What follows belongs to an exercise in optimizing a design on an open flow for small area; a production flow would make more cautious choices.
Only simulation tests tie the RTL to the original design; equivalence was not proved.
Some runs may be left out. An edit can pass the tests and still lose a function that they never use.
Power figures rest on the tool's default switching activity, not on a simulated workload.

===== run.sh =====
#!/bin/bash
# synth_recipe.tcl (not shown) runs the flow's synth.tcl, then flattens the netlist and writes it again
# the make line also repeats each setting of config.mk as NAME=value (left out here)
make -C /OpenROAD-flow-scripts/flow DESIGN_CONFIG=/design/flow/config.mk WORK_HOME=/design/flow/orfs CLKGATE_MAP_FILE= SYNTH_SCRIPT=/design/flow/synth_recipe.tcl finish

===== config.mk =====
export PLATFORM = sky130hd
export DESIGN_NAME = hdr_core
export DESIGN_NICKNAME = hdr_core
export VERILOG_FILES = /design/flow/design.v
export SDC_FILE = /design/flow/constraint.sdc
export NUM_CORES = 4
export LEC_CHECK = 0
export CAP_MARGIN = 20
export CORE_MARGIN = 2
export CORE_UTILIZATION = 40
export SLEW_MARGIN = 20

===== constraint.sdc =====
create_clock -name core_clock -period 20.0 [get_ports {clk}]
set_input_delay 4.0000 -clock core_clock [delete_from_list [all_inputs] [get_ports {clk}]]
set_output_delay 4.0000 -clock core_clock [all_outputs]
set_load 0.01 [all_outputs]

===== design.v =====
module arrow_left #(
    IX=50,
	 IY=50,
	 IRandom=3
	 )
	 (
	 input clk,
	 input rst,
	 input pix_clk,
	 input animate,
    input wire [9:0] x,
    input wire [9:0] y,
	 input btnFlag,
	 output reg arrow,
	 output reg [9:0] yc
    );
	 localparam ini_x = IX;     
	 localparam ini_y = IY;
	 localparam hw = 50;			 
	 localparam ini_random = IRandom;
	 integer randomSpeed;
	 integer currentSpeed;
	 reg moveToBegin;
	 reg [9:0] xc;      
	 reg [9:0] x0;
	 reg [9:0] x1;
	 reg [9:0] x2;
	 reg [9:0] x3;
	 reg [9:0] x4;
	 reg [9:0] x5;
	 reg [9:0] x6;
	 reg [9:0] x7;
	 reg [9:0] x8;
	 reg [9:0] x9;
	 reg [9:0] x10;
	 reg [9:0] y0;	    
	 reg [9:0] y1;		 
	 reg [9:0] y2;	    
	 reg [9:0] y3;		 
	 reg [9:0] y4;	    
	 reg [9:0] y5;		 
	 reg [9:0] y6;	    
	 reg [9:0] y7;		 
	 reg [9:0] y8;	    
	 reg [9:0] y9;		 
	 reg [9:0] y10;	    
	 reg dir_x;        
	 reg dir_y;
	 always @(*) 
	 begin					 
		x0 = xc - 15;	    
		x1 = xc - 12;  	 	 
		x2 = xc - 9;   	 
		x3 = xc - 6;   	 
		x4 = xc - 3;		 
		x5 = xc; 			 
		x6 = xc + 3;		 
		x7 = xc + 6;		 
		x8 = xc + 9;		 
		x9 = xc + 12;		 
		x10 = xc + 15;		 
		y0 = yc - 15;
		y1 = yc - 12;		
		y2 = yc - 9;
		y3 = yc - 6;		
		y4 = yc - 3;
		y5 = yc;		
		y6 = yc + 3;
		y7 = yc + 6;		
		y8 = yc + 9;
		y9 = yc + 12;		
		y10 = yc + 15;
		arrow = ( (x >= x5 - 2) && (x < x9) && (y >= y3) && (y < y7) );
		for (integer i = 0; i < 10; i = i + 1) begin
		    arrow = arrow || 
			         ((x >= x1 + i) && (x < x2 + i) && (y >= y4 + 2 - i) && (y < y6 - 2 + i));
		end
	 end
    always @ (posedge clk) 
	 begin
		if (rst || moveToBegin || btnFlag)
		begin
			xc <= ini_x;
			yc <= ini_y;
			dir_x <= 1;     
			moveToBegin <= 0;
			currentSpeed <= randomSpeed;
		end
		else if (yc >= 460)
				moveToBegin <= 1;
		else 
		begin	 
			   if (x0 == 0) 	dir_x <= 1;   
				if (x1 == 640)  dir_x <= 0;
				if (y0 == 0)  dir_y <= 1;
			if (animate && pix_clk)
			begin
				if (dir_y) yc <= yc + 3 + currentSpeed;
				else yc <= yc - 1;
			end
			randomSpeed <= (randomSpeed + 1) % 4;
		end
		if (rst) begin
			randomSpeed <= ini_random;
			dir_y <= 1'b0;
		end	
	 end
endmodule
module arrow_down #(
    IX=50,
	 IY=50,
	 IRandom=0
	 )
	 (
	 input clk,
	 input rst,
	 input pix_clk,
	 input animate,
    input wire [9:0] x,
    input wire [9:0] y,
	 input btnFlag,
	 output reg arrow,
	 output reg [9:0] yc
    );
	 localparam ini_x = IX;     
	 localparam ini_y = IY;
	 localparam hw = 50;			 
	 localparam ini_random = IRandom;
	 integer randomSpeed;
	 integer currentSpeed;
	 reg moveToBegin;
	 reg [9:0] xc;      
	 reg [9:0] x0;
	 reg [9:0] x1;
	 reg [9:0] x2;
	 reg [9:0] x3;
	 reg [9:0] x4;
	 reg [9:0] x5;
	 reg [9:0] x6;
	 reg [9:0] x7;
	 reg [9:0] x8;
	 reg [9:0] x9;
	 reg [9:0] x10;
	 reg [9:0] y0;	    
	 reg [9:0] y1;		 
	 reg [9:0] y2;	    
	 reg [9:0] y3;		 
	 reg [9:0] y4;	    
	 reg [9:0] y5;		 
	 reg [9:0] y6;	    
	 reg [9:0] y7;		 
	 reg [9:0] y8;	    
	 reg [9:0] y9;		 
	 reg [9:0] y10;	    
	 reg dir_x;        
	 reg dir_y;
	 always @(*) 
	 begin					 
		x0 = xc - 15;	    
		x1 = xc - 12;  	 	 
		x2 = xc - 9;   	 
		x3 = xc - 6;   	 
		x4 = xc - 3;		 
		x5 = xc; 			 
		x6 = xc + 3;		 
		x7 = xc + 6;		 
		x8 = xc + 9;		 
		x9 = xc + 12;		 
		x10 = xc + 15;		 
		y0 = yc - 15;
		y1 = yc - 12;		
		y2 = yc - 9;
		y3 = yc - 6;		
		y4 = yc - 3;
		y5 = yc;		
		y6 = yc + 3;
		y7 = yc + 6;		
		y8 = yc + 9;
		y9 = yc + 12;		
		y10 = yc + 15;
		arrow = ( (x >= x3) && (x < x7) && (y >= y1) && (y < y5 + 2) );
		for (integer i = 0; i < 10; i = i + 1) begin
		    arrow = arrow || 
			         ((x >= x4 + 2 - i) && (x < x6 - 2 + i) && (y >= y8 - i) && (y < y9 - i));
		end
	 end
    always @ (posedge clk) 
	 begin
		if (rst || moveToBegin || btnFlag)
		begin
			xc <= ini_x;
			yc <= ini_y;
			dir_x <= 1;     
			moveToBegin <= 0;
			currentSpeed <= randomSpeed;
		end
		else if (yc >= 460)
				moveToBegin <= 1;
		else 
		begin	 
			   if (x0 == 0) 	dir_x <= 1;   
				if (x1 == 640)  dir_x <= 0;
				if (y0 == 0)  dir_y <= 1;
			if (animate && pix_clk)
			begin
				if (dir_y) yc <= yc + 3 + currentSpeed;
				else yc <= yc - 1;
			end
			randomSpeed <= (randomSpeed + 1) % 4;
		end
		if (rst) begin
			randomSpeed <= ini_random;
			dir_y <= 1'b0;
		end	
	 end
endmodule
module arrow_up #(
    IX=50,
	 IY=50,
	 IRandom=2
	 )
	 (
	 input clk,
	 input rst,
	 input pix_clk,
	 input animate,
    input wire [9:0] x,
    input wire [9:0] y,
	 input btnFlag,
	 output reg arrow,
	 output reg [9:0] yc
    );
	 localparam ini_x = IX;     
	 localparam ini_y = IY;
	 localparam hw = 50;			 
	 localparam ini_random = IRandom;
	 integer randomSpeed;
	 integer currentSpeed;
	 reg moveToBegin;
	 reg [9:0] xc;      
	 reg [9:0] x0;
	 reg [9:0] x1;
	 reg [9:0] x2;
	 reg [9:0] x3;
	 reg [9:0] x4;
	 reg [9:0] x5;
	 reg [9:0] x6;
	 reg [9:0] x7;
	 reg [9:0] x8;
	 reg [9:0] x9;
	 reg [9:0] x10;
	 reg [9:0] y0;	    
	 reg [9:0] y1;		 
	 reg [9:0] y2;	    
	 reg [9:0] y3;		 
	 reg [9:0] y4;	    
	 reg [9:0] y5;		 
	 reg [9:0] y6;	    
	 reg [9:0] y7;		 
	 reg [9:0] y8;	    
	 reg [9:0] y9;		 
	 reg [9:0] y10;	    
	 reg dir_x;        
	 reg dir_y;
	 always @(*) 
	 begin					 
		x0 = xc - 15;	    
		x1 = xc - 12;  	 	 
		x2 = xc - 9;   	 
		x3 = xc - 6;   	 
		x4 = xc - 3;		 
		x5 = xc; 			 
		x6 = xc + 3;		 
		x7 = xc + 6;		 
		x8 = xc + 9;		 
		x9 = xc + 12;		 
		x10 = xc + 15;		 
		y0 = yc - 15;
		y1 = yc - 12;		
		y2 = yc - 9;
		y3 = yc - 6;		
		y4 = yc - 3;
		y5 = yc;		
		y6 = yc + 3;
		y7 = yc + 6;		
		y8 = yc + 9;
		y9 = yc + 12;		
		y10 = yc + 15;
		arrow = ( (x >= x3) && (x < x7) && (y >= y5 - 2) && (y < y9) );
		for (integer i = 0; i < 10; i = i + 1) begin
		    arrow = arrow || 
			         ((x >= x4 + 2 - i) && (x < x6 - 2 + i) && (y >= y1 + i) && (y < y2 + i));
		end
	 end
    always @ (posedge clk) 
	 begin
		if (rst || moveToBegin || btnFlag)
		begin
			xc <= ini_x;
			yc <= ini_y;
			dir_x <= 1;     
			moveToBegin <= 0;
			currentSpeed <= randomSpeed;
		end
		else if (yc >= 460)
				moveToBegin <= 1;
		else 
		begin	 
			   if (x0 == 0) 	dir_x <= 1;   
				if (x1 == 640)  dir_x <= 0;
				if (y0 == 0)  dir_y <= 1;
			if (animate && pix_clk)
			begin
				if (dir_y) yc <= yc + 3 + currentSpeed;
				else yc <= yc - 1;
			end
			randomSpeed <= (randomSpeed + 1) % 4;
		end
		if (rst) begin
			randomSpeed <= ini_random;
			dir_y <= 1'b0;
		end	
	 end
endmodule
module arrow_right #(
    IX=50,
	 IY=50,
	 IRandom=1
	 )
	 (
	 input clk,
	 input rst,
	 input pix_clk,
	 input animate,
    input wire [9:0] x,
    input wire [9:0] y,
	 input btnFlag,
	 output reg arrow,
	 output reg [9:0] yc
    );
	 localparam ini_x = IX;     
	 localparam ini_y = IY;
	 localparam hw = 50;			 
	 localparam ini_random = IRandom;
	 integer randomSpeed;
	 integer currentSpeed;
	 reg moveToBegin;
	 reg [9:0] xc;      
	 reg [9:0] x0;
	 reg [9:0] x1;
	 reg [9:0] x2;
	 reg [9:0] x3;
	 reg [9:0] x4;
	 reg [9:0] x5;
	 reg [9:0] x6;
	 reg [9:0] x7;
	 reg [9:0] x8;
	 reg [9:0] x9;
	 reg [9:0] x10;
	 reg [9:0] y0;	    
	 reg [9:0] y1;		 
	 reg [9:0] y2;	    
	 reg [9:0] y3;		 
	 reg [9:0] y4;	    
	 reg [9:0] y5;		 
	 reg [9:0] y6;	    
	 reg [9:0] y7;		 
	 reg [9:0] y8;	    
	 reg [9:0] y9;		 
	 reg [9:0] y10;	    
	 reg dir_x;        
	 reg dir_y;
	 always @(*) 
	 begin					 
		x0 = xc - 15;	    
		x1 = xc - 12;  	 	 
		x2 = xc - 9;   	 
		x3 = xc - 6;   	 
		x4 = xc - 3;		 
		x5 = xc; 			 
		x6 = xc + 3;		 
		x7 = xc + 6;		 
		x8 = xc + 9;		 
		x9 = xc + 12;		 
		x10 = xc + 15;		 
		y0 = yc - 15;
		y1 = yc - 12;		
		y2 = yc - 9;
		y3 = yc - 6;		
		y4 = yc - 3;
		y5 = yc;		
		y6 = yc + 3;
		y7 = yc + 6;		
		y8 = yc + 9;
		y9 = yc + 12;		
		y10 = yc + 15;
		arrow = ( (x >= x1) && (x < x5 + 2) && (y >= y3) && (y < y7) );
		for (integer i = 0; i < 10; i = i + 1) begin
		    arrow = arrow || 
			         ((x >= x8 - i) && (x < x9 - i) && (y >= y4 + 2 - i) && (y < y6 - 2 + i));
		end
	 end
    always @ (posedge clk) 
	 begin
		if (rst || moveToBegin || btnFlag)
		begin
			xc <= ini_x;
			yc <= ini_y;
			dir_x <= 1;     
			moveToBegin <= 0;
			currentSpeed <= randomSpeed;
		end
		else if (yc >= 460)
				moveToBegin <= 1;
		else 
		begin	 
			   if (x0 == 0) 	dir_x <= 1;   
				if (x1 == 640)  dir_x <= 0;
				if (y0 == 0)  dir_y <= 1;
			if (animate && pix_clk)
			begin
				if (dir_y) yc <= yc + 3 + currentSpeed;
				else yc <= yc - 1;
			end
			randomSpeed <= (randomSpeed + 1) % 4;
		end
		if (rst) begin
			randomSpeed <= ini_random;
			dir_y <= 1'b0;
		end	
	 end
endmodule
module targetArrow #(
    IX=50,
	 IY=400
	 )
	 (
	 input clk,
	 input rst,
	 input pix_clk,
    input wire [9:0] x,
    input wire [9:0] y,
	 output reg arrow
    );
	 localparam ini_x = IX;     
	 localparam ini_y = IY;
	 localparam hw = 50;			 
	 reg [9:0] xc;      
	 reg [9:0] yc;
	 reg [9:0] x0;
	 reg [9:0] x1;
	 reg [9:0] x2;
	 reg [9:0] x3;
	 reg [9:0] x4;
	 reg [9:0] x5;
	 reg [9:0] x6;
	 reg [9:0] x7;
	 reg [9:0] x8;
	 reg [9:0] x9;
	 reg [9:0] x10;
	 reg [9:0] y0;	    
	 reg [9:0] y1;		 
	 reg [9:0] y2;	    
	 reg [9:0] y3;		 
	 reg [9:0] y4;	    
	 reg [9:0] y5;		 
	 reg [9:0] y6;	    
	 reg [9:0] y7;		 
	 reg [9:0] y8;	    
	 reg [9:0] y9;		 
	 reg [9:0] y10;	    
	 reg dir_x;        
	 reg dir_y;
	 always @(*) 
	 begin					 
		x0 = xc - 15;	    
		x1 = xc - 12;  	 	 
		x2 = xc - 9;   	 
		x3 = xc - 6;   	 
		x4 = xc - 3;		 
		x5 = xc; 			 
		x6 = xc + 3;		 
		x7 = xc + 6;		 
		x8 = xc + 9;		 
		x9 = xc + 12;		 
		x10 = xc + 15;		 
		y0 = yc - 15;
		y1 = yc - 12;		
		y2 = yc - 9;
		y3 = yc - 6;		
		y4 = yc - 3;
		y5 = yc;		
		y6 = yc + 3;
		y7 = yc + 6;		
		y8 = yc + 9;
		y9 = yc + 12;		
		y10 = yc + 15;
		arrow = ( (x >= x3) && (x < x7) && (y >= y1) && (y < y5 + 2) );
		for (integer i = 0; i < 10; i = i + 1) begin
		    arrow = arrow || 
			         ((x >= x4 + 2 - i) && (x < x6 - 2 + i) && (y >= y8 - i) && (y < y9 - i));
		end
	 end
    always @ (posedge clk) 
	 begin
		if (rst)
		begin
			xc <= ini_x;
			yc <= ini_y;
			dir_x <= 1;     
			dir_y <= 0;     
		end
		else 
		begin	 
			   if (x0 == 0) 	dir_x <= 1;   
				if (x1 == 640)  dir_x <= 0;
				if (y0 == 0)  dir_y <= 1;
				if (y1 == 480) dir_y <= 0;
		end	
	 end
endmodule
module targetArrow_left #(
    IX=50,
	 IY=400
	 )
	 (
	 input clk,
	 input rst,
	 input pix_clk,
    input wire [9:0] x,
    input wire [9:0] y,
	 output reg arrow
    );
	 localparam ini_x = IX;     
	 localparam ini_y = IY;
	 localparam hw = 50;			 
	 reg [9:0] xc;      
	 reg [9:0] yc;
	 reg [9:0] x0;
	 reg [9:0] x1;
	 reg [9:0] x2;
	 reg [9:0] x3;
	 reg [9:0] x4;
	 reg [9:0] x5;
	 reg [9:0] x6;
	 reg [9:0] x7;
	 reg [9:0] x8;
	 reg [9:0] x9;
	 reg [9:0] x10;
	 reg [9:0] y0;	    
	 reg [9:0] y1;		 
	 reg [9:0] y2;	    
	 reg [9:0] y3;		 
	 reg [9:0] y4;	    
	 reg [9:0] y5;		 
	 reg [9:0] y6;	    
	 reg [9:0] y7;		 
	 reg [9:0] y8;	    
	 reg [9:0] y9;		 
	 reg [9:0] y10;	    
	 reg dir_x;        
	 reg dir_y;
	 always @(*) 
	 begin					 
		x0 = xc - 15;	    
		x1 = xc - 12;  	 	 
		x2 = xc - 9;   	 
		x3 = xc - 6;   	 
		x4 = xc - 3;		 
		x5 = xc; 			 
		x6 = xc + 3;		 
		x7 = xc + 6;		 
		x8 = xc + 9;		 
		x9 = xc + 12;		 
		x10 = xc + 15;		 
		y0 = yc - 15;
		y1 = yc - 12;		
		y2 = yc - 9;
		y3 = yc - 6;		
		y4 = yc - 3;
		y5 = yc;		
		y6 = yc + 3;
		y7 = yc + 6;		
		y8 = yc + 9;
		y9 = yc + 12;		
		y10 = yc + 15;
		arrow = ( (x >= x5 - 2) && (x < x9) && (y >= y3) && (y < y7) );
		for (integer i = 0; i < 10; i = i + 1) begin
		    arrow = arrow || 
			         ((x >= x1 + i) && (x < x2 + i) && (y >= y4 + 2 - i) && (y < y6 - 2 + i));
		end
	 end
    always @ (posedge clk) 
	 begin
		if (rst)
		begin
			xc <= ini_x;
			yc <= ini_y;
			dir_x <= 1;     
			dir_y <= 0;     
		end
		else 
		begin	 
			   if (x0 == 0) 	dir_x <= 1;   
				if (x1 == 640)  dir_x <= 0;
				if (y0 == 0)  dir_y <= 1;
				if (y1 == 480) dir_y <= 0;
		end	
	 end
endmodule
module targetArrow_up #(
    IX=50,
	 IY=400
	 )
	 (
	 input clk,
	 input rst,
	 input pix_clk,
    input wire [9:0] x,
    input wire [9:0] y,
	 output reg arrow
    );
	 localparam ini_x = IX;     
	 localparam ini_y = IY;
	 localparam hw = 50;			 
	 reg [9:0] xc;      
	 reg [9:0] yc;
	 reg [9:0] x0;
	 reg [9:0] x1;
	 reg [9:0] x2;
	 reg [9:0] x3;
	 reg [9:0] x4;
	 reg [9:0] x5;
	 reg [9:0] x6;
	 reg [9:0] x7;
	 reg [9:0] x8;
	 reg [9:0] x9;
	 reg [9:0] x10;
	 reg [9:0] y0;	    
	 reg [9:0] y1;		 
	 reg [9:0] y2;	    
	 reg [9:0] y3;		 
	 reg [9:0] y4;	    
	 reg [9:0] y5;		 
	 reg [9:0] y6;	    
	 reg [9:0] y7;		 
	 reg [9:0] y8;	    
	 reg [9:0] y9;		 
	 reg [9:0] y10;	    
	 reg dir_x;        
	 reg dir_y;
	 always @(*) 
	 begin					 
		x0 = xc - 15;	    
		x1 = xc - 12;  	 	 
		x2 = xc - 9;   	 
		x3 = xc - 6;   	 
		x4 = xc - 3;		 
		x5 = xc; 			 
		x6 = xc + 3;		 
		x7 = xc + 6;		 
		x8 = xc + 9;		 
		x9 = xc + 12;		 
		x10 = xc + 15;		 
		y0 = yc - 15;
		y1 = yc - 12;		
		y2 = yc - 9;
		y3 = yc - 6;		
		y4 = yc - 3;
		y5 = yc;		
		y6 = yc + 3;
		y7 = yc + 6;		
		y8 = yc + 9;
		y9 = yc + 12;		
		y10 = yc + 15;
		arrow = ( (x >= x3) && (x < x7) && (y >= y5 - 2) && (y < y9) );
		for (integer i = 0; i < 10; i = i + 1) begin
		    arrow = arrow || 
			         ((x >= x4 + 2 - i) && (x < x6 - 2 + i) && (y >= y1 + i) && (y < y2 + i));
		end
	 end
    always @ (posedge clk) 
	 begin
		if (rst)
		begin
			xc <= ini_x;
			yc <= ini_y;
			dir_x <= 1;     
			dir_y <= 0;     
		end
		else 
		begin	 
			   if (x0 == 0) 	dir_x <= 1;   
				if (x1 == 640)  dir_x <= 0;
				if (y0 == 0)  dir_y <= 1;
				if (y1 == 480) dir_y <= 0;
		end	
	 end
endmodule
module targetArrow_right #(
    IX=50,
	 IY=400
	 )
	 (
	 input clk,
	 input rst,
	 input pix_clk,
    input wire [9:0] x,
    input wire [9:0] y,
	 output reg arrow
    );
	 localparam ini_x = IX;     
	 localparam ini_y = IY;
	 localparam hw = 50;			 
	 reg [9:0] xc;      
	 reg [9:0] yc;
	 reg [9:0] x0;
	 reg [9:0] x1;
	 reg [9:0] x2;
	 reg [9:0] x3;
	 reg [9:0] x4;
	 reg [9:0] x5;
	 reg [9:0] x6;
	 reg [9:0] x7;
	 reg [9:0] x8;
	 reg [9:0] x9;
	 reg [9:0] x10;
	 reg [9:0] y0;	    
	 reg [9:0] y1;		 
	 reg [9:0] y2;	    
	 reg [9:0] y3;		 
	 reg [9:0] y4;	    
	 reg [9:0] y5;		 
	 reg [9:0] y6;	    
	 reg [9:0] y7;		 
	 reg [9:0] y8;	    
	 reg [9:0] y9;		 
	 reg [9:0] y10;	    
	 reg dir_x;        
	 reg dir_y;
	 always @(*) 
	 begin					 
		x0 = xc - 15;	    
		x1 = xc - 12;  	 	 
		x2 = xc - 9;   	 
		x3 = xc - 6;   	 
		x4 = xc - 3;		 
		x5 = xc; 			 
		x6 = xc + 3;		 
		x7 = xc + 6;		 
		x8 = xc + 9;		 
		x9 = xc + 12;		 
		x10 = xc + 15;		 
		y0 = yc - 15;
		y1 = yc - 12;		
		y2 = yc - 9;
		y3 = yc - 6;		
		y4 = yc - 3;
		y5 = yc;		
		y6 = yc + 3;
		y7 = yc + 6;		
		y8 = yc + 9;
		y9 = yc + 12;		
		y10 = yc + 15;
		arrow = ( (x >= x1) && (x < x5 + 2) && (y >= y3) && (y < y7) );
		for (integer i = 0; i < 10; i = i + 1) begin
		    arrow = arrow || 
			         ((x >= x8 - i) && (x < x9 - i) && (y >= y4 + 2 - i) && (y < y6 - 2 + i));
		end
	 end
    always @ (posedge clk) 
	 begin
		if (rst)
		begin
			xc <= ini_x;
			yc <= ini_y;
			dir_x <= 1;     
			dir_y <= 0;     
		end
		else 
		begin	 
			   if (x0 == 0) 	dir_x <= 1;   
				if (x1 == 640)  dir_x <= 0;
				if (y0 == 0)  dir_y <= 1;
				if (y1 == 480) dir_y <= 0;
		end	
	 end
endmodule
module calDist(input clk, 
					input btnValid,
					input wire [9:0] y_coord,
					output reg [19:0] pts,
					output reg [19:0] arrowFlag);
integer y_c;
always @(posedge clk)
begin
	if (btnValid == 1)
	begin
	   y_c = y_coord;
		if (400 - y_c < 10 && 400 - y_c > -10)
			pts <= 500;
		else if (400 - y_c < 50 && 400 - y_c > -50)
			pts <= 300;
		else if (400 - y_c < 80 && 400 - y_c > -80)
			pts <= 100;
		else
			pts <= 0;
		arrowFlag <= 1;
	end
	else 
	begin
		pts <= 0;
		arrowFlag <= 0;
	end
end
endmodule
 module score #(IX = 300, IY = 100, i = 0)
					(input clk,
					input rst,
					input pix_clk,
					input wire [9:0] x,
					input wire [9:0] y,
					input wire [3:0] digit,
					output reg score);
		always @(*) begin
			score = 0;
			if (rst) begin
				score = 0;
			end
			case (digit)
					0:
					if (x < 600 - i*35 && x > 570 - i*35 && y < 100 && y > 97)
						score = 1;		
					else if (x < 600 - i*35 && x > 570 - i*35 && y < 40 && y > 37)
						score = 1;
					else if (y < 100 && y > 37 && x < 600 - i*35 && x > 597 - i*35 )
						score = 1;
					else if (y < 100 && y > 37 && x > 570 - i*35 && x < 573 - i*35)
						score = 1;
					else
						score = 0;
					1:
					if (y < 100 && y > 37 && x < 600 - i*35 && x > 597 - i*35)
						score = 1;
					else
						score = 0;
					5:
					if (x < 600 - i*35 && x > 570 - i*35 && y < 100 && y > 97)
						score = 1;
					else if (x < 600 - i*35 && x > 570 - i*35 && y < 70 && y > 67)
						score = 1;
					else if (x < 600 - i*35 && x > 570 - i*35 && y < 40 && y > 37)
						score = 1;
					else if (y < 100 && y > 67 && x < 600 - i*35 && x > 597 - i*35)
						score = 1;
					else if (y < 67 && y > 37 && x > 570 - i*35 && x < 573 - i*35)
						score = 1;
					else 
						score = 0;
					3:
					if (x < 600 - i*35 && x > 570 - i*35 && y < 100 && y > 97)
						score = 1;		
					else if (x < 600 - i*35 && x > 570 - i*35 && y < 70 && y > 67)
						score = 1;
					else if (x < 600 - i*35 && x > 570 - i*35 && y < 40 && y > 37)
						score = 1;
					else if (y < 100 && y > 37 && x < 600 - i*35 && x > 597 - i*35)
						score = 1;
					else
						score = 0;
					4:
					if (x < 600 - i*35 && x > 570 - i*35 && y < 70 && y > 67)
						score = 1;
					else if (y < 100 && y > 37 && x < 600 - i*35 && x > 597 - i*35)
						score = 1;
					else if (y < 67 && y > 37 && x > 570 - i*35 && x < 573 - i*35)
						score = 1;
					else
						score = 0;
					2:
					if (x < 600 - i*35 && x > 570 - i*35 && y < 100 && y > 97)
						score = 1;		
					else if (x < 600 - i*35 && x > 570 - i*35 && y < 70 && y > 67)
						score = 1;
					else if (x < 600 - i*35 && x > 570 - i*35 && y < 40 && y > 37)
						score = 1;
					else if (y < 100 && y > 67 && x > 570 - i*35 && x < 573 - i*35)
						score = 1;
					else if (y < 67 && y > 37 && x < 600 - i*35 && x > 597 - i*35)
						score = 1;
					else
						score = 0;
					6:
					if (x < 600 - i*35 && x > 570 - i*35 && y < 100 && y > 97)
						score = 1;		
					else if (x < 600 - i*35 && x > 570 - i*35 && y < 70 && y > 67)
						score = 1;
					else if (x < 600 - i*35 && x > 570 - i*35 && y < 40 && y > 37)
						score = 1;
					else if (y < 100 && y > 37 && x > 570 - i*35 && x < 573 - i*35)
						score = 1;
					else if (y < 100 && y > 67 && x < 600 - i*35 && x > 597 - i*35)
						score = 1;
					else
						score = 0;
					7:
					if (x < 600 - i*35 && x > 570 - i*35 && y < 40 && y > 37)
						score= 1;	
					else if (y < 100 && y > 37 && x < 600 - i*35 && x > 597 - i*35)
						score = 1;
					else
						score = 0;
					8: 
					if (x < 600 - i*35 && x > 570 - i*35 && y < 100 && y > 97)
						score = 1;		
					else if (x < 600 - i*35 && x > 570 - i*35 && y < 70 && y > 67)
						score = 1;
					else if (x < 600 - i*35 && x > 570 - i*35 && y < 40 && y > 37)
						score = 1;
					else if (y < 100 && y > 37 && x < 600 - i*35 && x > 597 - i*35)
						score = 1;
					else if (y < 100 && y > 37 && x > 570 - i*35 && x < 573 - i*35)
						score = 1;
					else
						score = 0;
					9:
					if (x < 600 - i*35 && x > 570 - i*35 && y < 40 && y > 37)
						score = 1;		
					else if (x < 600 - i*35 && x > 570 - i*35 && y < 70 && y > 67)
						score = 1;
					else if (y < 100 && y > 37 && x < 600 - i*35 && x > 597 - i*35)
						score = 1;
					else if (y < 67 && y > 37 && x < 573 - i*35 && x > 570 - i*35)
						score = 1;
					else
						score = 0;
				endcase
		end
endmodule
module color(
	input clk,
	input pix_stb,
	input rst,
	input [9:0] x,
	input [9:0] y,
	input [3:0] arrow,
	input [3:0] targetArrow,
	input [5:0] score,
	input border,
	output reg [2:0] vgaRed,
	output reg [2:0] vgaGreen,
	output reg [2:0] vgaBlue,
	input pauseState
   );
	always @(posedge clk)
	begin
   	if (rst) begin
			vgaBlue = 'b000;
			vgaGreen = 'b000;
			vgaRed = 'b000;
		end
	   if (pauseState == 0 && (arrow[0] || arrow[1] || arrow[2] || arrow[3])) begin
		    vgaBlue = 'b111;
		    vgaRed = 'b111;
		end
		else if (targetArrow[0] || targetArrow[1] || targetArrow[2] ||targetArrow[3])
		begin
			 vgaBlue = 'b111;
		    vgaRed = 'b111;
			 vgaGreen = 'b111;
		end
		else if (border)
		begin
			vgaBlue = 'b111;
		end
		else if (score != 0)
		begin
			vgaGreen = 'b111;
			vgaBlue = 'b111;
		end
	   else begin
		    vgaBlue = 'b000;
			 vgaGreen = 'b000;
			 vgaRed = 'b000;
		end
	end
endmodule
module hdr_core(
    input  wire       clk,
    input  wire       rst,         
    input  wire       pix_stb,     
    input  wire       animate,     
    input  wire [9:0] x,           
    input  wire [9:0] y,           
    input  wire       btnL,        
    input  wire       btnD,
    input  wire       btnU,
    input  wire       btnR,
    input  wire       pause,       
    output wire [2:0] vgaRed,
    output wire [2:0] vgaGreen,
    output wire [2:0] vgaBlue
    );
    wire rst_i = rst;
    wire [3:0] arrow;
    wire [3:0] targetArrow;
    wire [9:0] ycl;
    wire [9:0] ycd;
    wire [9:0] ycu;
    wire [9:0] ycr;
    wire [19:0] ptsL;
    wire [19:0] ptsD;
    wire [19:0] ptsU;
    wire [19:0] ptsR;
    reg  [19:0] totalPts;
    wire [5:0] score;
    always @(posedge clk)
    begin
        if (rst_i)
            totalPts <= 0;
        else
            totalPts <= totalPts + ptsL + ptsD + ptsU + ptsR;
    end
    localparam gap = 30;
    arrow_left #(.IX(50), .IY(50), .IRandom(3)) arrow1(
        .clk(clk), .rst(rst_i), .pix_clk(pix_stb), .animate(animate),
        .x(x), .y(y), .btnFlag(btnL), .arrow(arrow[0]), .yc(ycl));
    arrow_down #(.IX(50 + gap), .IY(50), .IRandom(0)) arrow2(
        .clk(clk), .rst(rst_i), .pix_clk(pix_stb), .animate(animate),
        .x(x), .y(y), .btnFlag(btnD), .arrow(arrow[1]), .yc(ycd));
    arrow_up #(.IX(50 + gap * 2), .IY(50), .IRandom(2)) arrow3(
        .clk(clk), .rst(rst_i), .pix_clk(pix_stb), .animate(animate),
        .x(x), .y(y), .btnFlag(btnU), .arrow(arrow[2]), .yc(ycu));
    arrow_right #(.IX(50 + gap * 3), .IY(50), .IRandom(1)) arrow4(
        .clk(clk), .rst(rst_i), .pix_clk(pix_stb), .animate(animate),
        .x(x), .y(y), .btnFlag(btnR), .arrow(arrow[3]), .yc(ycr));
    targetArrow_left #(.IX(50), .IY(400)) targetArrow1(
        .clk(clk), .rst(rst_i), .pix_clk(pix_stb), .x(x), .y(y), .arrow(targetArrow[0]));
    targetArrow #(.IX(50 + gap), .IY(400)) targetArrow2(
        .clk(clk), .rst(rst_i), .pix_clk(pix_stb), .x(x), .y(y), .arrow(targetArrow[1]));
    targetArrow_up #(.IX(50 + gap * 2), .IY(400)) targetArrow3(
        .clk(clk), .rst(rst_i), .pix_clk(pix_stb), .x(x), .y(y), .arrow(targetArrow[2]));
    targetArrow_right #(.IX(50 + gap * 3), .IY(400)) targetArrow4(
        .clk(clk), .rst(rst_i), .pix_clk(pix_stb), .x(x), .y(y), .arrow(targetArrow[3]));
    calDist calcDistL (.clk(clk), .btnValid(btnL), .y_coord(ycl), .pts(ptsL), .arrowFlag());
    calDist calcDistD (.clk(clk), .btnValid(btnD), .y_coord(ycd), .pts(ptsD), .arrowFlag());
    calDist calcDistU (.clk(clk), .btnValid(btnU), .y_coord(ycu), .pts(ptsU), .arrowFlag());
    calDist calcDistR (.clk(clk), .btnValid(btnR), .y_coord(ycr), .pts(ptsR), .arrowFlag());
    score #(.IX(300), .IY(100), .i(0)) scores
        (.clk(clk), .rst(rst_i), .pix_clk(pix_stb), .x(x), .y(y),
         .digit(totalPts % 10), .score(score[0]));
    score #(.IX(300), .IY(100), .i(1)) scores1
        (.clk(clk), .rst(rst_i), .pix_clk(pix_stb), .x(x), .y(y),
         .digit((totalPts / 10) % 10), .score(score[1]));
    score #(.IX(300), .IY(100), .i(2)) scores2
        (.clk(clk), .rst(rst_i), .pix_clk(pix_stb), .x(x), .y(y),
         .digit((totalPts / 100) % 10), .score(score[2]));
    score #(.IX(300), .IY(100), .i(3)) scores3
        (.clk(clk), .rst(rst_i), .pix_clk(pix_stb), .x(x), .y(y),
         .digit((totalPts / 1000) % 10), .score(score[3]));
    score #(.IX(300), .IY(100), .i(4)) scores4
        (.clk(clk), .rst(rst_i), .pix_clk(pix_stb), .x(x), .y(y),
         .digit((totalPts / 10000) % 10), .score(score[4]));
    score #(.IX(300), .IY(100), .i(5)) scores5
        (.clk(clk), .rst(rst_i), .pix_clk(pix_stb), .x(x), .y(y),
         .digit((totalPts / 100000) % 10), .score(score[5]));
    color clr(
        .clk(clk), .pix_stb(pix_stb), .rst(rst_i), .x(x), .y(y),
        .arrow(arrow), .targetArrow(targetArrow), .score(score),
        .border(1'b0),
        .vgaRed(vgaRed), .vgaGreen(vgaGreen), .vgaBlue(vgaBlue),
        .pauseState(pause));
endmodule

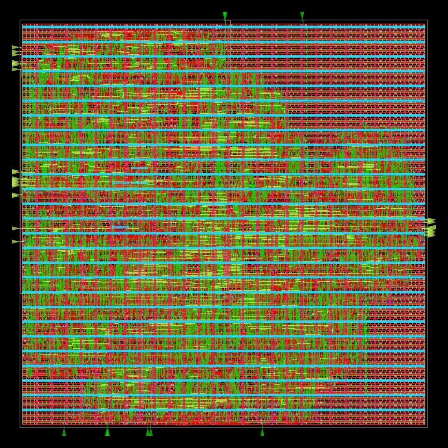
Run 1: full-chip view from the flow's report step
DIE AREA: 142000 um2
Final Non-Filler Cells: 9394

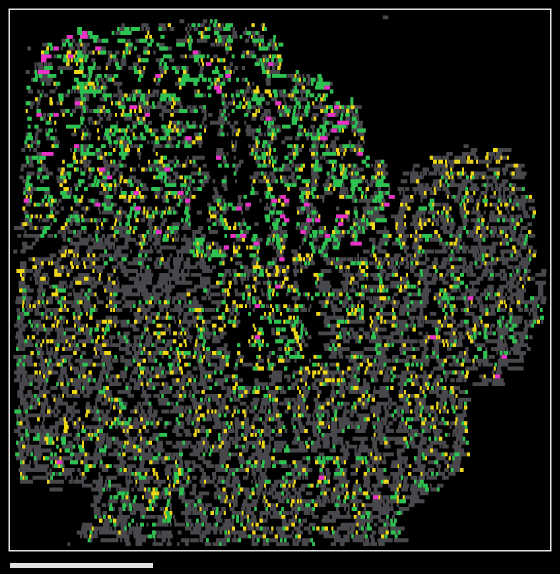
Run 1: logic cells by family
The bar under the picture is 100 um long.
Yellow is NAND gates, cells 1314, most used nand2_1, where all over the die. Green is inverting AOI/OAI gates, cells 1777, most used a21oi_1, where all over the die. Magenta is multiplexers, cells 78, most used mux2i_1.

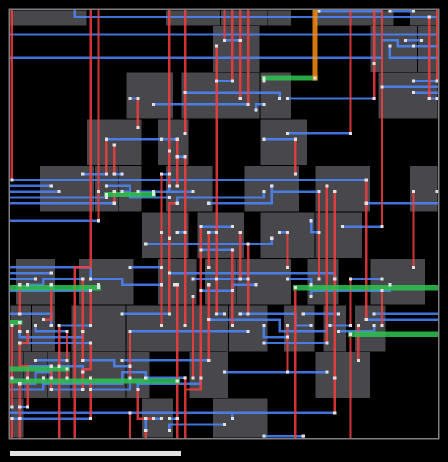
Run 1: close-up of the layout
The bar under the picture is 10 um long. Region (82, 82) to (107, 107) um. Cells in grey, sequential cells in the stronger grey; small squares are vias.
Orange is metal 4. Blue is metal 1. Red is metal 2. Green is metal 3.
Most frequent: xnor2_1 (7), xor2_1 (5), buf_4 (5). 44 logic cells have their middle in the window. Sequential cells in the window: 0.

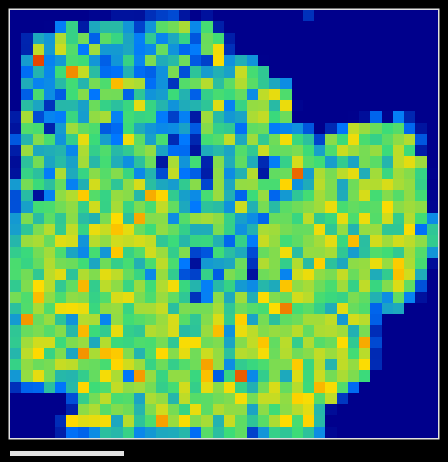
Run 1: placement density heat map
The bar under the picture is 100 um long. The die is cut into 38 by 38 equal tiles; dark blue is low, red is high, 0 to 100% covered.
The emptiest ninth of the die: upper right. 3.0% of the tiles are over 75% full. The mean over all tiles is 40%. 20% of the tiles are nearly empty.

==> impl_metrics.py, run 1 <==
metrics = {
    "synthesis": {
        "ys_warn_count": 23,
        "synthArstFlopShare_pct": 0,
        "synth-main-ff-cell": "dfxtp_1",
        "synth.avg_cell_area_um2": 7.15,
        "yosys_register_bits": 113,
        "synthCells": 7759,
    },
    "timing": {
        "tns_ns": 0,
        "report.final.slew_viol_count": 0,
        "relSlewSlack_pct": 18.9,
        "rsz0062_at_grt": "no",
        "clock_skew_ns": 0.0238,
        "finalCriticalPeriod_ns": 15.05,
        "fmaxAchievable_mhz": 66.4,
        "timing.final.hold_violations": 0,
    },
    "cts": {
        "cts_max_level": 4,
        "ctsResizeCount": 0,
        "clkLatencyLatePin_ns": 0.52,
        "cts_setup_buffers": 0,
        "cts.sinks": 113,
        "cts_root_buf": "clkbuf_16",
    },
    "power_and_ir_drop": {
        "leakagePower_nw": 23.7,
        "swShare_pct": 43.5,
        "power.density_nw_per_um2": 19.9,
        "p_seq_share_pct": 21.2,
        "p_sw_mw": 0.503,
        "ir_worst_vdd_mv": 0.0724,
        "internal-power_mw": 0.653,
    },
    "final_layout": {
        "dominant_cells": "multi-input combinational cells",
        "clkbuf_count": 25,
        "syn_to_final_growth_pct": 5.03,
        "layout-drive-gt1-share_pct": 5.50,
        "multi_input_comb_cells": 6955,
        "most-common-layout-cells": "ha_1 (1081), nand2_1 (755), a21oi_1 (648)",
        "ff_latch_area_um2": 2390,
        "fillers": 14300,
        "final-clk-cell-share_pct": 1.01,
        "final_util_pct": 42.4,
        "largest-register": "totalPts",
        "fin_nets": 8715,
    },
    "global_routing": {
        "met1_usage_pct": 37.8,
        "use_met3_pct": 3.76,
        "grtUsageTotal_pct": 27.1,
        "grt_pass1_vias": 53900,
        "use_met2_pct": 43.2,
        "grt_busiest_layer": "met2",
        "overflow": 0,
        "grt_pass1_wl_mm": 310,
    },
    "detailed_routing": {
        "num_vias": 57700,
        "drtPass1Iterations": 6,
        "wirelength_mm": 197,
        "antenna_left": 0,
    },
    "setup_path": {
        "startpoint_type": "flip-flop",
        "arrival_ns": 15.32,
        "cpPeakStageDelay_ns": 0.89,
        "crit_buf_inv": 5,
        "cp-end-kind": "flip-flop",
        "cpMostUsedCell": "inv_1",
        "cp_top_family": "compound AO/OA/AOI/OAI gates",
    },
    "placed_design": {
        "dp_cells": 9356,
        "hpwl_mm": 151,
    },
    "floorplanning": {
        "ioPinCount": 38,
        "die_h_um": 376,
    },
    "run_status": {
        "status": "complete, no violations",
    },
}
-- run 1: power groups by stage --
stage	logic (mW)	clock network (mW)	registers, mW
2_1_floorplan	0.391	0	0.247
3_3_place_gp	0.566	0	0.249
3_5_place_dp	0.581	0	0.250
4_1_cts	0.585	0.327	0.245
5_1_grt	0.670	0.335	0.246
6_report	0.591	0.321	0.245
-- run 1: logic make-up (layout without fill, tap and decap cells) --
logic type               Yosys count  after routing  share of synthesized area (%)
AO/OA/AOI/OAI                   2141           2141                           25.7
multiplexers                      78             78                           1.58
buffers and inverters            691            526                           4.94
flip-flops                       113            113                           4.31
AND/OR/NAND/NOR                 2830           2830                           25.5
adder cells (fa/ha/maj)         1123           1123                           25.6
XOR/XNOR                         783            783                           12.4
other                              0              6                              0
-- run 1: worst register-to-register path: cells and delay by family, from the launching register on --
family | cells | cell delay [ns]
XOR/XNOR | 2 | 0.77
buffers and inverters | 5 | 0.96
flip-flops | 1 | 0.31
multiplexers | 3 | 0.96
AND/OR/NAND/NOR | 7 | 1.58
AO/OA/AOI/OAI | 27 | 9.70
adder cells (fa/ha/maj) | 2 | 0.53
-- run 1: synth_stat cells (73+ instances only) --
cell / number / share of area [%]
a31oi_1: 81 / 0.91
nand4_1: 75 / 0.85
a21oi_1: 648 / 5.8
clkbuf_1: 268 / 1.8
inv_1: 269 / 1.8
a21o_1: 138 / 1.9
dfxtp_1: 100 / 3.6
ha_1: 1081 / 24
nor2_1: 614 / 4.2
nand2_1: 755 / 5.1
xor2_1: 186 / 2.9
nor4_1: 73 / 0.82
nor3_1: 226 / 2.0
nand3_1: 198 / 1.8
nor2b_1: 250 / 2.8
nand2b_1: 246 / 2.8
o21ai_0: 445 / 4.0
xnor2_1: 593 / 9.4
-- run 1: final timing paths --
kind / from / end / slack (ns) / cells after the start
worst max-delay path: totalPts[17] / clr.vgaGreen[1] / 4.95 / 46
worst min-delay path: arrow3.randomSpeed[2] / arrow3.currentSpeed[2] / 0.43 / 0
worst max register to register: totalPts[17] / clr.vgaGreen[1] / 4.95 / 46
worst min register to register: arrow3.randomSpeed[2] / arrow3.currentSpeed[2] / 0.43 / 0
-- run 1: metal layers --
metal	wire (um)	part of all wire, %
met4	4360	2.2
met5	55	0.028
met3	13800	7.0
met1	91700	46
met2	87400	44
==> run 2: a larger rewrite; changed files in full <==
==> design.v <==
module hdr_lane #(parameter [1:0] IR = 2'd0) (
    input  wire       clk,
    input  wire       rst,
    input  wire       tick,
    input  wire       btn,
    output reg  [8:0] yc,
    output wire [2:0] code       
    );
    reg       mtb;               
    reg       dir;               
    reg [1:0] cs;                
    reg [1:0] rs;                
    always @(posedge clk) begin
        if (rst | mtb | btn) begin
            yc  <= 9'd50;
            mtb <= 1'b0;
            cs  <= rs;
        end else if (yc >= 9'd460)
            mtb <= 1'b1;
        else begin
            if (yc == 9'd15) dir <= 1'b1;
            if (tick) yc <= dir ? yc + {1'b0, cs} + 9'd3 : yc - 9'd1;
            rs <= rs + 2'd1;
        end
        if (rst) begin
            rs  <= IR;
            dir <= 1'b0;
        end
    end
    assign code = (yc >= 9'd391 && yc <= 9'd409) ? 3'd5 :
                  (yc >= 9'd351 && yc <= 9'd449) ? 3'd3 :
                  (yc >= 9'd321)                 ? 3'd1 : 3'd0;
endmodule
module hdr_core(
    input  wire       clk,
    input  wire       rst,         
    input  wire       pix_stb,     
    input  wire       animate,     
    input  wire [9:0] x,           
    input  wire [9:0] y,           
    input  wire       btnL,        
    input  wire       btnD,
    input  wire       btnU,
    input  wire       btnR,
    input  wire       pause,       
    output wire [2:0] vgaRed,
    output wire [2:0] vgaGreen,
    output wire [2:0] vgaBlue
    );
    wire tick = animate & pix_stb;
    wire [8:0] ycl, ycd, ycu, ycr;
    wire [2:0] cl, cd, cu, cr;
    hdr_lane #(.IR(2'd3)) laneL (.clk(clk), .rst(rst), .tick(tick), .btn(btnL), .yc(ycl), .code(cl));
    hdr_lane #(.IR(2'd0)) laneD (.clk(clk), .rst(rst), .tick(tick), .btn(btnD), .yc(ycd), .code(cd));
    hdr_lane #(.IR(2'd2)) laneU (.clk(clk), .rst(rst), .tick(tick), .btn(btnU), .yc(ycu), .code(cu));
    hdr_lane #(.IR(2'd1)) laneR (.clk(clk), .rst(rst), .tick(tick), .btn(btnR), .yc(ycr), .code(cr));
    reg [4:0] h;
    always @(posedge clk)
        h <= (btnL ? {2'b0, cl} : 5'd0) + (btnD ? {2'b0, cd} : 5'd0) +
             (btnU ? {2'b0, cu} : 5'd0) + (btnR ? {2'b0, cr} : 5'd0);
    reg       m;
    reg [3:0] d5, d4, d3, d2, d1, d0;
    wire [4:0] s2 = {1'b0, d2} + h;                          
    wire [1:0] c2 = (s2 >= 5'd20) ? 2'd2 : (s2 >= 5'd10) ? 2'd1 : 2'd0;
    wire [3:0] u2 = s2 - {c2, 3'b0} - {2'b0, c2, 1'b0};      
    wire [4:0] s3 = {1'b0, d3} + {3'b0, c2};
    wire       c3 = (s3 >= 5'd10);
    wire [3:0] u3 = c3 ? s3 - 5'd10 : s3;
    wire [4:0] s4 = {1'b0, d4} + {4'b0, c3};
    wire       c4 = (s4 >= 5'd10);
    wire [3:0] u4 = c4 ? s4 - 5'd10 : s4;
    wire [4:0] s5 = {1'b0, d5} + {4'b0, c4};
    wire       c5 = (s5 >= 5'd10);
    wire [3:0] u5 = c5 ? s5 - 5'd10 : s5;
    wire       um = m | c5;
    wire       b    = ~(d1 > 4'd7 || (d1 == 4'd7 && d0 >= 4'd6));    
    wire       wrap = um & ((u4 == 4'd5) |
                            ((u4 == 4'd4) & ((u3 == 4'd9) |
                                             ((u3 == 4'd8) & (u2 >= 4'd5 + {3'b0, b})))));
    wire [1:0] k    = (u4 == 4'd5) ? 2'd2 : {1'b0, u3[0]};
    wire       brw  = (u2 < 4'd5 + {3'b0, b});
    wire [4:0] w2s  = {1'b0, u2} + 5'd5 - {4'b0, b};
    wire [3:0] w2   = (w2s >= 5'd10) ? w2s - 5'd10 : w2s;
    wire [1:0] w3   = k - {1'b0, brw};
    wire [3:0] l0s  = d0 + 4'd4;
    wire       l0c  = (l0s >= 4'd10);
    wire [3:0] l0   = l0c ? l0s - 4'd10 : l0s;
    wire [3:0] l1s  = d1 + 4'd2 + {3'b0, l0c};
    wire [3:0] l1   = (l1s >= 4'd10) ? l1s - 4'd10 : l1s;
    always @(posedge clk) begin
        if (rst) begin
            m <= 1'b0; d5 <= 4'd0; d4 <= 4'd0; d3 <= 4'd0; d2 <= 4'd0; d1 <= 4'd0; d0 <= 4'd0;
        end else if (wrap) begin
            m <= 1'b0; d5 <= 4'd0; d4 <= 4'd0; d3 <= {2'b0, w3}; d2 <= w2;
            d1 <= l1; d0 <= l0;
        end else begin
            m <= um; d5 <= u5; d4 <= u4; d3 <= u3; d2 <= u2;
        end
    end
    function automatic dshape(input [4:0] a, input [4:0] b);
        reg [3:0] u;
        reg signed [4:0] sb;
        reg [4:0] ub;
        begin
            u  = a[4] ? ~a[3:0] : a[3:0];
            sb = b;
            ub = {1'b0, u} + b;
            dshape = ((u <= 4'd5) && (sb >= -5'sd12) && (sb <= 5'sd1)) ||
                     (!b[4] && (b <= 5'd11) && (u <= 4'd9) && (ub <= 5'd11));
        end
    endfunction
    wire [1:0] lane = x[7] ? 2'd3 : x[6] ? (x[5] ? 2'd2 : 2'd1) : 2'd0;
    reg  [10:0] dx;
    reg  [8:0]  ycs;
    always @(*) begin
        case (lane)
            2'd0: begin dx = {1'b0, x} - 11'd50;  ycs = ycl; end
            2'd1: begin dx = {1'b0, x} - 11'd80;  ycs = ycd; end
            2'd2: begin dx = {1'b0, x} - 11'd110; ycs = ycu; end
            default: begin dx = {1'b0, x} - 11'd140; ycs = ycr; end
        endcase
    end
    wire [10:0] dy  = {1'b0, y} - {2'b0, ycs};
    wire [10:0] dyt = {1'b0, y} - 11'd400;
    wire dx_ok  = (dx[10:4]  == 7'h00) | (dx[10:4]  == 7'h7f);
    wire dy_ok  = (dy[10:4]  == 7'h00) | (dy[10:4]  == 7'h7f);
    wire dyt_ok = (dyt[10:4] == 7'h00) | (dyt[10:4] == 7'h7f);
    wire swap = (lane == 2'd0) | (lane == 2'd3);    
    wire [4:0] bx = (lane == 2'd0) ? ~dx[4:0] : dx[4:0];
    wire [4:0] by  = (lane == 2'd2) ? ~dy[4:0]  : dy[4:0];
    wire [4:0] byt = (lane == 2'd2) ? ~dyt[4:0] : dyt[4:0];
    wire fall = dx_ok & dy_ok &
                (swap ? dshape(dy[4:0], bx) : dshape(dx[4:0], by));
    wire tgt  = dx_ok & dyt_ok &
                (swap ? dshape(dyt[4:0], bx) : dshape(dx[4:0], byt));
    wire [5:0] hc, lc, rc;
    genvar gk;
    generate
        for (gk = 0; gk < 6; gk = gk + 1) begin : col
            assign hc[gk] = (x > 570 - gk * 35) && (x < 600 - gk * 35);
            assign lc[gk] = (x > 570 - gk * 35) && (x < 573 - gk * 35);
            assign rc[gk] = (x > 597 - gk * 35) && (x < 600 - gk * 35);
        end
    endgenerate
    wire [3:0] dsel = ({4{hc[0]}} & d0) | ({4{hc[1]}} & d1) | ({4{hc[2]}} & d2) |
                      ({4{hc[3]}} & d3) | ({4{hc[4]}} & d4) | ({4{hc[5]}} & d5);
    wire yT  = (y == 10'd38) | (y == 10'd39);
    wire yM  = (y == 10'd68) | (y == 10'd69);
    wire yB  = (y == 10'd98) | (y == 10'd99);
    wire yU  = (y > 10'd37) && (y < 10'd67);
    wire y67 = (y == 10'd67);
    wire yL  = (y > 10'd67) && (y < 10'd100);
    reg sT, sM, sB, rU, r67, rL, lU, l67, lL;
    always @(*) begin
        {sT, sM, sB, rU, r67, rL, lU, l67, lL} = 9'b0;
        case (dsel)
            4'd0: {sT, sM, sB, rU, r67, rL, lU, l67, lL} = 9'b101_111_111;
            4'd1: {sT, sM, sB, rU, r67, rL, lU, l67, lL} = 9'b000_111_000;
            4'd2: {sT, sM, sB, rU, r67, rL, lU, l67, lL} = 9'b111_100_001;
            4'd3: {sT, sM, sB, rU, r67, rL, lU, l67, lL} = 9'b111_111_000;
            4'd4: {sT, sM, sB, rU, r67, rL, lU, l67, lL} = 9'b010_111_100;
            4'd5: {sT, sM, sB, rU, r67, rL, lU, l67, lL} = 9'b111_001_100;
            4'd6: {sT, sM, sB, rU, r67, rL, lU, l67, lL} = 9'b111_001_111;
            4'd7: {sT, sM, sB, rU, r67, rL, lU, l67, lL} = 9'b100_111_000;
            4'd8: {sT, sM, sB, rU, r67, rL, lU, l67, lL} = 9'b111_111_111;
            4'd9: {sT, sM, sB, rU, r67, rL, lU, l67, lL} = 9'b110_111_100;
            default: ;
        endcase
    end
    wire digit_px = (|hc & ((yT & sT) | (yM & sM) | (yB & sB))) |
                    (|rc & ((yU & rU) | (y67 & r67) | (yL & rL))) |
                    (|lc & ((yU & lU) | (y67 & l67) | (yL & lL)));
    reg r, g, bl;
    wire av = ~pause & fall;
    always @(posedge clk) begin
        bl <= av | tgt | digit_px;
        r  <= av | tgt | (digit_px & ~rst & r);
        g  <= av ? (~rst & g) : (tgt | digit_px);
    end
    assign vgaRed   = {3{r}};
    assign vgaGreen = {3{g}};
    assign vgaBlue  = {3{bl}};
endmodule
==> run 2 against run 1 <==
  * Non-clock buffer count decreased by 145
  * Final area decreased by 81%
  * Worst setup slack improved by 4.4 ns
  * Sequential share of layout area increased by 13 points
  * Still clean
  * Utilization increased by 1.4 points
  * Die area decreased by 81%
==> impl_metrics.py, run 2 <==
metrics = {
    "power_and_ir_drop": {
        "ir_worst_vdd_mv": 0.0303,
        "pg_clk_mw": 0.190,
        "p_sw_mw": 0.194,
        "seq_cell_power_mw": 0.192,
        "internal-power_mw": 0.373,
        "power.density_nw_per_um2": 51.8,
        "p_clk_share_pct": 33.5,
        "leakagePower_nw": 4.34,
        "swShare_pct": 34.2,
        "comb_power_mw": 0.185,
        "p_seq_share_pct": 33.9,
        "comb_power_share_pct": 32.6,
        "maxPowerGroup": "registers",
    },
    "flow_run": {
        "cap_viol_max_count": 0,
    },
    "final_layout": {
        "final_common_cell": "nor2_1",
        "final_area_um2": 11000,
        "layout-drive-gt1-share_pct": 3.37,
        "fin_nets": 1490,
        "most-common-layout-cells": "nor2_1 (126), nand2_1 (124), ha_1 (114)",
        "fillers": 2545,
        "syn_to_final_growth_pct": 7.83,
        "ff_latch_area_um2": 1920,
        "stdcell_count": 1664,
        "final_util_pct": 43.8,
        "multiInputGateArea_um2": 7510,
    },
    "cts": {
        "numCtsBuffers": 9,
        "cts_setup_buffers": 0,
        "cts_hold_buf": 0,
        "path_clk_slew_ns": 0.07,
        "cts_root_buf": "clkbuf_16",
        "cts.sinks": 92,
        "cts_tree": "done",
        "clkLatencyLatePin_ns": 0.36,
        "ctsResizeCount": 0,
        "cts_max_level": 3,
    },
    "timing": {
        "whs_ns": 0.455,
        "relSlewSlack_pct": 32.9,
        "fmaxAchievable_mhz": 94.1,
        "finalCriticalPeriod_ns": 10.63,
        "report.final.slew_viol_count": 0,
        "clock_skew_ns": 0.0144,
        "tns_ns": 0,
        "rsz0062_at_grt": "no",
        "timing.final.hold_violations": 0,
        "finalCritPeriodShare_pct": 53.1,
        "worst_pin_slew_ns": 1.01,
        "fin_ws_ns": 9.37,
    },
    "floorplanning": {
        "rows": 58,
        "die_x_um": 163,
        "core_um2": 25000,
        "die_h_um": 163,
        "initial_utilization_pct": 40.6,
        "dieArea_um2": 26700,
        "ioPinCount": 38,
    },
    "setup_path": {
        "r2r_slack_ns": 12.08,
        "path_max_fanout": 21,
        "cp-end-kind": "flip-flop",
        "startpoint": "x[7]",
        "regToRegStartpoint": "d2[0]",
        "arrival_ns": 10.88,
        "r2r-end": "d0[2]",
        "crit_path_end": "g",
        "startpoint_type": "input pin",
        "reg2reg_depth": 32,
    },
    "global_routing": {
        "grtUsageTotal_pct": 20.3,
        "overflow": 0,
        "grt_pass1_wl_mm": 44.1,
        "antenna_found_initial": 0,
        "grt_pass1_vias": 8840,
    },
    "synthesis": {
        "synth_xor_xnor_area_share_pct": 7.98,
        "synth.top_cells.by_area": "dfxtp_1 (17%), ha_1 (14%), xnor2_1 (5.0%)",
        "synthArstFlopShare_pct": 0,
        "yosysMostFrequentCell": "nor2_1",
        "ys_seq_area_share_pct": 18.9,
        "yosys.area_share.adder_pct": 17.6,
        "ys_warn_count": 5,
        "synth_top_area_share_pct": 16.5,
        "yosys_register_bits": 92,
        "yosys.area_share.simple_pct": 24.0,
        "synth_compound_area_share_pct": 22.4,
        "yosys-top-cells-count": "nor2_1 (126), nand2_1 (124), ha_1 (114)",
        "synth_top_family_by_area": "simple AND/OR/NAND/NOR gates",
        "synth.avg_cell_area_um2": 7.49,
        "yosys.area.top_type": "dfxtp_1",
        "synth_mux_area_share_pct": 1.80,
        "syn_nets": 1518,
        "synthCells": 1357,
        "synth-main-ff-cell": "dfxtp_1",
        "synth.distinct_cells": 78,
    },
    "placed_design": {
        "port_buffers": 37,
        "place_area_um2": 10600,
        "dp_cells": 1648,
        "hpwl_mm": 20.3,
        "globalplace.congestion": 0.893,
    },
    "detailed_routing": {
        "post_drt_via_cell_ratio": 5.77,
        "drtIter0Drc": 778,
        "wirelength_mm": 27.0,
        "wl_per_cell_um": 16.2,
        "drtPass1Iterations": 6,
        "antenna_left": 0,
        "num_vias": 9602,
    },
    "run_status": {
        "status": "complete, no violations",
    },
    "min_path": {
        "hold_path_class": "flip-flop to flip-flop",
    },
}
## run 2: cell types whose count changed after synthesis, sizes merged, moves of 154 or more
cell	before	now
ha	1081	114
nand2	756	124
a21oi	662	93
xnor2	596	58
nor2	618	126
o21ai	484	80
nand2b	246	12
nor2b	250	16
clkbuf	268	58
inv	288	100
nor3	230	51
nand3	200	42
xor2	186	32
## run 2: final cells by class
| cell class | instances | area share [%] |
|---|---|---|
| repair buffers | 42 | 3.72 |
| well taps | 330 | 3.77 |
| inverters | 104 | 3.56 |
| clock inverters | 7 | 0.890 |
| flip-flops and latches | 92 | 17.5 |
| clock buffers | 9 | 2.05 |
| multi-input cells | 1080 | 68.5 |
## run 2: worst min path at each step
stage                           start  slack (ns)  cells after the start           to
after floorplan           laneL.rs[1]        0.42                      0  laneL.cs[1]
after global placement    laneU.rs[1]        0.43                      0  laneU.cs[1]
after detailed placement  laneU.rs[1]        0.43                      0  laneU.cs[1]
after CTS                 laneU.rs[1]        0.45                      0  laneU.cs[1]
after global routing      laneL.rs[1]        0.46                      0  laneL.cs[1]
final                     laneD.rs[1]        0.46                      0  laneD.cs[1]
## run 2: logic make-up after synthesis
| logic type | count (synthesis) |
|---|---|
| AND/OR/NAND/NOR | 494 |
| AO/OA/AOI/OAI | 345 |
| buffers and inverters | 185 |
| adder cells (fa/ha/maj) | 132 |
| flip-flops | 92 |
| XOR/XNOR | 91 |
| multiplexers | 18 |
## run 2: worst max-delay path: stages
cell	delay [ns]
clkdlybuf4s50_1	0.74
nor2_1	0.57
inv_1	0.20
ha_1	0.47
inv_1	0.53
mux2i_1	0.17
ha_1	0.24
fa_1	0.44
nand2b_1	0.23
a21oi_1	0.30
xor2_1	0.66
xnor2_1	0.20
ha_1	0.22
fa_1	0.21
inv_1	0.06
a21o_1	0.17
a21oi_1	0.14
o221ai_1	0.15
o211ai_1	0.19
a21oi_1	0.09
o31ai_1	0.26
and4bb_2	0.30
mux2_2	0.33
## run 2: routing by layer
metal	global-route usage (%)	part of all wire (%)	up-vias
li1	-	-	4808
met1	27.3	46	4452
met2	33.3	45	298
met3	2.74	6.1	44
met4	6.92	2.4	0
met5	0	0	-
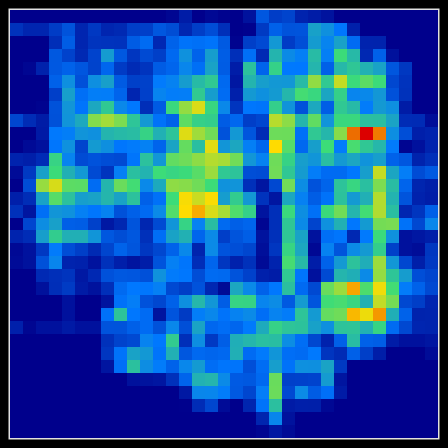
Run 2: signal metal coverage by tile
The die is cut into 33 by 33 equal tiles; dark blue is low, red is high, scaled to the fullest tile. Values are wire area over tile area, all layers added.
22% of the tiles are nearly empty. The mean over all tiles is 0.16. The fullest tile reaches 0.78.

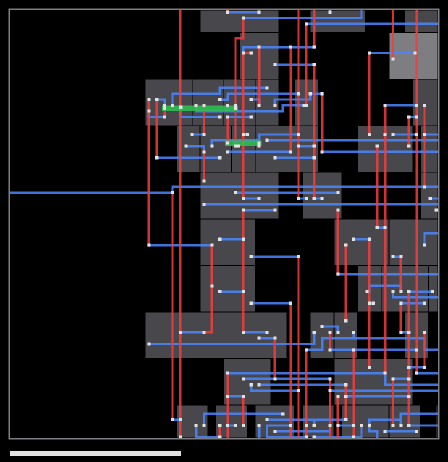
Run 2: close-up of the layout
The bar under the picture is 10 um long. Region (28, 28) to (53, 53) um. Cells in grey, sequential cells in the stronger grey; small squares are vias.

==> run 3: a larger rewrite; changed files in full <==
removed: run.sh
==> design.v <==
module hdr_lane #(parameter [1:0] IR = 2'd0) (
    input  wire       clk,
    input  wire       rst,
    input  wire       tick,
    input  wire       btn,
    output reg  [8:0] yc,
    output wire [2:0] code
    );
    reg       mtb, dir;
    reg [1:0] cs, rs;
    wire restart = rst | mtb | btn;
    wire ge   = yc[8] & yc[7] & yc[6] & (yc[4] | (yc[3] & yc[2]));    
    wire run  = ~restart & ~ge;
    wire mv   = run & tick;
    wire [2:0] sp = {1'b0, cs} + 3'd3;
    wire [5:0] dl = ~mv ? 6'd0 : dir ? {3'b000, sp} : 6'b111111;
    wire [6:0] lo = {1'b0, yc[5:0]} + {1'b0, dl};
    wire [2:0] hi = yc[8:6] + {2'b0, lo[6] & dir};
    always @(posedge clk) begin
        yc  <= restart ? 9'd50 : {hi, lo[5:0]};
        mtb <= ~restart & ge;
        if (restart) cs <= rs;
        rs  <= rst ? IR : run ? rs + 2'd1 : rs;
        dir <= ~rst & (dir | (run & (yc[5:0] == 6'd15)));
    end
    wire c1 = (yc >= 9'd321);
    wire c3 = (yc >= 9'd351) && (yc <= 9'd449);
    wire c5 = (yc >= 9'd391) && (yc <= 9'd409);
    assign code = {c5, c3 & ~c5, c1};
endmodule
module hdr_acc (
    input  wire       clk,
    input  wire       rst,
    input  wire [4:0] h,
    output reg  [3:0] d5, d4, d3, d2, d1,
    output reg  [2:0] d0h
    );
    reg m;
    wire [4:0] s2 = {1'b0, d2} + h;                          
    wire ge20 = s2[4] & (s2[3] | s2[2]);
    wire ge10 = s2[4] | (s2[3] & (s2[2] | s2[1]));
    wire [3:0] u2 = s2[3:0] + (ge20 ? 4'd12 : ge10 ? 4'd6 : 4'd0);    
    wire [1:0] c2 = {ge20, ge10 & ~ge20};
    wire [4:0] s3 = {1'b0, d3} + {3'b0, c2};                 
    wire c3 = s3[3] & (s3[2] | s3[1]);
    wire [3:0] u3 = c3 ? {3'b000, s3[0]} : s3[3:0];
    wire c4i = c3 & (d4 == 4'd9);
    wire [3:0] u4 = c4i ? 4'd0 : d4 + {3'b0, c3};
    wire c5i = c4i & (d5 == 4'd9);
    wire [3:0] u5 = c5i ? 4'd0 : d5 + {3'b0, c4i};
    wire um = m | c5i;
    wire b = ~(d1[3] | (d1[2] & d1[1] & d1[0] & d0h[1] & d0h[0]));    
    wire u45 = u4[2] & u4[0];
    wire nb  = ~b;
    wire u2ge = u2[3] | (u2[2] & (u2[1] | (u2[0] & nb)));
    wire wrap = um & (u45 | (u4[2] & u3[3] & (u3[0] | u2ge)));
    wire [1:0] k = u45 ? 2'd2 : {1'b0, u3[0]};
    wire [4:0] w = {k, 3'b000} + {1'b0, k, 1'b0} + {1'b0, u2} - 5'd5 - {4'b0, b};   
    wire [3:0] w2 = (w >= 5'd20) ? w - 5'd20 : (w >= 5'd10) ? w - 5'd10 : w;
    wire [1:0] w3 = (w >= 5'd20) ? 2'd2 : (w >= 5'd10) ? 2'd1 : 2'd0;
    wire [2:0] l0s = d0h + 3'd2;                 
    wire l0c = (l0s >= 3'd5);
    wire [2:0] l0 = l0c ? l0s - 3'd5 : l0s;
    wire [3:0] l1s = d1 + 4'd2 + {3'b0, l0c};
    wire [3:0] l1 = (l1s >= 4'd10) ? l1s - 4'd10 : l1s;
    always @(posedge clk) begin
        if (rst) begin
            m <= 1'b0; d5 <= 4'd0; d4 <= 4'd0; d3 <= 4'd0; d2 <= 4'd0; d1 <= 4'd0; d0h <= 3'd0;
        end else if (wrap) begin
            m <= 1'b0; d5 <= 4'd0; d4 <= 4'd0; d3 <= {2'b0, w3}; d2 <= w2;
            d1 <= l1; d0h <= l0;
        end else begin
            m <= um; d5 <= u5; d4 <= u4; d3 <= u3; d2 <= u2;
        end
    end
endmodule
module hdr_shapes (
    input  wire [9:0] x,
    input  wire [9:0] y,
    input  wire [8:0] ycl, ycd, ycu, ycr,
    output wire       fall,
    output wire       tgt
    );
    function automatic [0:0] T_D(input [8:0] i);
        case (i)
            9'd0: T_D = 1'd1;
            9'd1: T_D = 1'd1;
            9'd2: T_D = 1'd1;
            9'd3: T_D = 1'd1;
            9'd4: T_D = 1'd1;
            9'd5: T_D = 1'd1;
            9'd6: T_D = 1'd1;
            9'd7: T_D = 1'd1;
            9'd8: T_D = 1'd1;
            9'd9: T_D = 1'd1;
            9'd10: T_D = 1'd1;
            9'd11: T_D = 1'd1;
            9'd12: T_D = 1'd0;
            9'd13: T_D = 1'd0;
            9'd14: T_D = 1'd0;
            9'd15: T_D = 1'd0;
            9'd16: T_D = 1'd0;
            9'd17: T_D = 1'd0;
            9'd18: T_D = 1'd0;
            9'd19: T_D = 1'd0;
            9'd20: T_D = 1'd1;
            9'd21: T_D = 1'd1;
            9'd22: T_D = 1'd1;
            9'd23: T_D = 1'd1;
            9'd24: T_D = 1'd1;
            9'd25: T_D = 1'd1;
            9'd26: T_D = 1'd1;
            9'd27: T_D = 1'd1;
            9'd28: T_D = 1'd1;
            9'd29: T_D = 1'd1;
            9'd30: T_D = 1'd1;
            9'd31: T_D = 1'd1;
            9'd32: T_D = 1'd1;
            9'd33: T_D = 1'd1;
            9'd34: T_D = 1'd1;
            9'd35: T_D = 1'd1;
            9'd36: T_D = 1'd1;
            9'd37: T_D = 1'd1;
            9'd38: T_D = 1'd1;
            9'd39: T_D = 1'd1;
            9'd40: T_D = 1'd1;
            9'd41: T_D = 1'd1;
            9'd42: T_D = 1'd1;
            9'd43: T_D = 1'd0;
            9'd44: T_D = 1'd0;
            9'd45: T_D = 1'd0;
            9'd46: T_D = 1'd0;
            9'd47: T_D = 1'd0;
            9'd48: T_D = 1'd0;
            9'd49: T_D = 1'd0;
            9'd50: T_D = 1'd0;
            9'd51: T_D = 1'd0;
            9'd52: T_D = 1'd1;
            9'd53: T_D = 1'd1;
            9'd54: T_D = 1'd1;
            9'd55: T_D = 1'd1;
            9'd56: T_D = 1'd1;
            9'd57: T_D = 1'd1;
            9'd58: T_D = 1'd1;
            9'd59: T_D = 1'd1;
            9'd60: T_D = 1'd1;
            9'd61: T_D = 1'd1;
            9'd62: T_D = 1'd1;
            9'd63: T_D = 1'd1;
            9'd64: T_D = 1'd1;
            9'd65: T_D = 1'd1;
            9'd66: T_D = 1'd1;
            9'd67: T_D = 1'd1;
            9'd68: T_D = 1'd1;
            9'd69: T_D = 1'd1;
            9'd70: T_D = 1'd1;
            9'd71: T_D = 1'd1;
            9'd72: T_D = 1'd1;
            9'd73: T_D = 1'd1;
            9'd74: T_D = 1'd0;
            9'd75: T_D = 1'd0;
            9'd76: T_D = 1'd0;
            9'd77: T_D = 1'd0;
            9'd78: T_D = 1'd0;
            9'd79: T_D = 1'd0;
            9'd80: T_D = 1'd0;
            9'd81: T_D = 1'd0;
            9'd82: T_D = 1'd0;
            9'd83: T_D = 1'd0;
            9'd84: T_D = 1'd1;
            9'd85: T_D = 1'd1;
            9'd86: T_D = 1'd1;
            9'd87: T_D = 1'd1;
            9'd88: T_D = 1'd1;
            9'd89: T_D = 1'd1;
            9'd90: T_D = 1'd1;
            9'd91: T_D = 1'd1;
            9'd92: T_D = 1'd1;
            9'd93: T_D = 1'd1;
            9'd94: T_D = 1'd1;
            9'd95: T_D = 1'd1;
            9'd96: T_D = 1'd1;
            9'd97: T_D = 1'd1;
            9'd98: T_D = 1'd1;
            9'd99: T_D = 1'd1;
            9'd100: T_D = 1'd1;
            9'd101: T_D = 1'd1;
            9'd102: T_D = 1'd1;
            9'd103: T_D = 1'd1;
            9'd104: T_D = 1'd1;
            9'd105: T_D = 1'd0;
            9'd106: T_D = 1'd0;
            9'd107: T_D = 1'd0;
            9'd108: T_D = 1'd0;
            9'd109: T_D = 1'd0;
            9'd110: T_D = 1'd0;
            9'd111: T_D = 1'd0;
            9'd112: T_D = 1'd0;
            9'd113: T_D = 1'd0;
            9'd114: T_D = 1'd0;
            9'd115: T_D = 1'd0;
            9'd116: T_D = 1'd1;
            9'd117: T_D = 1'd1;
            9'd118: T_D = 1'd1;
            9'd119: T_D = 1'd1;
            9'd120: T_D = 1'd1;
            9'd121: T_D = 1'd1;
            9'd122: T_D = 1'd1;
            9'd123: T_D = 1'd1;
            9'd124: T_D = 1'd1;
            9'd125: T_D = 1'd1;
            9'd126: T_D = 1'd1;
            9'd127: T_D = 1'd1;
            9'd128: T_D = 1'd1;
            9'd129: T_D = 1'd1;
            9'd130: T_D = 1'd1;
            9'd131: T_D = 1'd1;
            9'd132: T_D = 1'd1;
            9'd133: T_D = 1'd1;
            9'd134: T_D = 1'd1;
            9'd135: T_D = 1'd1;
            9'd136: T_D = 1'd0;
            9'd137: T_D = 1'd0;
            9'd138: T_D = 1'd0;
            9'd139: T_D = 1'd0;
            9'd140: T_D = 1'd0;
            9'd141: T_D = 1'd0;
            9'd142: T_D = 1'd0;
            9'd143: T_D = 1'd0;
            9'd144: T_D = 1'd0;
            9'd145: T_D = 1'd0;
            9'd146: T_D = 1'd0;
            9'd147: T_D = 1'd0;
            9'd148: T_D = 1'd1;
            9'd149: T_D = 1'd1;
            9'd150: T_D = 1'd1;
            9'd151: T_D = 1'd1;
            9'd152: T_D = 1'd1;
            9'd153: T_D = 1'd1;
            9'd154: T_D = 1'd1;
            9'd155: T_D = 1'd1;
            9'd156: T_D = 1'd1;
            9'd157: T_D = 1'd1;
            9'd158: T_D = 1'd1;
            9'd159: T_D = 1'd1;
            9'd160: T_D = 1'd1;
            9'd161: T_D = 1'd1;
            9'd162: T_D = 1'd1;
            9'd163: T_D = 1'd1;
            9'd164: T_D = 1'd1;
            9'd165: T_D = 1'd1;
            9'd166: T_D = 1'd1;
            9'd167: T_D = 1'd0;
            9'd168: T_D = 1'd0;
            9'd169: T_D = 1'd0;
            9'd170: T_D = 1'd0;
            9'd171: T_D = 1'd0;
            9'd172: T_D = 1'd0;
            9'd173: T_D = 1'd0;
            9'd174: T_D = 1'd0;
            9'd175: T_D = 1'd0;
            9'd176: T_D = 1'd0;
            9'd177: T_D = 1'd0;
            9'd178: T_D = 1'd0;
            9'd179: T_D = 1'd0;
            9'd180: T_D = 1'd1;
            9'd181: T_D = 1'd1;
            9'd182: T_D = 1'd1;
            9'd183: T_D = 1'd1;
            9'd184: T_D = 1'd1;
            9'd185: T_D = 1'd1;
            9'd186: T_D = 1'd1;
            9'd187: T_D = 1'd1;
            9'd188: T_D = 1'd1;
            9'd189: T_D = 1'd1;
            9'd190: T_D = 1'd1;
            9'd191: T_D = 1'd1;
            9'd192: T_D = 1'd1;
            9'd193: T_D = 1'd1;
            9'd194: T_D = 1'd1;
            9'd195: T_D = 1'd1;
            9'd196: T_D = 1'd1;
            9'd197: T_D = 1'd1;
            9'd198: T_D = 1'd0;
            9'd199: T_D = 1'd0;
            9'd200: T_D = 1'd0;
            9'd201: T_D = 1'd0;
            9'd202: T_D = 1'd0;
            9'd203: T_D = 1'd0;
            9'd204: T_D = 1'd0;
            9'd205: T_D = 1'd0;
            9'd206: T_D = 1'd0;
            9'd207: T_D = 1'd0;
            9'd208: T_D = 1'd0;
            9'd209: T_D = 1'd0;
            9'd210: T_D = 1'd0;
            9'd211: T_D = 1'd0;
            9'd212: T_D = 1'd0;
            9'd213: T_D = 1'd0;
            9'd214: T_D = 1'd0;
            9'd215: T_D = 1'd0;
            9'd216: T_D = 1'd0;
            9'd217: T_D = 1'd0;
            9'd218: T_D = 1'd0;
            9'd219: T_D = 1'd0;
            9'd220: T_D = 1'd0;
            9'd221: T_D = 1'd0;
            9'd222: T_D = 1'd0;
            9'd223: T_D = 1'd0;
            9'd224: T_D = 1'd1;
            9'd225: T_D = 1'd1;
            9'd226: T_D = 1'd1;
            9'd227: T_D = 1'd1;
            9'd228: T_D = 1'd1;
            9'd229: T_D = 1'd0;
            9'd230: T_D = 1'd0;
            9'd231: T_D = 1'd0;
            9'd232: T_D = 1'd0;
            9'd233: T_D = 1'd0;
            9'd234: T_D = 1'd0;
            9'd235: T_D = 1'd0;
            9'd236: T_D = 1'd0;
            9'd237: T_D = 1'd0;
            9'd238: T_D = 1'd0;
            9'd239: T_D = 1'd0;
            9'd240: T_D = 1'd0;
            9'd241: T_D = 1'd0;
            9'd242: T_D = 1'd0;
            9'd243: T_D = 1'd0;
            9'd244: T_D = 1'd0;
            9'd245: T_D = 1'd0;
            9'd246: T_D = 1'd0;
            9'd247: T_D = 1'd0;
            9'd248: T_D = 1'd0;
            9'd249: T_D = 1'd0;
            9'd250: T_D = 1'd0;
            9'd251: T_D = 1'd0;
            9'd252: T_D = 1'd0;
            9'd253: T_D = 1'd0;
            9'd254: T_D = 1'd0;
            9'd255: T_D = 1'd0;
            9'd256: T_D = 1'd1;
            9'd257: T_D = 1'd1;
            9'd258: T_D = 1'd1;
            9'd259: T_D = 1'd1;
            9'd260: T_D = 1'd0;
            9'd261: T_D = 1'd0;
            9'd262: T_D = 1'd0;
            9'd263: T_D = 1'd0;
            9'd264: T_D = 1'd0;
            9'd265: T_D = 1'd0;
            9'd266: T_D = 1'd0;
            9'd267: T_D = 1'd0;
            9'd268: T_D = 1'd0;
            9'd269: T_D = 1'd0;
            9'd270: T_D = 1'd0;
            9'd271: T_D = 1'd0;
            9'd272: T_D = 1'd0;
            9'd273: T_D = 1'd0;
            9'd274: T_D = 1'd0;
            9'd275: T_D = 1'd0;
            9'd276: T_D = 1'd0;
            9'd277: T_D = 1'd0;
            9'd278: T_D = 1'd0;
            9'd279: T_D = 1'd0;
            9'd280: T_D = 1'd0;
            9'd281: T_D = 1'd0;
            9'd282: T_D = 1'd0;
            9'd283: T_D = 1'd0;
            9'd284: T_D = 1'd0;
            9'd285: T_D = 1'd0;
            9'd286: T_D = 1'd0;
            9'd287: T_D = 1'd0;
            9'd288: T_D = 1'd1;
            9'd289: T_D = 1'd1;
            9'd290: T_D = 1'd1;
            9'd291: T_D = 1'd0;
            9'd292: T_D = 1'd0;
            9'd293: T_D = 1'd0;
            9'd294: T_D = 1'd0;
            9'd295: T_D = 1'd0;
            9'd296: T_D = 1'd0;
            9'd297: T_D = 1'd0;
            9'd298: T_D = 1'd0;
            9'd299: T_D = 1'd0;
            9'd300: T_D = 1'd0;
            9'd301: T_D = 1'd0;
            9'd302: T_D = 1'd0;
            9'd303: T_D = 1'd0;
            9'd304: T_D = 1'd0;
            9'd305: T_D = 1'd0;
            9'd306: T_D = 1'd0;
            9'd307: T_D = 1'd0;
            9'd308: T_D = 1'd0;
            9'd309: T_D = 1'd0;
            9'd310: T_D = 1'd0;
            9'd311: T_D = 1'd0;
            9'd312: T_D = 1'd0;
            9'd313: T_D = 1'd0;
            9'd314: T_D = 1'd0;
            9'd315: T_D = 1'd0;
            9'd316: T_D = 1'd0;
            9'd317: T_D = 1'd0;
            9'd318: T_D = 1'd0;
            9'd319: T_D = 1'd0;
            9'd320: T_D = 1'd0;
            9'd321: T_D = 1'd0;
            9'd322: T_D = 1'd0;
            9'd323: T_D = 1'd0;
            9'd324: T_D = 1'd0;
            9'd325: T_D = 1'd0;
            9'd326: T_D = 1'd0;
            9'd327: T_D = 1'd0;
            9'd328: T_D = 1'd0;
            9'd329: T_D = 1'd0;
            9'd330: T_D = 1'd0;
            9'd331: T_D = 1'd0;
            9'd332: T_D = 1'd0;
            9'd333: T_D = 1'd0;
            9'd334: T_D = 1'd0;
            9'd335: T_D = 1'd0;
            9'd336: T_D = 1'd0;
            9'd337: T_D = 1'd0;
            9'd338: T_D = 1'd0;
            9'd339: T_D = 1'd0;
            9'd340: T_D = 1'd0;
            9'd341: T_D = 1'd0;
            9'd342: T_D = 1'd0;
            9'd343: T_D = 1'd0;
            9'd344: T_D = 1'd0;
            9'd345: T_D = 1'd0;
            9'd346: T_D = 1'd0;
            9'd347: T_D = 1'd0;
            9'd348: T_D = 1'd0;
            9'd349: T_D = 1'd0;
            9'd350: T_D = 1'd0;
            9'd351: T_D = 1'd0;
            9'd352: T_D = 1'd0;
            9'd353: T_D = 1'd0;
            9'd354: T_D = 1'd0;
            9'd355: T_D = 1'd0;
            9'd356: T_D = 1'd0;
            9'd357: T_D = 1'd0;
            9'd358: T_D = 1'd0;
            9'd359: T_D = 1'd0;
            9'd360: T_D = 1'd0;
            9'd361: T_D = 1'd0;
            9'd362: T_D = 1'd0;
            9'd363: T_D = 1'd0;
            9'd364: T_D = 1'd0;
            9'd365: T_D = 1'd0;
            9'd366: T_D = 1'd0;
            9'd367: T_D = 1'd0;
            9'd368: T_D = 1'd0;
            9'd369: T_D = 1'd0;
            9'd370: T_D = 1'd0;
            9'd371: T_D = 1'd0;
            9'd372: T_D = 1'd0;
            9'd373: T_D = 1'd0;
            9'd374: T_D = 1'd0;
            9'd375: T_D = 1'd0;
            9'd376: T_D = 1'd0;
            9'd377: T_D = 1'd0;
            9'd378: T_D = 1'd0;
            9'd379: T_D = 1'd0;
            9'd380: T_D = 1'd0;
            9'd381: T_D = 1'd0;
            9'd382: T_D = 1'd0;
            9'd383: T_D = 1'd0;
            9'd384: T_D = 1'd0;
            9'd385: T_D = 1'd0;
            9'd386: T_D = 1'd0;
            9'd387: T_D = 1'd0;
            9'd388: T_D = 1'd0;
            9'd389: T_D = 1'd0;
            9'd390: T_D = 1'd0;
            9'd391: T_D = 1'd0;
            9'd392: T_D = 1'd0;
            9'd393: T_D = 1'd0;
            9'd394: T_D = 1'd0;
            9'd395: T_D = 1'd0;
            9'd396: T_D = 1'd0;
            9'd397: T_D = 1'd0;
            9'd398: T_D = 1'd0;
            9'd399: T_D = 1'd0;
            9'd400: T_D = 1'd0;
            9'd401: T_D = 1'd0;
            9'd402: T_D = 1'd0;
            9'd403: T_D = 1'd0;
            9'd404: T_D = 1'd0;
            9'd405: T_D = 1'd0;
            9'd406: T_D = 1'd0;
            9'd407: T_D = 1'd0;
            9'd408: T_D = 1'd0;
            9'd409: T_D = 1'd0;
            9'd410: T_D = 1'd0;
            9'd411: T_D = 1'd0;
            9'd412: T_D = 1'd0;
            9'd413: T_D = 1'd0;
            9'd414: T_D = 1'd0;
            9'd415: T_D = 1'd0;
            9'd416: T_D = 1'd0;
            9'd417: T_D = 1'd0;
            9'd418: T_D = 1'd0;
            9'd419: T_D = 1'd0;
            9'd420: T_D = 1'd0;
            9'd421: T_D = 1'd0;
            9'd422: T_D = 1'd0;
            9'd423: T_D = 1'd0;
            9'd424: T_D = 1'd0;
            9'd425: T_D = 1'd0;
            9'd426: T_D = 1'd0;
            9'd427: T_D = 1'd0;
            9'd428: T_D = 1'd0;
            9'd429: T_D = 1'd0;
            9'd430: T_D = 1'd0;
            9'd431: T_D = 1'd0;
            9'd432: T_D = 1'd0;
            9'd433: T_D = 1'd0;
            9'd434: T_D = 1'd0;
            9'd435: T_D = 1'd0;
            9'd436: T_D = 1'd0;
            9'd437: T_D = 1'd0;
            9'd438: T_D = 1'd0;
            9'd439: T_D = 1'd0;
            9'd440: T_D = 1'd0;
            9'd441: T_D = 1'd0;
            9'd442: T_D = 1'd0;
            9'd443: T_D = 1'd0;
            9'd444: T_D = 1'd0;
            9'd445: T_D = 1'd0;
            9'd446: T_D = 1'd0;
            9'd447: T_D = 1'd0;
            9'd448: T_D = 1'd0;
            9'd449: T_D = 1'd0;
            9'd450: T_D = 1'd0;
            9'd451: T_D = 1'd0;
            9'd452: T_D = 1'd0;
            9'd453: T_D = 1'd0;
            9'd454: T_D = 1'd0;
            9'd455: T_D = 1'd0;
            9'd456: T_D = 1'd0;
            9'd457: T_D = 1'd0;
            9'd458: T_D = 1'd0;
            9'd459: T_D = 1'd0;
            9'd460: T_D = 1'd0;
            9'd461: T_D = 1'd0;
            9'd462: T_D = 1'd0;
            9'd463: T_D = 1'd0;
            9'd464: T_D = 1'd0;
            9'd465: T_D = 1'd0;
            9'd466: T_D = 1'd0;
            9'd467: T_D = 1'd0;
            9'd468: T_D = 1'd0;
            9'd469: T_D = 1'd0;
            9'd470: T_D = 1'd0;
            9'd471: T_D = 1'd0;
            9'd472: T_D = 1'd0;
            9'd473: T_D = 1'd0;
            9'd474: T_D = 1'd0;
            9'd475: T_D = 1'd0;
            9'd476: T_D = 1'd0;
            9'd477: T_D = 1'd0;
            9'd478: T_D = 1'd0;
            9'd479: T_D = 1'd0;
            9'd480: T_D = 1'd0;
            9'd481: T_D = 1'd0;
            9'd482: T_D = 1'd0;
            9'd483: T_D = 1'd0;
            9'd484: T_D = 1'd0;
            9'd485: T_D = 1'd0;
            9'd486: T_D = 1'd0;
            9'd487: T_D = 1'd0;
            9'd488: T_D = 1'd0;
            9'd489: T_D = 1'd0;
            9'd490: T_D = 1'd0;
            9'd491: T_D = 1'd0;
            9'd492: T_D = 1'd0;
            9'd493: T_D = 1'd0;
            9'd494: T_D = 1'd0;
            9'd495: T_D = 1'd0;
            9'd496: T_D = 1'd0;
            9'd497: T_D = 1'd0;
            9'd498: T_D = 1'd0;
            9'd499: T_D = 1'd0;
            9'd500: T_D = 1'd0;
            9'd501: T_D = 1'd0;
            9'd502: T_D = 1'd0;
            9'd503: T_D = 1'd0;
            9'd504: T_D = 1'd0;
            9'd505: T_D = 1'd0;
            9'd506: T_D = 1'd0;
            9'd507: T_D = 1'd0;
            9'd508: T_D = 1'd0;
            9'd509: T_D = 1'd0;
            9'd510: T_D = 1'd0;
            9'd511: T_D = 1'd0;
        endcase
    endfunction
    function automatic [8:0] T_X(input [5:0] i);
        case (i)
            6'd0: T_X = 9'd500;
            6'd1: T_X = 9'd469;
            6'd2: T_X = 9'd438;
            6'd3: T_X = 9'd407;
            6'd4: T_X = 9'd376;
            6'd5: T_X = 9'd345;
            6'd6: T_X = 9'd314;
            6'd7: T_X = 9'd283;
            6'd8: T_X = 9'd252;
            6'd9: T_X = 9'd221;
            6'd10: T_X = 9'd190;
            6'd11: T_X = 9'd159;
            6'd12: T_X = 9'd96;
            6'd13: T_X = 9'd65;
            6'd14: T_X = 9'd34;
            6'd15: T_X = 9'd3;
            6'd16: T_X = 9'd4;
            6'd17: T_X = 9'd37;
            6'd18: T_X = 9'd70;
            6'd19: T_X = 9'd103;
            6'd20: T_X = 9'd136;
            6'd21: T_X = 9'd169;
            6'd22: T_X = 9'd202;
            6'd23: T_X = 9'd235;
            6'd24: T_X = 9'd268;
            6'd25: T_X = 9'd301;
            6'd26: T_X = 9'd334;
            6'd27: T_X = 9'd367;
            6'd28: T_X = 9'd400;
            6'd29: T_X = 9'd433;
            6'd30: T_X = 9'd466;
            6'd31: T_X = 9'd499;
            6'd32: T_X = 9'd433;
            6'd33: T_X = 9'd400;
            6'd34: T_X = 9'd367;
            6'd35: T_X = 9'd334;
            6'd36: T_X = 9'd301;
            6'd37: T_X = 9'd268;
            6'd38: T_X = 9'd235;
            6'd39: T_X = 9'd202;
            6'd40: T_X = 9'd169;
            6'd41: T_X = 9'd136;
            6'd42: T_X = 9'd103;
            6'd43: T_X = 9'd70;
            6'd44: T_X = 9'd37;
            6'd45: T_X = 9'd4;
            6'd46: T_X = 9'd3;
            6'd47: T_X = 9'd34;
            6'd48: T_X = 9'd65;
            6'd49: T_X = 9'd96;
            6'd50: T_X = 9'd159;
            6'd51: T_X = 9'd190;
            6'd52: T_X = 9'd221;
            6'd53: T_X = 9'd252;
            6'd54: T_X = 9'd283;
            6'd55: T_X = 9'd314;
            6'd56: T_X = 9'd345;
            6'd57: T_X = 9'd376;
            6'd58: T_X = 9'd407;
            6'd59: T_X = 9'd438;
            6'd60: T_X = 9'd469;
            6'd61: T_X = 9'd500;
            6'd62: T_X = 9'd499;
            6'd63: T_X = 9'd466;
        endcase
    endfunction
    wire [8:0] xt = T_X(x[5:0]);
    wire [3:0] ux = xt[8:5];
    wire [4:0] bx = xt[4:0];
    wire lane_ok = (x[9:8] == 2'b00) & (x[7] ? (x[6:5] == 2'b00) : (x[6:5] != 2'b00));
    wire horiz = ~x[6];
    reg [8:0] ycs;
    always @(*) begin
        case (x[6:5])
            2'b01: ycs = ycl;
            2'b10: ycs = ycd;
            2'b11: ycs = ycu;
            default: ycs = ycr;
        endcase
    end
    wire [8:0] dy = y[8:0] - ycs;
    wire dy_ok = (dy[8:4] == 5'b00000) | (dy[8:4] == 5'b11111);
    wire [3:0] uy = dy[4] ? ~dy[3:0] : dy[3:0];
    wire [4:0] by = x[5] ? ~dy[4:0] : dy[4:0];      
    wire [3:0] fu = horiz ? uy : ux;
    wire [4:0] fb = horiz ? bx : by;
    assign fall = lane_ok & dy_ok & T_D({fu, fb});
    wire dyt_ok = (y[9:5] == 5'b01100);
    wire [3:0] uyt = y[4] ? y[3:0] : ~y[3:0];
    wire [4:0] byt = x[5] ? {y[4], ~y[3:0]} : {~y[4], y[3:0]};
    wire [3:0] tu = horiz ? uyt : ux;
    wire [4:0] tb = horiz ? bx : byt;
    assign tgt = lane_ok & dyt_ok & T_D({tu, tb});
endmodule
module hdr_digits (
    input  wire [9:0] x,
    input  wire [9:0] y,
    input  wire [3:0] d5, d4, d3, d2, d1,
    input  wire [2:0] d0h,
    output wire       digit_px
    );
    wire [3:0] d0 = {d0h, 1'b0};
    wire [5:0] hc, lc, rc;
    genvar gk;
    generate
        for (gk = 0; gk < 6; gk = gk + 1) begin : col
            assign hc[gk] = (x > 570 - gk * 35) && (x < 600 - gk * 35);
            assign lc[gk] = (x > 570 - gk * 35) && (x < 573 - gk * 35);
            assign rc[gk] = (x > 597 - gk * 35) && (x < 600 - gk * 35);
        end
    endgenerate
    wire [3:0] dsel = ({4{hc[0]}} & d0) | ({4{hc[1]}} & d1) | ({4{hc[2]}} & d2) |
                      ({4{hc[3]}} & d3) | ({4{hc[4]}} & d4) | ({4{hc[5]}} & d5);
    wire yT  = (y == 10'd38) | (y == 10'd39);
    wire yM  = (y == 10'd68) | (y == 10'd69);
    wire yB  = (y == 10'd98) | (y == 10'd99);
    wire yU  = (y > 10'd37) && (y < 10'd67);
    wire y67 = (y == 10'd67);
    wire yL  = (y > 10'd67) && (y < 10'd100);
    function automatic [8:0] T_SEG(input [3:0] i);
        case (i)
            4'd0: T_SEG = 9'd383;
            4'd1: T_SEG = 9'd56;
            4'd2: T_SEG = 9'd481;
            4'd3: T_SEG = 9'd504;
            4'd4: T_SEG = 9'd188;
            4'd5: T_SEG = 9'd460;
            4'd6: T_SEG = 9'd463;
            4'd7: T_SEG = 9'd312;
            4'd8: T_SEG = 9'd511;
            4'd9: T_SEG = 9'd444;
            4'd10: T_SEG = 9'd0;
            4'd11: T_SEG = 9'd0;
            4'd12: T_SEG = 9'd0;
            4'd13: T_SEG = 9'd0;
            4'd14: T_SEG = 9'd0;
            4'd15: T_SEG = 9'd0;
        endcase
    endfunction
    wire [8:0] sg = T_SEG(dsel);    
    assign digit_px = (|hc & ((yT & sg[8]) | (yM & sg[7]) | (yB & sg[6]))) |
                      (|rc & ((yU & sg[5]) | (y67 & sg[4]) | (yL & sg[3]))) |
                      (|lc & ((yU & sg[2]) | (y67 & sg[1]) | (yL & sg[0])));
endmodule
module hdr_core(
    input  wire       clk,
    input  wire       rst,         
    input  wire       pix_stb,     
    input  wire       animate,     
    input  wire [9:0] x,           
    input  wire [9:0] y,           
    input  wire       btnL,        
    input  wire       btnD,
    input  wire       btnU,
    input  wire       btnR,
    input  wire       pause,       
    output wire [2:0] vgaRed,
    output wire [2:0] vgaGreen,
    output wire [2:0] vgaBlue
    );
    wire tick = animate & pix_stb;
    wire [8:0] ycl, ycd, ycu, ycr;
    wire [2:0] cl, cd, cu, cr;
    hdr_lane #(.IR(2'd3)) laneL (.clk(clk), .rst(rst), .tick(tick), .btn(btnL), .yc(ycl), .code(cl));
    hdr_lane #(.IR(2'd0)) laneD (.clk(clk), .rst(rst), .tick(tick), .btn(btnD), .yc(ycd), .code(cd));
    hdr_lane #(.IR(2'd2)) laneU (.clk(clk), .rst(rst), .tick(tick), .btn(btnU), .yc(ycu), .code(cu));
    hdr_lane #(.IR(2'd1)) laneR (.clk(clk), .rst(rst), .tick(tick), .btn(btnR), .yc(ycr), .code(cr));
    reg [4:0] h;
    always @(posedge clk)
        h <= (btnL ? {2'b0, cl} : 5'd0) + (btnD ? {2'b0, cd} : 5'd0) +
             (btnU ? {2'b0, cu} : 5'd0) + (btnR ? {2'b0, cr} : 5'd0);
    wire [3:0] d5, d4, d3, d2, d1;
    wire [2:0] d0h;
    hdr_acc acc (.clk(clk), .rst(rst), .h(h), .d5(d5), .d4(d4), .d3(d3), .d2(d2), .d1(d1), .d0h(d0h));
    wire fall, tgt, digit_px;
    hdr_shapes shapes (.x(x), .y(y), .ycl(ycl), .ycd(ycd), .ycu(ycu), .ycr(ycr), .fall(fall), .tgt(tgt));
    hdr_digits digits (.x(x), .y(y), .d5(d5), .d4(d4), .d3(d3), .d2(d2), .d1(d1), .d0h(d0h),
                       .digit_px(digit_px));
    reg r, g, bl;
    wire av = ~pause & fall;
    always @(posedge clk) begin
        bl <= av | tgt | digit_px;
        r  <= av | tgt | (digit_px & ~rst & r);
        g  <= av ? (~rst & g) : (tgt | digit_px);
    end
    assign vgaRed   = {3{r}};
    assign vgaGreen = {3{g}};
    assign vgaBlue  = {3{bl}};
endmodule
==> flow/run.sh <==
#!/bin/bash
# Standard layout with two changes in how it is made:
# - the port buffers are the smallest buffer (buf_1) instead of the resizer's default pick;
# - non-critical gates are downsized after global routing (ORFS RECOVER_POWER).
set -euo pipefail
export BUFFER_PORTS_ARGS="-buffer_cell sky130_fd_sc_hd__buf_1"
export RECOVER_POWER=100
bash standard.sh > standard_make.log 2>&1
==> standard.sh <==
#!/bin/bash
# synth_recipe.tcl (not shown) runs the flow's synth.tcl, then flattens the netlist and writes it again
# the make line also repeats each setting of config.mk as NAME=value (left out here)
make -C /OpenROAD-flow-scripts/flow DESIGN_CONFIG=/design/flow/config.mk WORK_HOME=/design/flow/orfs CLKGATE_MAP_FILE= SYNTH_SCRIPT=/design/flow/synth_recipe.tcl "${@:-finish}"
==> config.mk <==
export PLATFORM = sky130hd
export DESIGN_NAME = hdr_core
export DESIGN_NICKNAME = hdr_core
export VERILOG_FILES = /design/flow/design.v
export SDC_FILE = /design/flow/constraint.sdc
export NUM_CORES = 4
export LEC_CHECK = 0
export CAP_MARGIN = 20
export CORE_MARGIN = 2
export CORE_UTILIZATION = 60
export CTS_BUF_LIST = sky130_fd_sc_hd__clkbuf_8
export SLEW_MARGIN = 20
==> run 3 against run 2 <==
  * Now fails the layout checks on capacitance limit, slew limit
  * Non-clock buffer count fell by 3
  * Utilization rose by 21 points
  * First-iteration DRC count fell by 29%
  * Power fell by 30%
  * Global-route usage rose by 8.4 points
  * Combinational power fell by 58%
  * Sequential share of layout area rose by 4.8 points
  * Critical endpoint is now laneU.yc[7]
  * Final area fell by 21%
  * Worst setup slack improved by 2.4 ns
  * Worst hold slack improved by 0.010 ns
  * Critical path depth fell by 4
  * Largest cell class unchanged
  * Synthesized area fell by 19%
==> impl_metrics.py, run 3 <==
metrics = {
    "setup_path": {
        "cp_top_family": "simple AND/OR/NAND/NOR gates",
        "cp-end-kind": "flip-flop",
        "arrival_ns": 8.52,
        "crit_chain": "clkbuf_2 > clkbuf_1 > nor3_1 > inv_1 > nor2_1 > nand3_1 > a21oi_1 > ha_1 > inv_1 > fa_1 > nor2b_1 > o21ai_0 > nand2b_1 > a21o_1 > a21oi_1 > nor2b_1 > ha_1 > ha_1 > and2_1",
        "worst-setup-path-type": "input pin to flip-flop",
        "cp_data_required_time_ns": 20.27,
        "startpoint_type": "input pin",
        "slowest_stage": "nor3_1",
        "crit_buf_inv": 4,
        "path_max_fanout": 38,
        "cpMostUsedCell": "ha_1",
        "cpPeakStageDelay_ns": 0.75,
    },
    "run_status": {
        "status": "failed layout checks",
        "layout.failed_checks": "capacitance limit, slew limit",
    },
    "floorplanning": {
        "rows": 42,
        "die_h_um": 121,
        "core_um2": 13300,
        "ioPinCount": 38,
        "initial_utilization_pct": 61.9,
        "die_x_um": 121,
        "dieArea_um2": 14700,
    },
    "synthesis": {
        "synth.avg_cell_area_um2": 8.35,
        "netlist_area_um2": 8260,
        "yosysMostFrequentCell": "nor2_1",
        "yosys-top-cells-count": "nor2_1 (102), ha_1 (96), dfxtp_1 (84)",
        "ys_warn_count": 8,
        "synth-main-ff-cell": "dfxtp_1",
        "ys_seq_area_share_pct": 23.3,
        "syn_nets": 1130,
        "synthCells": 989,
        "synth.top_cells.by_area": "dfxtp_1 (20%), ha_1 (15%), nor2_1 (4.6%)",
        "synth_top_area_share_pct": 20.4,
        "synth.distinct_cells": 85,
        "yosys_register_bits": 92,
        "yosys.area.top_type": "dfxtp_1",
        "synthArstFlopShare_pct": 0,
        "synth_edf_count": 8,
    },
    "detailed_routing": {
        "m1WireLength_mm": 8.64,
        "antenna_left": 0,
        "dr_wl_met2_mm": 10.1,
        "highest_layer": "met4",
        "wl_met3_um": 984,
        "drtIter0Drc": 551,
        "wl_per_cell_um": 17.2,
        "post_drt_via_cell_ratio": 6.15,
        "drtPass1Iterations": 5,
        "drcViolationCount": 0,
        "wirelength_mm": 20.4,
        "num_vias": 7268,
    },
    "global_routing": {
        "grtUsageTotal_pct": 28.7,
        "use_met3_pct": 4.32,
        "grt_pass1_vias": 7190,
        "grt_pass1_wl_mm": 33.8,
        "grt_busiest_layer": "met2",
        "met1_usage_pct": 34.8,
        "overflow": 0,
        "antenna_found_initial": 0,
        "use_met2_pct": 50.6,
    },
    "power_and_ir_drop": {
        "p_seq_share_pct": 48.7,
        "ir_worst_vdd_mv": 0.0549,
        "power.density_nw_per_um2": 45.9,
        "leakagePower_nw": 3.81,
        "swShare_pct": 32.3,
        "p_sw_mw": 0.128,
        "internal-power_mw": 0.268,
        "p_clk_share_pct": 31.9,
        "comb_power_share_pct": 19.4,
    },
    "placed_design": {
        "hpwl_mm": 16.1,
        "globalplace.congestion": 0.954,
        "port_buffers": 37,
    },
    "cts": {
        "cts_max_level": 3,
        "cts.sinks": 92,
        "cts_hold_buf": 0,
        "clock_path_buffers": 2,
        "cts_setup_buffers": 0,
        "cts_root_buf": "clkbuf_8",
        "clkLatencyLatePin_ns": 0.39,
        "cts_tree": "done",
        "path_clk_slew_ns": 0.11,
        "numCtsBuffers": 9,
        "ctsResizeCount": 0,
    },
    "final_layout": {
        "most-common-layout-cells": "nor2_1 (102), ha_1 (96), dfxtp_1 (84)",
        "syn_to_final_growth_pct": 4.33,
        "layout-drive-gt1-share_pct": 4.77,
        "fin_nets": 1142,
        "final_common_cell": "nor2_1",
    },
    "flow_run": {
        "cap_viol_max_count": 1,
    },
    "timing": {
        "rsz0062_at_grt": "no",
        "timing.final.hold_violations": 0,
        "clock_skew_ns": 0.0216,
        "fin_ws_ns": 11.75,
        "relSlewSlack_pct": -29.3,
        "fmaxAchievable_mhz": 121,
        "report.final.slew_viol_count": 39,
        "finalCritPeriodShare_pct": 41.3,
        "worst_pin_slew_ns": 1.94,
        "tns_ns": 0,
        "finalCriticalPeriod_ns": 8.25,
    },
    "min_path": {
        "hold_path_class": "flip-flop to flip-flop",
    },
}
==> run 3: cell count changes in the layout (fill, tap and decap cells not counted), moves of 14 or more <==
cell             delta
xnor2_1            -20
nand2_1            -55
nand4_1            -14
o21ai_0            -50
clkdlybuf4s50_1    -37
nor2_1             -24
inv_1              -22
nand3_1            -19
a21oi_1            -33
buf_1              +33
ha_1               -18
nor3_1             -24
==> run 3: through the flow <==
| stage | hold WS (ns) | cells | area [um2] | util [%] |
|---|---|---|---|---|
| 6_report | 0.466 | 1182 | 8620 | 64.5 |
| 3_5_place_dp | 0.442 | 1166 | 8430 | 63.2 |
| 5_1_grt | 0.488 | 1182 | 8620 | 64.5 |
| 4_1_cts | 0.469 | 1182 | 8630 | 64.7 |
| 3_3_place_gp | 0.427 | 1166 | 8430 | 63.2 |
| 2_1_floorplan | 0.422 | 989 | 8260 | - |
==> run 3: final timing paths <==
| path | from | slack [ns] | cells past startpoint | to |
|---|---|---|---|---|
| max | rst | 11.75 | 19 | laneU.yc[7] |
| min | laneL.rs[1] | 0.47 | 0 | laneL.cs[1] |
| min reg2reg | laneL.rs[1] | 0.47 | 0 | laneL.cs[1] |
| max reg2reg | acc.d2[0] | 12.97 | 28 | acc.d2[1] |
==> run 3: kinds of logic after synthesis <==
logic type | Yosys count | share of synthesized area [%]
XOR/XNOR | 63 | 7.18
adder cells (fa/ha/maj) | 113 | 18.5
buffers and inverters | 116 | 5.98
multiplexers | 22 | 4.06
AND/OR/NAND/NOR | 346 | 21.2
flip-flops | 92 | 23.3
AO/OA/AOI/OAI | 237 | 19.7
==> run 3: power by group through the flow <==
| stage | registers (mW) | logic (mW) | clock network, mW |
|---|---|---|---|
| floorplan | 0.196 | 0.0574 | 0 |
| global placement | 0.197 | 0.0726 | 0 |
| detailed placement | 0.197 | 0.0755 | 0 |
| CTS | 0.193 | 0.0760 | 0.127 |
| global route | 0.193 | 0.0853 | 0.135 |
| finish | 0.193 | 0.0769 | 0.126 |
==> run 3: final cells by class <==
| cell class | instances | area, um2 |
|---|---|---|
| Timing Repair Buffer | 39 | 150 |
| Sequential cell | 92 | 1920 |
| Multi-Input combinational cell | 781 | 5840 |
| Inverter | 78 | 293 |
| Clock inverter | 7 | 71.3 |
| Tap cell | 176 | 220 |
| Fill cell | 1184 | 4730 |
| Clock buffer | 9 | 124 |
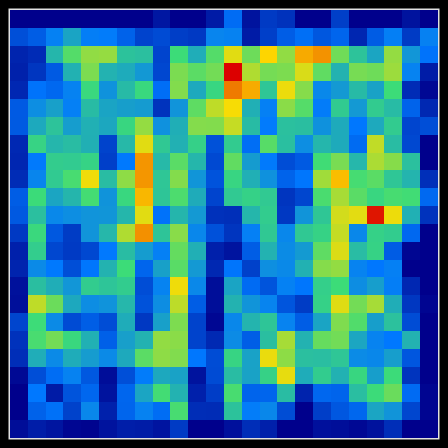
Run 3: signal metal coverage by tile
The die is cut into 24 by 24 equal tiles; dark blue is low, red is high, scaled to the fullest tile. Values are wire area over tile area, all layers added.
19% of the tiles are over half the peak. 8.0% of the tiles are nearly empty. The emptiest ninth of the die: lower left. The mean over all tiles is 0.22.

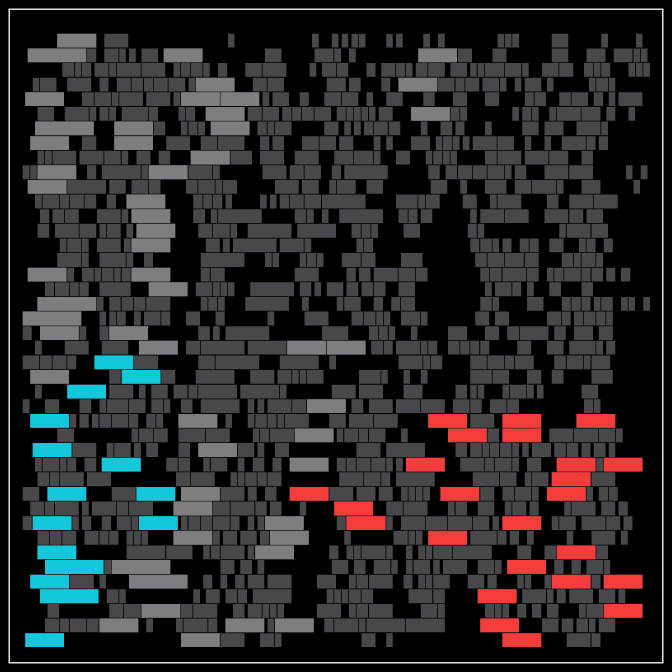
Run 3: hierarchy map of the flops
Red is `acc`, flops 24, where lower right. Cyan is `laneL`, flops 15.
Another 53 sequential cells are not coloured.

## Run 4: what changed since run 3
==> flow/run.sh (replaced) <==
#!/bin/bash
# Standard layout with two changes in how it is made:
# - the port buffers are the smallest buffer (buf_1) instead of the resizer's default pick;
set -euo pipefail
export BUFFER_PORTS_ARGS="-buffer_cell sky130_fd_sc_hd__buf_1"
bash standard.sh > standard_make.log 2>&1
==> run 4 against run 3 <==
  * Now clean on timing, DRC and antenna
  * Highest routed layer unchanged
  * Critical path type unchanged
  * Combinational power about the same
  * Maximum frequency rose by 5.1%
  * Synthesized area is the same
  * Register-to-register slack improved by 0.05 ns
  * Sequential power hardly changed
  * Power about the same
  * Critical path depth down 5
==> impl_metrics.py, run 4 <==
metrics = {
    "power_and_ir_drop": {
        "swShare_pct": 32.3,
        "power.density_nw_per_um2": 45.8,
        "internal-power_mw": 0.268,
        "p_seq_share_pct": 48.7,
        "leakagePower_nw": 3.83,
    },
    "setup_path": {
        "startpoint_type": "input pin",
        "slowest_stage": "clkbuf_2",
        "path_max_fanout": 43,
        "cp-end-kind": "flip-flop",
        "cpPeakStageDelay_ns": 0.72,
    },
    "detailed_routing": {
        "wirelength_mm": 20.4,
        "drtIter0Drc": 469,
        "wl_per_cell_um": 17.3,
        "drcViolationCount": 0,
    },
    "final_layout": {
        "layout-drive-gt1-share_pct": 5.07,
        "multiInputGateArea_um2": 5840,
        "syn_to_final_growth_pct": 4.50,
        "fin_nets": 1142,
    },
    "synthesis": {
        "ys_seq_area_share_pct": 23.3,
        "ys_warn_count": 8,
        "yosys_register_bits": 92,
        "synth_xor_xnor_area_share_pct": 7.18,
        "synthCells": 989,
        "yosys.area_share.adder_pct": 18.5,
        "synth.avg_cell_area_um2": 8.35,
        "synth-main-ff-cell": "dfxtp_1",
        "yosys.area_share.simple_pct": 21.2,
    },
    "timing": {
        "relSlewSlack_pct": 33.7,
        "report.final.slew_viol_count": 0,
        "clock_skew_ns": 0.0227,
        "fmaxAchievable_mhz": 127,
        "timing.final.hold_violations": 0,
    },
    "global_routing": {
        "antenna_found_initial": 0,
        "grt_pass1_wl_mm": 33.8,
        "overflow": 0,
        "grtUsageTotal_pct": 28.7,
    },
    "cts": {
        "cts.sinks": 92,
        "clock_path_buffers": 2,
        "cts_root_buf": "clkbuf_8",
        "clkLatencyLatePin_ns": 0.39,
        "ctsResizeCount": 0,
        "cts_max_level": 3,
        "cts_setup_buffers": 0,
    },
    "floorplanning": {
        "initial_utilization_pct": 61.9,
        "die_x_um": 121,
        "die_h_um": 121,
        "dieArea_um2": 14700,
    },
    "flow_run": {
        "cap_viol_max_count": 0,
    },
    "run_status": {
        "status": "complete, no violations",
    },
    "placed_design": {
        "hpwl_mm": 16.1,
    },
}
run 4: cell types whose count changed in the layout (fill, tap and decap cells not counted):
| cell | delta |
|---|---|
| and2_0 | -10 |
| o21ai_1 | +1 |
| a2111oi_2 | +1 |
| buf_4 | +2 |
| clkbuf_1 | -3 |
| buf_1 | +1 |
| o21ai_0 | -1 |
| a2111oi_0 | -1 |
| and2_1 | +10 |
run 4: worst max-delay path: cells and delay by family:
family	cells	cell delay [ns]
AO/OA/AOI/OAI	5	1.08
multiplexers	2	0.93
buffers and inverters	1	0.72
adder cells (fa/ha/maj)	2	0.62
AND/OR/NAND/NOR	3	0.52
XOR/XNOR	1	0.26
run 4: cell type report:
type | count | share of cell area (%)
timing repair buffer | 39 | 1.83
multi-input combinational | 781 | 67.7
inverter | 78 | 3.39
tap | 176 | 2.55
clock inverter | 7 | 0.826
clock buffer | 9 | 1.44
sequential | 92 | 22.3
run 4: path summary, 6_finish.rpt:
kind,startpoint,end,slack [ns],cells past startpoint
setup / recovery,x[6],g,12.15,14
hold / removal,laneL.rs[1],laneL.cs[1],0.47,0
setup reg to reg,acc.d2[0],acc.d2[1],13.02,28
hold reg to reg,laneL.rs[1],laneL.cs[1],0.47,0
run 4: layer usage:
| metal | vias up | wire (um) | global-route usage, % |
|---|---|---|---|
| met1 | 3466 | 8750 | 34.8 |
| met4 | 0 | 725 | 11.9 |
| li1 | 3534 | - | - |
| met5 | - | 0 | 0 |
| met3 | 54 | 898 | 4.32 |
| met2 | 223 | 10000 | 50.6 |
run 4: stage by stage:
stage | total power [mW] | cells | util (%) | setup slack, ns | hold WS [ns]
2_1_floorplan | 0.253 | 989 | - | 12.02 | 0.422
3_3_place_gp | 0.269 | 1166 | 63.2 | 12.09 | 0.427
3_5_place_dp | 0.273 | 1166 | 63.2 | 11.80 | 0.442
4_1_cts | 0.396 | 1182 | 64.7 | 12.21 | 0.469
5_1_grt | 0.413 | 1182 | 64.7 | 11.68 | 0.488
6_report | 0.396 | 1182 | 64.7 | 12.15 | 0.465
run 4: kinds of logic after synthesis:
family	Yosys count
muxes	22
DFF	92
AOI/OAI and AO/OA	237
adders and majority gates	113
xor gates and xnor gates	63
buffers and inverters	116
and+or+nand+nor	346
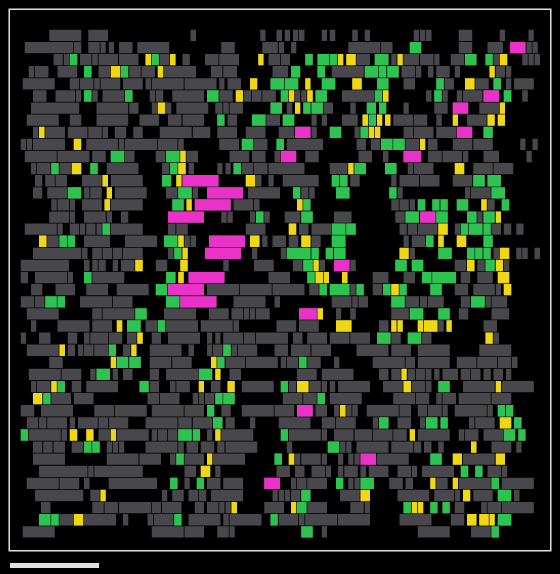
Run 4: logic cells by family
The bar under the picture is 20 um long.
commonest non-fill, non-tap cell in the layout: nor2_1
Final Non-Filler Cells: 1182
multi-input combinational area share: 67.7%

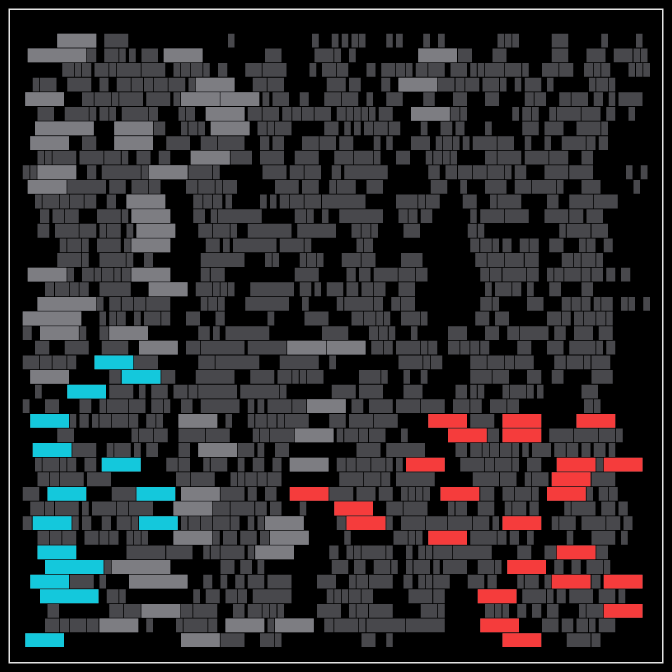
Run 4: hierarchy map of the flops
Red is `acc`, flops 24, where lower right. Cyan is `laneL`, flops 15.
Another 53 sequential cells are not coloured.

## Run 5: what changed since run 4
==> run.sh (new file) <==
#!/bin/bash
# synth_recipe.tcl (not shown) runs the flow's synth.tcl, then flattens the netlist and writes it again
# the make line also repeats each setting of config.mk as NAME=value (left out here)
make -C /OpenROAD-flow-scripts/flow DESIGN_CONFIG=/design/flow/config.mk WORK_HOME=/design/flow/orfs CLKGATE_MAP_FILE= SYNTH_SCRIPT=/design/flow/synth_recipe.tcl finish
--- a/config.mk
+++ b/config.mk
@@ -11,2 +11,4 @@
 export CTS_BUF_LIST = sky130_fd_sc_hd__clkbuf_8
+export CTS_CLUSTER_DIAMETER = 100
+export CTS_CLUSTER_SIZE = 30
 export SLEW_MARGIN = 20
removed: flow/run.sh
removed: standard.sh
==> run 5 against run 4 <==
  * Still clean
  * Routed wire length down 1.5%
  * Register-to-register slack better by 0.05 ns
  * Final area up 2.8%
  * Worst hold slack worse by 0.0013 ns
  * Clock power about the same
  * Critical endpoint is now r
  * Highest routed layer unchanged
==> impl_metrics.py, run 5 <==
metrics = {
    "setup_path": {
        "regToRegStartpoint": "acc.d2[0]",
        "worst-setup-path-type": "input pin to flip-flop",
        "arrival_ns": 8.38,
        "startpoint_type": "input pin",
        "reg2reg_depth": 28,
        "path_max_fanout": 19,
        "r2r_slack_ns": 13.07,
        "r2r-end": "acc.d2[1]",
        "cp_data_required_time_ns": 20.33,
        "cp-end-kind": "flip-flop",
    },
    "synthesis": {
        "synthArstFlopShare_pct": 0,
        "netlist_area_um2": 8260,
        "syn_nets": 1130,
        "ys_seq_area_share_pct": 23.3,
        "yosys.area.top_type": "dfxtp_1",
        "yosys_register_bits": 92,
        "synth_top_area_share_pct": 20.4,
        "synthCells": 989,
        "yosysMostFrequentCell": "nor2_1",
        "synth.distinct_cells": 85,
        "synth.avg_cell_area_um2": 8.35,
        "synth-main-ff-cell": "dfxtp_1",
        "ys_warn_count": 8,
        "yosys-top-cells-count": "nor2_1 (102), ha_1 (96), dfxtp_1 (84)",
        "synth.top_cells.by_area": "dfxtp_1 (20%), ha_1 (15%), nor2_1 (4.6%)",
        "synth_edf_count": 8,
    },
    "global_routing": {
        "antenna_found_initial": 0,
        "overflow": 0,
        "grt_pass1_wl_mm": 33.0,
        "grt_pass1_vias": 7071,
        "grt_max_degree": 44,
        "grtUsageTotal_pct": 27.9,
    },
    "cts": {
        "numCtsBuffers": 9,
        "cts_tree": "done",
        "ctsResizeCount": 0,
        "cts_max_level": 3,
        "clock_path_buffers": 2,
        "cts_hold_buf": 0,
        "cts_root_buf": "clkbuf_8",
        "path_clk_slew_ns": 0.11,
        "cts.sinks": 92,
        "cts_setup_buffers": 0,
        "clkLatencyLatePin_ns": 0.40,
    },
    "timing": {
        "fmaxAchievable_mhz": 124,
        "relSlewSlack_pct": 42.2,
        "rsz0062_at_grt": "no",
        "tns_ns": 0,
        "worst_pin_slew_ns": 0.861,
        "timing.final.hold_violations": 0,
        "clock_skew_ns": 0.0224,
        "fin_ws_ns": 11.95,
        "whs_ns": 0.464,
        "report.final.slew_viol_count": 0,
        "finalCritPeriodShare_pct": 40.2,
        "finalCriticalPeriod_ns": 8.05,
        "finalSetupViolations": 0,
    },
    "min_path": {
        "min_from": "laneD.rs[1]",
        "hold_path_depth": 0,
        "hold_path_class": "flip-flop to flip-flop",
        "holdPathEnd": "laneD.cs[1]",
    },
    "final_layout": {
        "layout-drive-gt1-share_pct": 4.96,
        "final_common_cell": "nor2_1",
        "final_area_um2": 8870,
        "most-common-layout-cells": "nor2_1 (102), ha_1 (96), dfxtp_1 (84)",
        "syn_to_final_growth_pct": 7.39,
        "fillers": 1115,
        "final_util_pct": 66.4,
        "fin_nets": 1144,
        "diodes": 0,
    },
    "floorplanning": {
        "initial_utilization_pct": 61.9,
        "dieArea_um2": 14700,
        "core_um2": 13300,
    },
    "detailed_routing": {
        "drtIter0Drc": 530,
        "drcViolationCount": 0,
        "post_drt_via_cell_ratio": 6.17,
        "drtPass1Iterations": 5,
        "num_vias": 7301,
        "antenna_left": 0,
        "wl_per_cell_um": 17.0,
    },
    "placed_design": {
        "globalplace.congestion": 0.914,
        "hpwl_mm": 15.7,
        "place_area_um2": 8680,
        "port_buffers": 37,
        "dp_slack_ns": 11.60,
    },
    "power_and_ir_drop": {
        "power.density_nw_per_um2": 45.0,
        "leakagePower_nw": 3.94,
        "ir_worst_vdd_mv": 0.0530,
    },
    "flow_run": {
        "cap_viol_max_count": 0,
    },
    "run_status": {
        "status": "complete, no violations",
    },
}
## run 5: layout make-up
| cell class | count | area [um2] | area share, % |
|---|---|---|---|
| Clock buffer | 9 | 124 | 1.40 |
| Clock inverter | 7 | 67.6 | 0.762 |
| Inverter | 78 | 293 | 3.30 |
| Multi-Input combinational cell | 781 | 5840 | 65.9 |
| Sequential cell | 92 | 1920 | 21.7 |
| Tap cell | 176 | 220 | 2.48 |
| Timing Repair Buffer | 41 | 400 | 4.51 |
## run 5: layer usage
metal	GRT usage (%)	vias up	wire, um
li1	-	3546	-
met1	33.5	3500	8670
met2	49.7	209	9950
met3	4.14	46	911
met4	11.1	0	563
met5	0	-	0
## run 5: worst max path at each step
stage | start | end | slack, ns
floorplan | x[6] | g | 12.02
global placement | x[3] | g | 11.78
detailed placement | x[3] | g | 11.60
CTS | x[3] | g | 11.99
global route | x[3] | g | 11.51
finish | x[3] | r | 11.95
## run 5: logic make-up (layout without fill, tap and decap cells)
family	Yosys count	in the layout	share of synthesized area [%]
simple gates	346	346	21.2
fa+ha+maj	113	113	18.5
mux	22	22	4.06
flops	92	92	23.3
buf+inv	116	135	5.98
compound gates	237	237	19.7
xor+xnor	63	63	7.18
## run 5: stage by stage
| stage | cells | total power [mW] |
|---|---|---|
| 2_1_floorplan | 989 | 0.253 |
| 3_3_place_gp | 1168 | 0.274 |
| 3_5_place_dp | 1168 | 0.276 |
| 4_1_cts | 1184 | 0.399 |
| 5_1_grt | 1184 | 0.416 |
| 6_report | 1184 | 0.399 |
## run 5: power by group
| group | internal [mW] | switching (mW) |
|---|---|---|
| combinational | 0.0342 | 0.0463 |
| sequential | 0.189 | 0.00331 |
| clock | 0.0487 | 0.0773 |
| total | 0.272 | 0.127 |
## run 5: critical path, cell delays in order
cell	delay, ns
clkdlybuf4s50_1	0.94
inv_1	0.26
ha_1	0.33
nand2b_1	0.12
a21boi_0	0.15
a22o_1	0.31
a32oi_1	0.17
nand2_1	0.08
a221oi_1	0.57
inv_1	0.15
ha_1	0.21
o21ai_1	0.12
o211ai_2	0.13
a2111oi_2	0.36
o2111a_1	0.26
nor4_2	0.07
o21ai_1	0.15
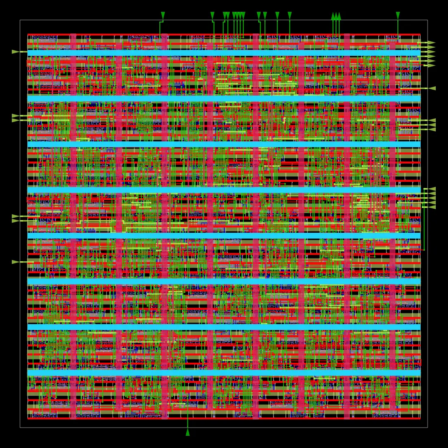
Run 5: full-chip view from the flow's report step
std cell rows: 42
final wirelength: 20.1 mm
I/O pin count: 38
Die X: 121 um

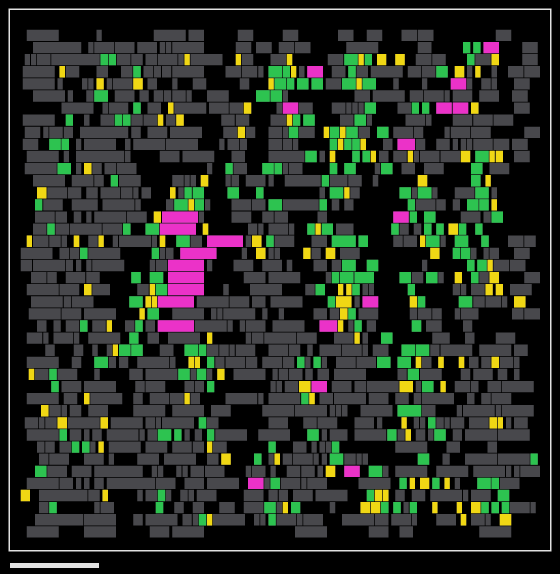
Run 5: logic cells by family
The bar under the picture is 20 um long.
Final Non-Filler Cells: 1184
multi-input combinational area share: 65.9%

## Run 6: what changed since run 5
--- a/config.mk
+++ b/config.mk
@@ -11,4 +11,2 @@
 export CTS_BUF_LIST = sky130_fd_sc_hd__clkbuf_8
-export CTS_CLUSTER_DIAMETER = 100
-export CTS_CLUSTER_SIZE = 30
 export SLEW_MARGIN = 20
==> run 6 against run 5 <==
  * Still clean
  * Routed wire length is the same
  * Sequential cell count is the same
  * Sequential share of layout area is the same
  * Worst setup slack is the same
  * Global-route usage is the same
  * Clock skew is the same
  * Sequential power is essentially flat
  * Synthesized cell count is the same
  * Synthesized area is the same
  * Final area is the same
  * Critical endpoint unchanged
==> impl_metrics.py, run 6 <==
metrics = {
    "run_status": {
        "status": "complete, no violations",
    },
    "cts": {
        "path_clk_slew_ns": 0.11,
        "cts_tree": "done",
        "cts_max_level": 3,
        "ctsResizeCount": 0,
        "cts_setup_buffers": 0,
        "cts_hold_buf": 0,
        "numCtsBuffers": 9,
        "clock_path_buffers": 2,
        "clkLatencyLatePin_ns": 0.40,
        "cts_root_buf": "clkbuf_8",
        "cts.sinks": 92,
    },
    "power_and_ir_drop": {
        "power_mw": 0.399,
        "ir_worst_vdd_mv": 0.0530,
        "leakagePower_nw": 3.94,
        "power.density_nw_per_um2": 45.0,
    },
    "timing": {
        "relSlewSlack_pct": 42.2,
        "clock_skew_ns": 0.0224,
        "tns_ns": 0,
        "report.final.slew_viol_count": 0,
        "timing.final.hold_violations": 0,
        "finalSetupViolations": 0,
        "finalCriticalPeriod_ns": 8.05,
        "rsz0062_at_grt": "no",
        "fmaxAchievable_mhz": 124,
        "finalCritPeriodShare_pct": 40.2,
        "worst_pin_slew_ns": 0.861,
    },
    "setup_path": {
        "regToRegStartpoint": "acc.d2[0]",
        "r2r-end": "acc.d2[1]",
        "arrival_ns": 8.38,
        "cp-end-kind": "flip-flop",
        "crit_path_end": "r",
        "cp_data_required_time_ns": 20.33,
        "r2r_slack_ns": 13.07,
        "worst-setup-path-type": "input pin to flip-flop",
        "startpoint": "x[3]",
        "reg2reg_depth": 28,
        "startpoint_type": "input pin",
        "path_max_fanout": 19,
    },
    "synthesis": {
        "syn_nets": 1130,
        "ys_seq_area_share_pct": 23.3,
        "synth.avg_cell_area_um2": 8.35,
        "yosys.area.top_type": "dfxtp_1",
        "yosysMostFrequentCell": "nor2_1",
        "netlist_area_um2": 8260,
        "synth_edf_count": 8,
        "synth.top_cells.by_area": "dfxtp_1 (20%), ha_1 (15%), nor2_1 (4.6%)",
        "ys_warn_count": 8,
        "synth_top_area_share_pct": 20.4,
        "yosys_register_bits": 92,
        "synthCells": 989,
        "yosys-top-cells-count": "nor2_1 (102), ha_1 (96), dfxtp_1 (84)",
        "synthArstFlopShare_pct": 0,
        "synth-main-ff-cell": "dfxtp_1",
        "synth.distinct_cells": 85,
    },
    "flow_run": {
        "cap_viol_max_count": 0,
    },
    "global_routing": {
        "antenna_found_initial": 0,
        "grt_pass1_vias": 7071,
        "overflow": 0,
        "grt_max_degree": 44,
        "grtUsageTotal_pct": 27.9,
        "grt_pass1_wl_mm": 33.0,
    },
    "detailed_routing": {
        "wl_met3_um": 911,
        "num_vias": 7301,
        "antenna_left": 0,
        "drtIter0Drc": 530,
        "dr_wl_met2_mm": 9.95,
        "m1WireLength_mm": 8.67,
        "drcViolationCount": 0,
        "wirelength_mm": 20.1,
        "post_drt_via_cell_ratio": 6.17,
        "highest_layer": "met4",
        "wl_per_cell_um": 17.0,
        "drtPass1Iterations": 5,
    },
    "placed_design": {
        "hpwl_mm": 15.7,
        "port_buffers": 37,
        "globalplace.congestion": 0.914,
    },
    "final_layout": {
        "syn_to_final_growth_pct": 7.39,
        "most-common-layout-cells": "nor2_1 (102), ha_1 (96), dfxtp_1 (84)",
        "fin_nets": 1144,
        "final_util_pct": 66.4,
        "fillers": 1115,
        "diodes": 0,
        "final_common_cell": "nor2_1",
        "layout-drive-gt1-share_pct": 4.96,
    },
    "floorplanning": {
        "initial_utilization_pct": 61.9,
        "die_x_um": 121,
        "core_um2": 13300,
        "rows": 42,
        "dieArea_um2": 14700,
        "die_h_um": 121,
        "ioPinCount": 38,
    },
    "min_path": {
        "hold_path_class": "flip-flop to flip-flop",
    },
}
run 6: cell counts after synthesis:
No cell type changed its count.
run 6: report_power, final:
group          switching (mW)  leakage (nW)  internal [mW]
Combinational          0.0463          3.08         0.0342
Clock                  0.0773        0.0997         0.0487
Sequential            0.00331         0.756          0.189
run 6: worst min path at each step:
stage | start | to | slack [ns] | depth (start not counted)
2_1_floorplan | laneR.rs[0] | laneR.cs[0] | 0.42 | 0
5_1_grt | laneD.rs[1] | laneD.cs[1] | 0.48 | 0
4_1_cts | laneD.rs[1] | laneD.cs[1] | 0.46 | 0
3_3_place_gp | laneR.rs[0] | laneR.cs[0] | 0.43 | 0
6_report | laneD.rs[1] | laneD.cs[1] | 0.46 | 0
3_5_place_dp | laneL.rs[1] | laneL.cs[1] | 0.44 | 0
run 6: worst max-delay path, cell delays in order:
cell,delay (ns)
clkdlybuf4s50_1,0.94
inv_1,0.26
ha_1,0.33
nand2b_1,0.12
a21boi_0,0.15
a22o_1,0.31
a32oi_1,0.17
nand2_1,0.08
a221oi_1,0.57
inv_1,0.15
ha_1,0.21
o21ai_1,0.12
o211ai_2,0.13
a2111oi_2,0.36
o2111a_1,0.26
nor4_2,0.07
o21ai_1,0.15
run 6: cell families after synthesis:
kind of cell             Yosys count  synth area share (%)
AND/OR/NAND/NOR                  346                  21.2
AO/OA/AOI/OAI                    237                  19.7
buffers and inverters            116                  5.98
adder cells (fa/ha/maj)          113                  18.5
flip-flops                        92                  23.3
XOR/XNOR                          63                  7.18
multiplexers                      22                  4.06
run 6: final cells by class:
class                   count  area (um2)  area share, %
repair buffers             41         400           4.51
flip-flops and latches     92        1920           21.7
clock inverters             7        67.6          0.762
multi-input cells         781        5840           65.9
well taps                 176         220           2.48
clock buffers               9         124           1.40
inverters                  78         293           3.30
run 6: metrics by stage:
step | instance area (um2) | setup WS (ns) | hold slack, ns | cells
2_1_floorplan | 8260 | 12.02 | 0.422 | 989
3_3_place_gp | 8680 | 11.78 | 0.428 | 1168
3_5_place_dp | 8680 | 11.60 | 0.437 | 1168
4_1_cts | 8870 | 11.99 | 0.465 | 1184
5_1_grt | 8870 | 11.51 | 0.481 | 1184
6_report | 8870 | 11.95 | 0.464 | 1184
run 6: layer usage:
layer  global-route usage (%)  vias to the layer above
met5                        0                        -
met3                     4.14                       46
li1                         -                     3546
met2                     49.7                      209
met1                     33.5                     3500
met4                     11.1                        0
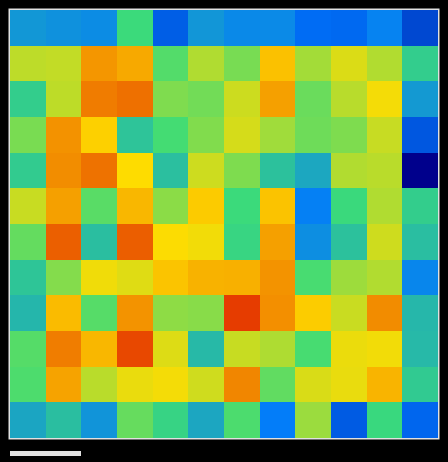
Run 6: placement density heat map
The bar under the picture is 20 um long. The die is cut into 12 by 12 equal tiles; dark blue is low, red is high, 0 to 100% covered.
0.70% of the tiles are nearly empty. The fullest tile reaches 93%. The mean over all tiles is 59%. 23% of the tiles are over 75% full.

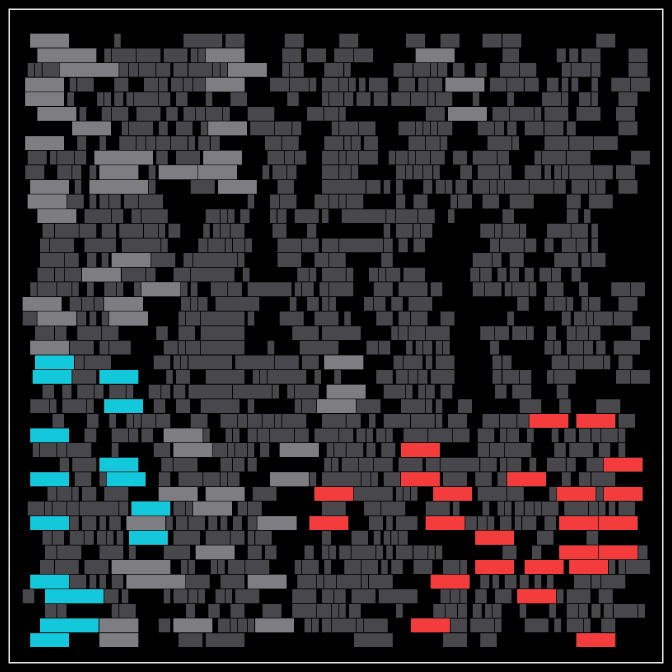
Run 6: hierarchy map of the flops
Cyan is `laneL`, flops 15. Red is `acc`, flops 24, where lower right.


==> layout pictures side by side <==
Placement density heat map.
image #1
The bar under the picture is 20 um long. The die is cut into 12 by 12 equal tiles; dark blue is low, red is high, 0 to 100% covered.
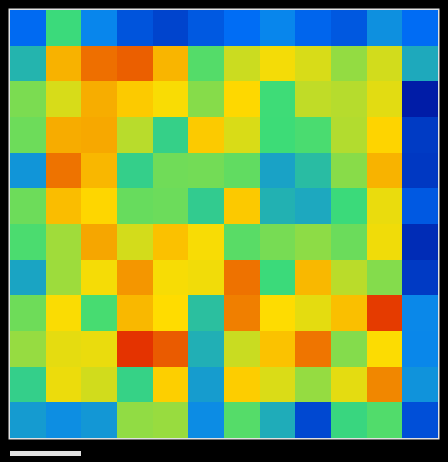
image #2
The bar under the picture is 50 um long. The die is cut into 16 by 16 equal tiles; dark blue is low, red is high, 0 to 100% covered.
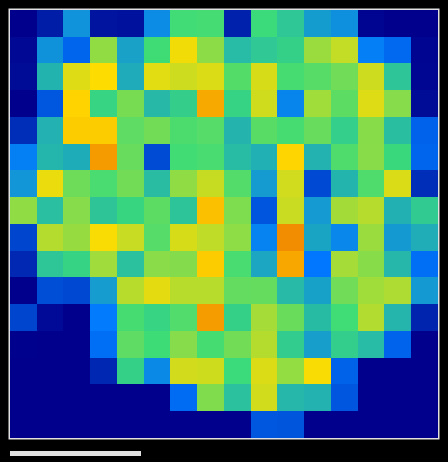
Run 4 is image #1.
Run 2 is image #2.


==> gallery <==
Signal metal coverage by tile.
shot_01.png
The die is cut into 24 by 24 equal tiles; dark blue is low, red is high, scaled to the fullest tile. Values are wire area over tile area, all layers added.
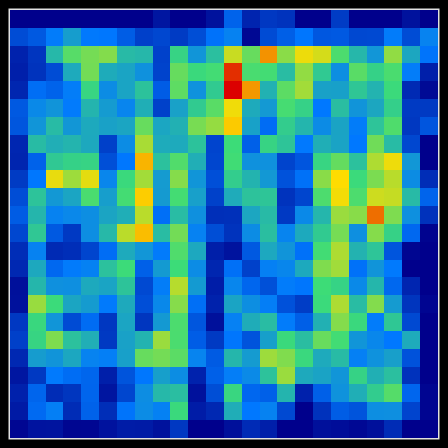
shot_02.png
The die is cut into 38 by 38 equal tiles; dark blue is low, red is high, scaled to the fullest tile. Values are wire area over tile area, all layers added.
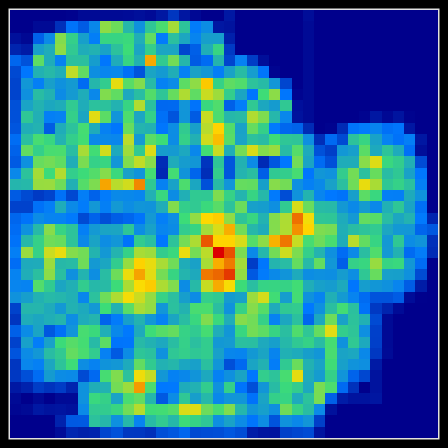
- shot_02.png = run 1
- shot_01.png = run 4

Key to shot_02.png:
The mean over all tiles is 0.23. 19% of the tiles are over half the peak. The emptiest ninth of the die: upper right. The fullest tile reaches 0.71.

[re-timing with driven ports]
How much do the figures lean on ideal ports? The routed layouts below were timed once more, with nothing changed but the port constraints. Step 1, drivers: a clkbuf_16 drives clk and a buf_2 each remaining input, both assumed. Step 2 adds t to the input delays and takes it off the output delays; t is the mean of the earliest and latest rising clock arrival at the registers after step 1. Input paths then give back, and output paths get back, about the clock's delay inside the block. a / b / c = ideal / step 1 / step 2; a / b = the first two.
run	shift t [ns]	setup slack, ns	clock arrival spread, ns
run 1	0.593	4.947 / 4.947 / 4.947	0.024 / 0.024
run 2	0.398	9.371 / 9.397 / 8.999	0.015 / 0.015
run 3	0.417	11.750 / 11.766 / 11.349	0.022 / 0.022
run 4	0.419	12.152 / 12.162 / 11.743	0.023 / 0.023
run 5	0.426	11.951 / 11.963 / 11.537	0.025 / 0.025
run 6	0.426	11.951 / 11.963 / 11.537	0.025 / 0.025
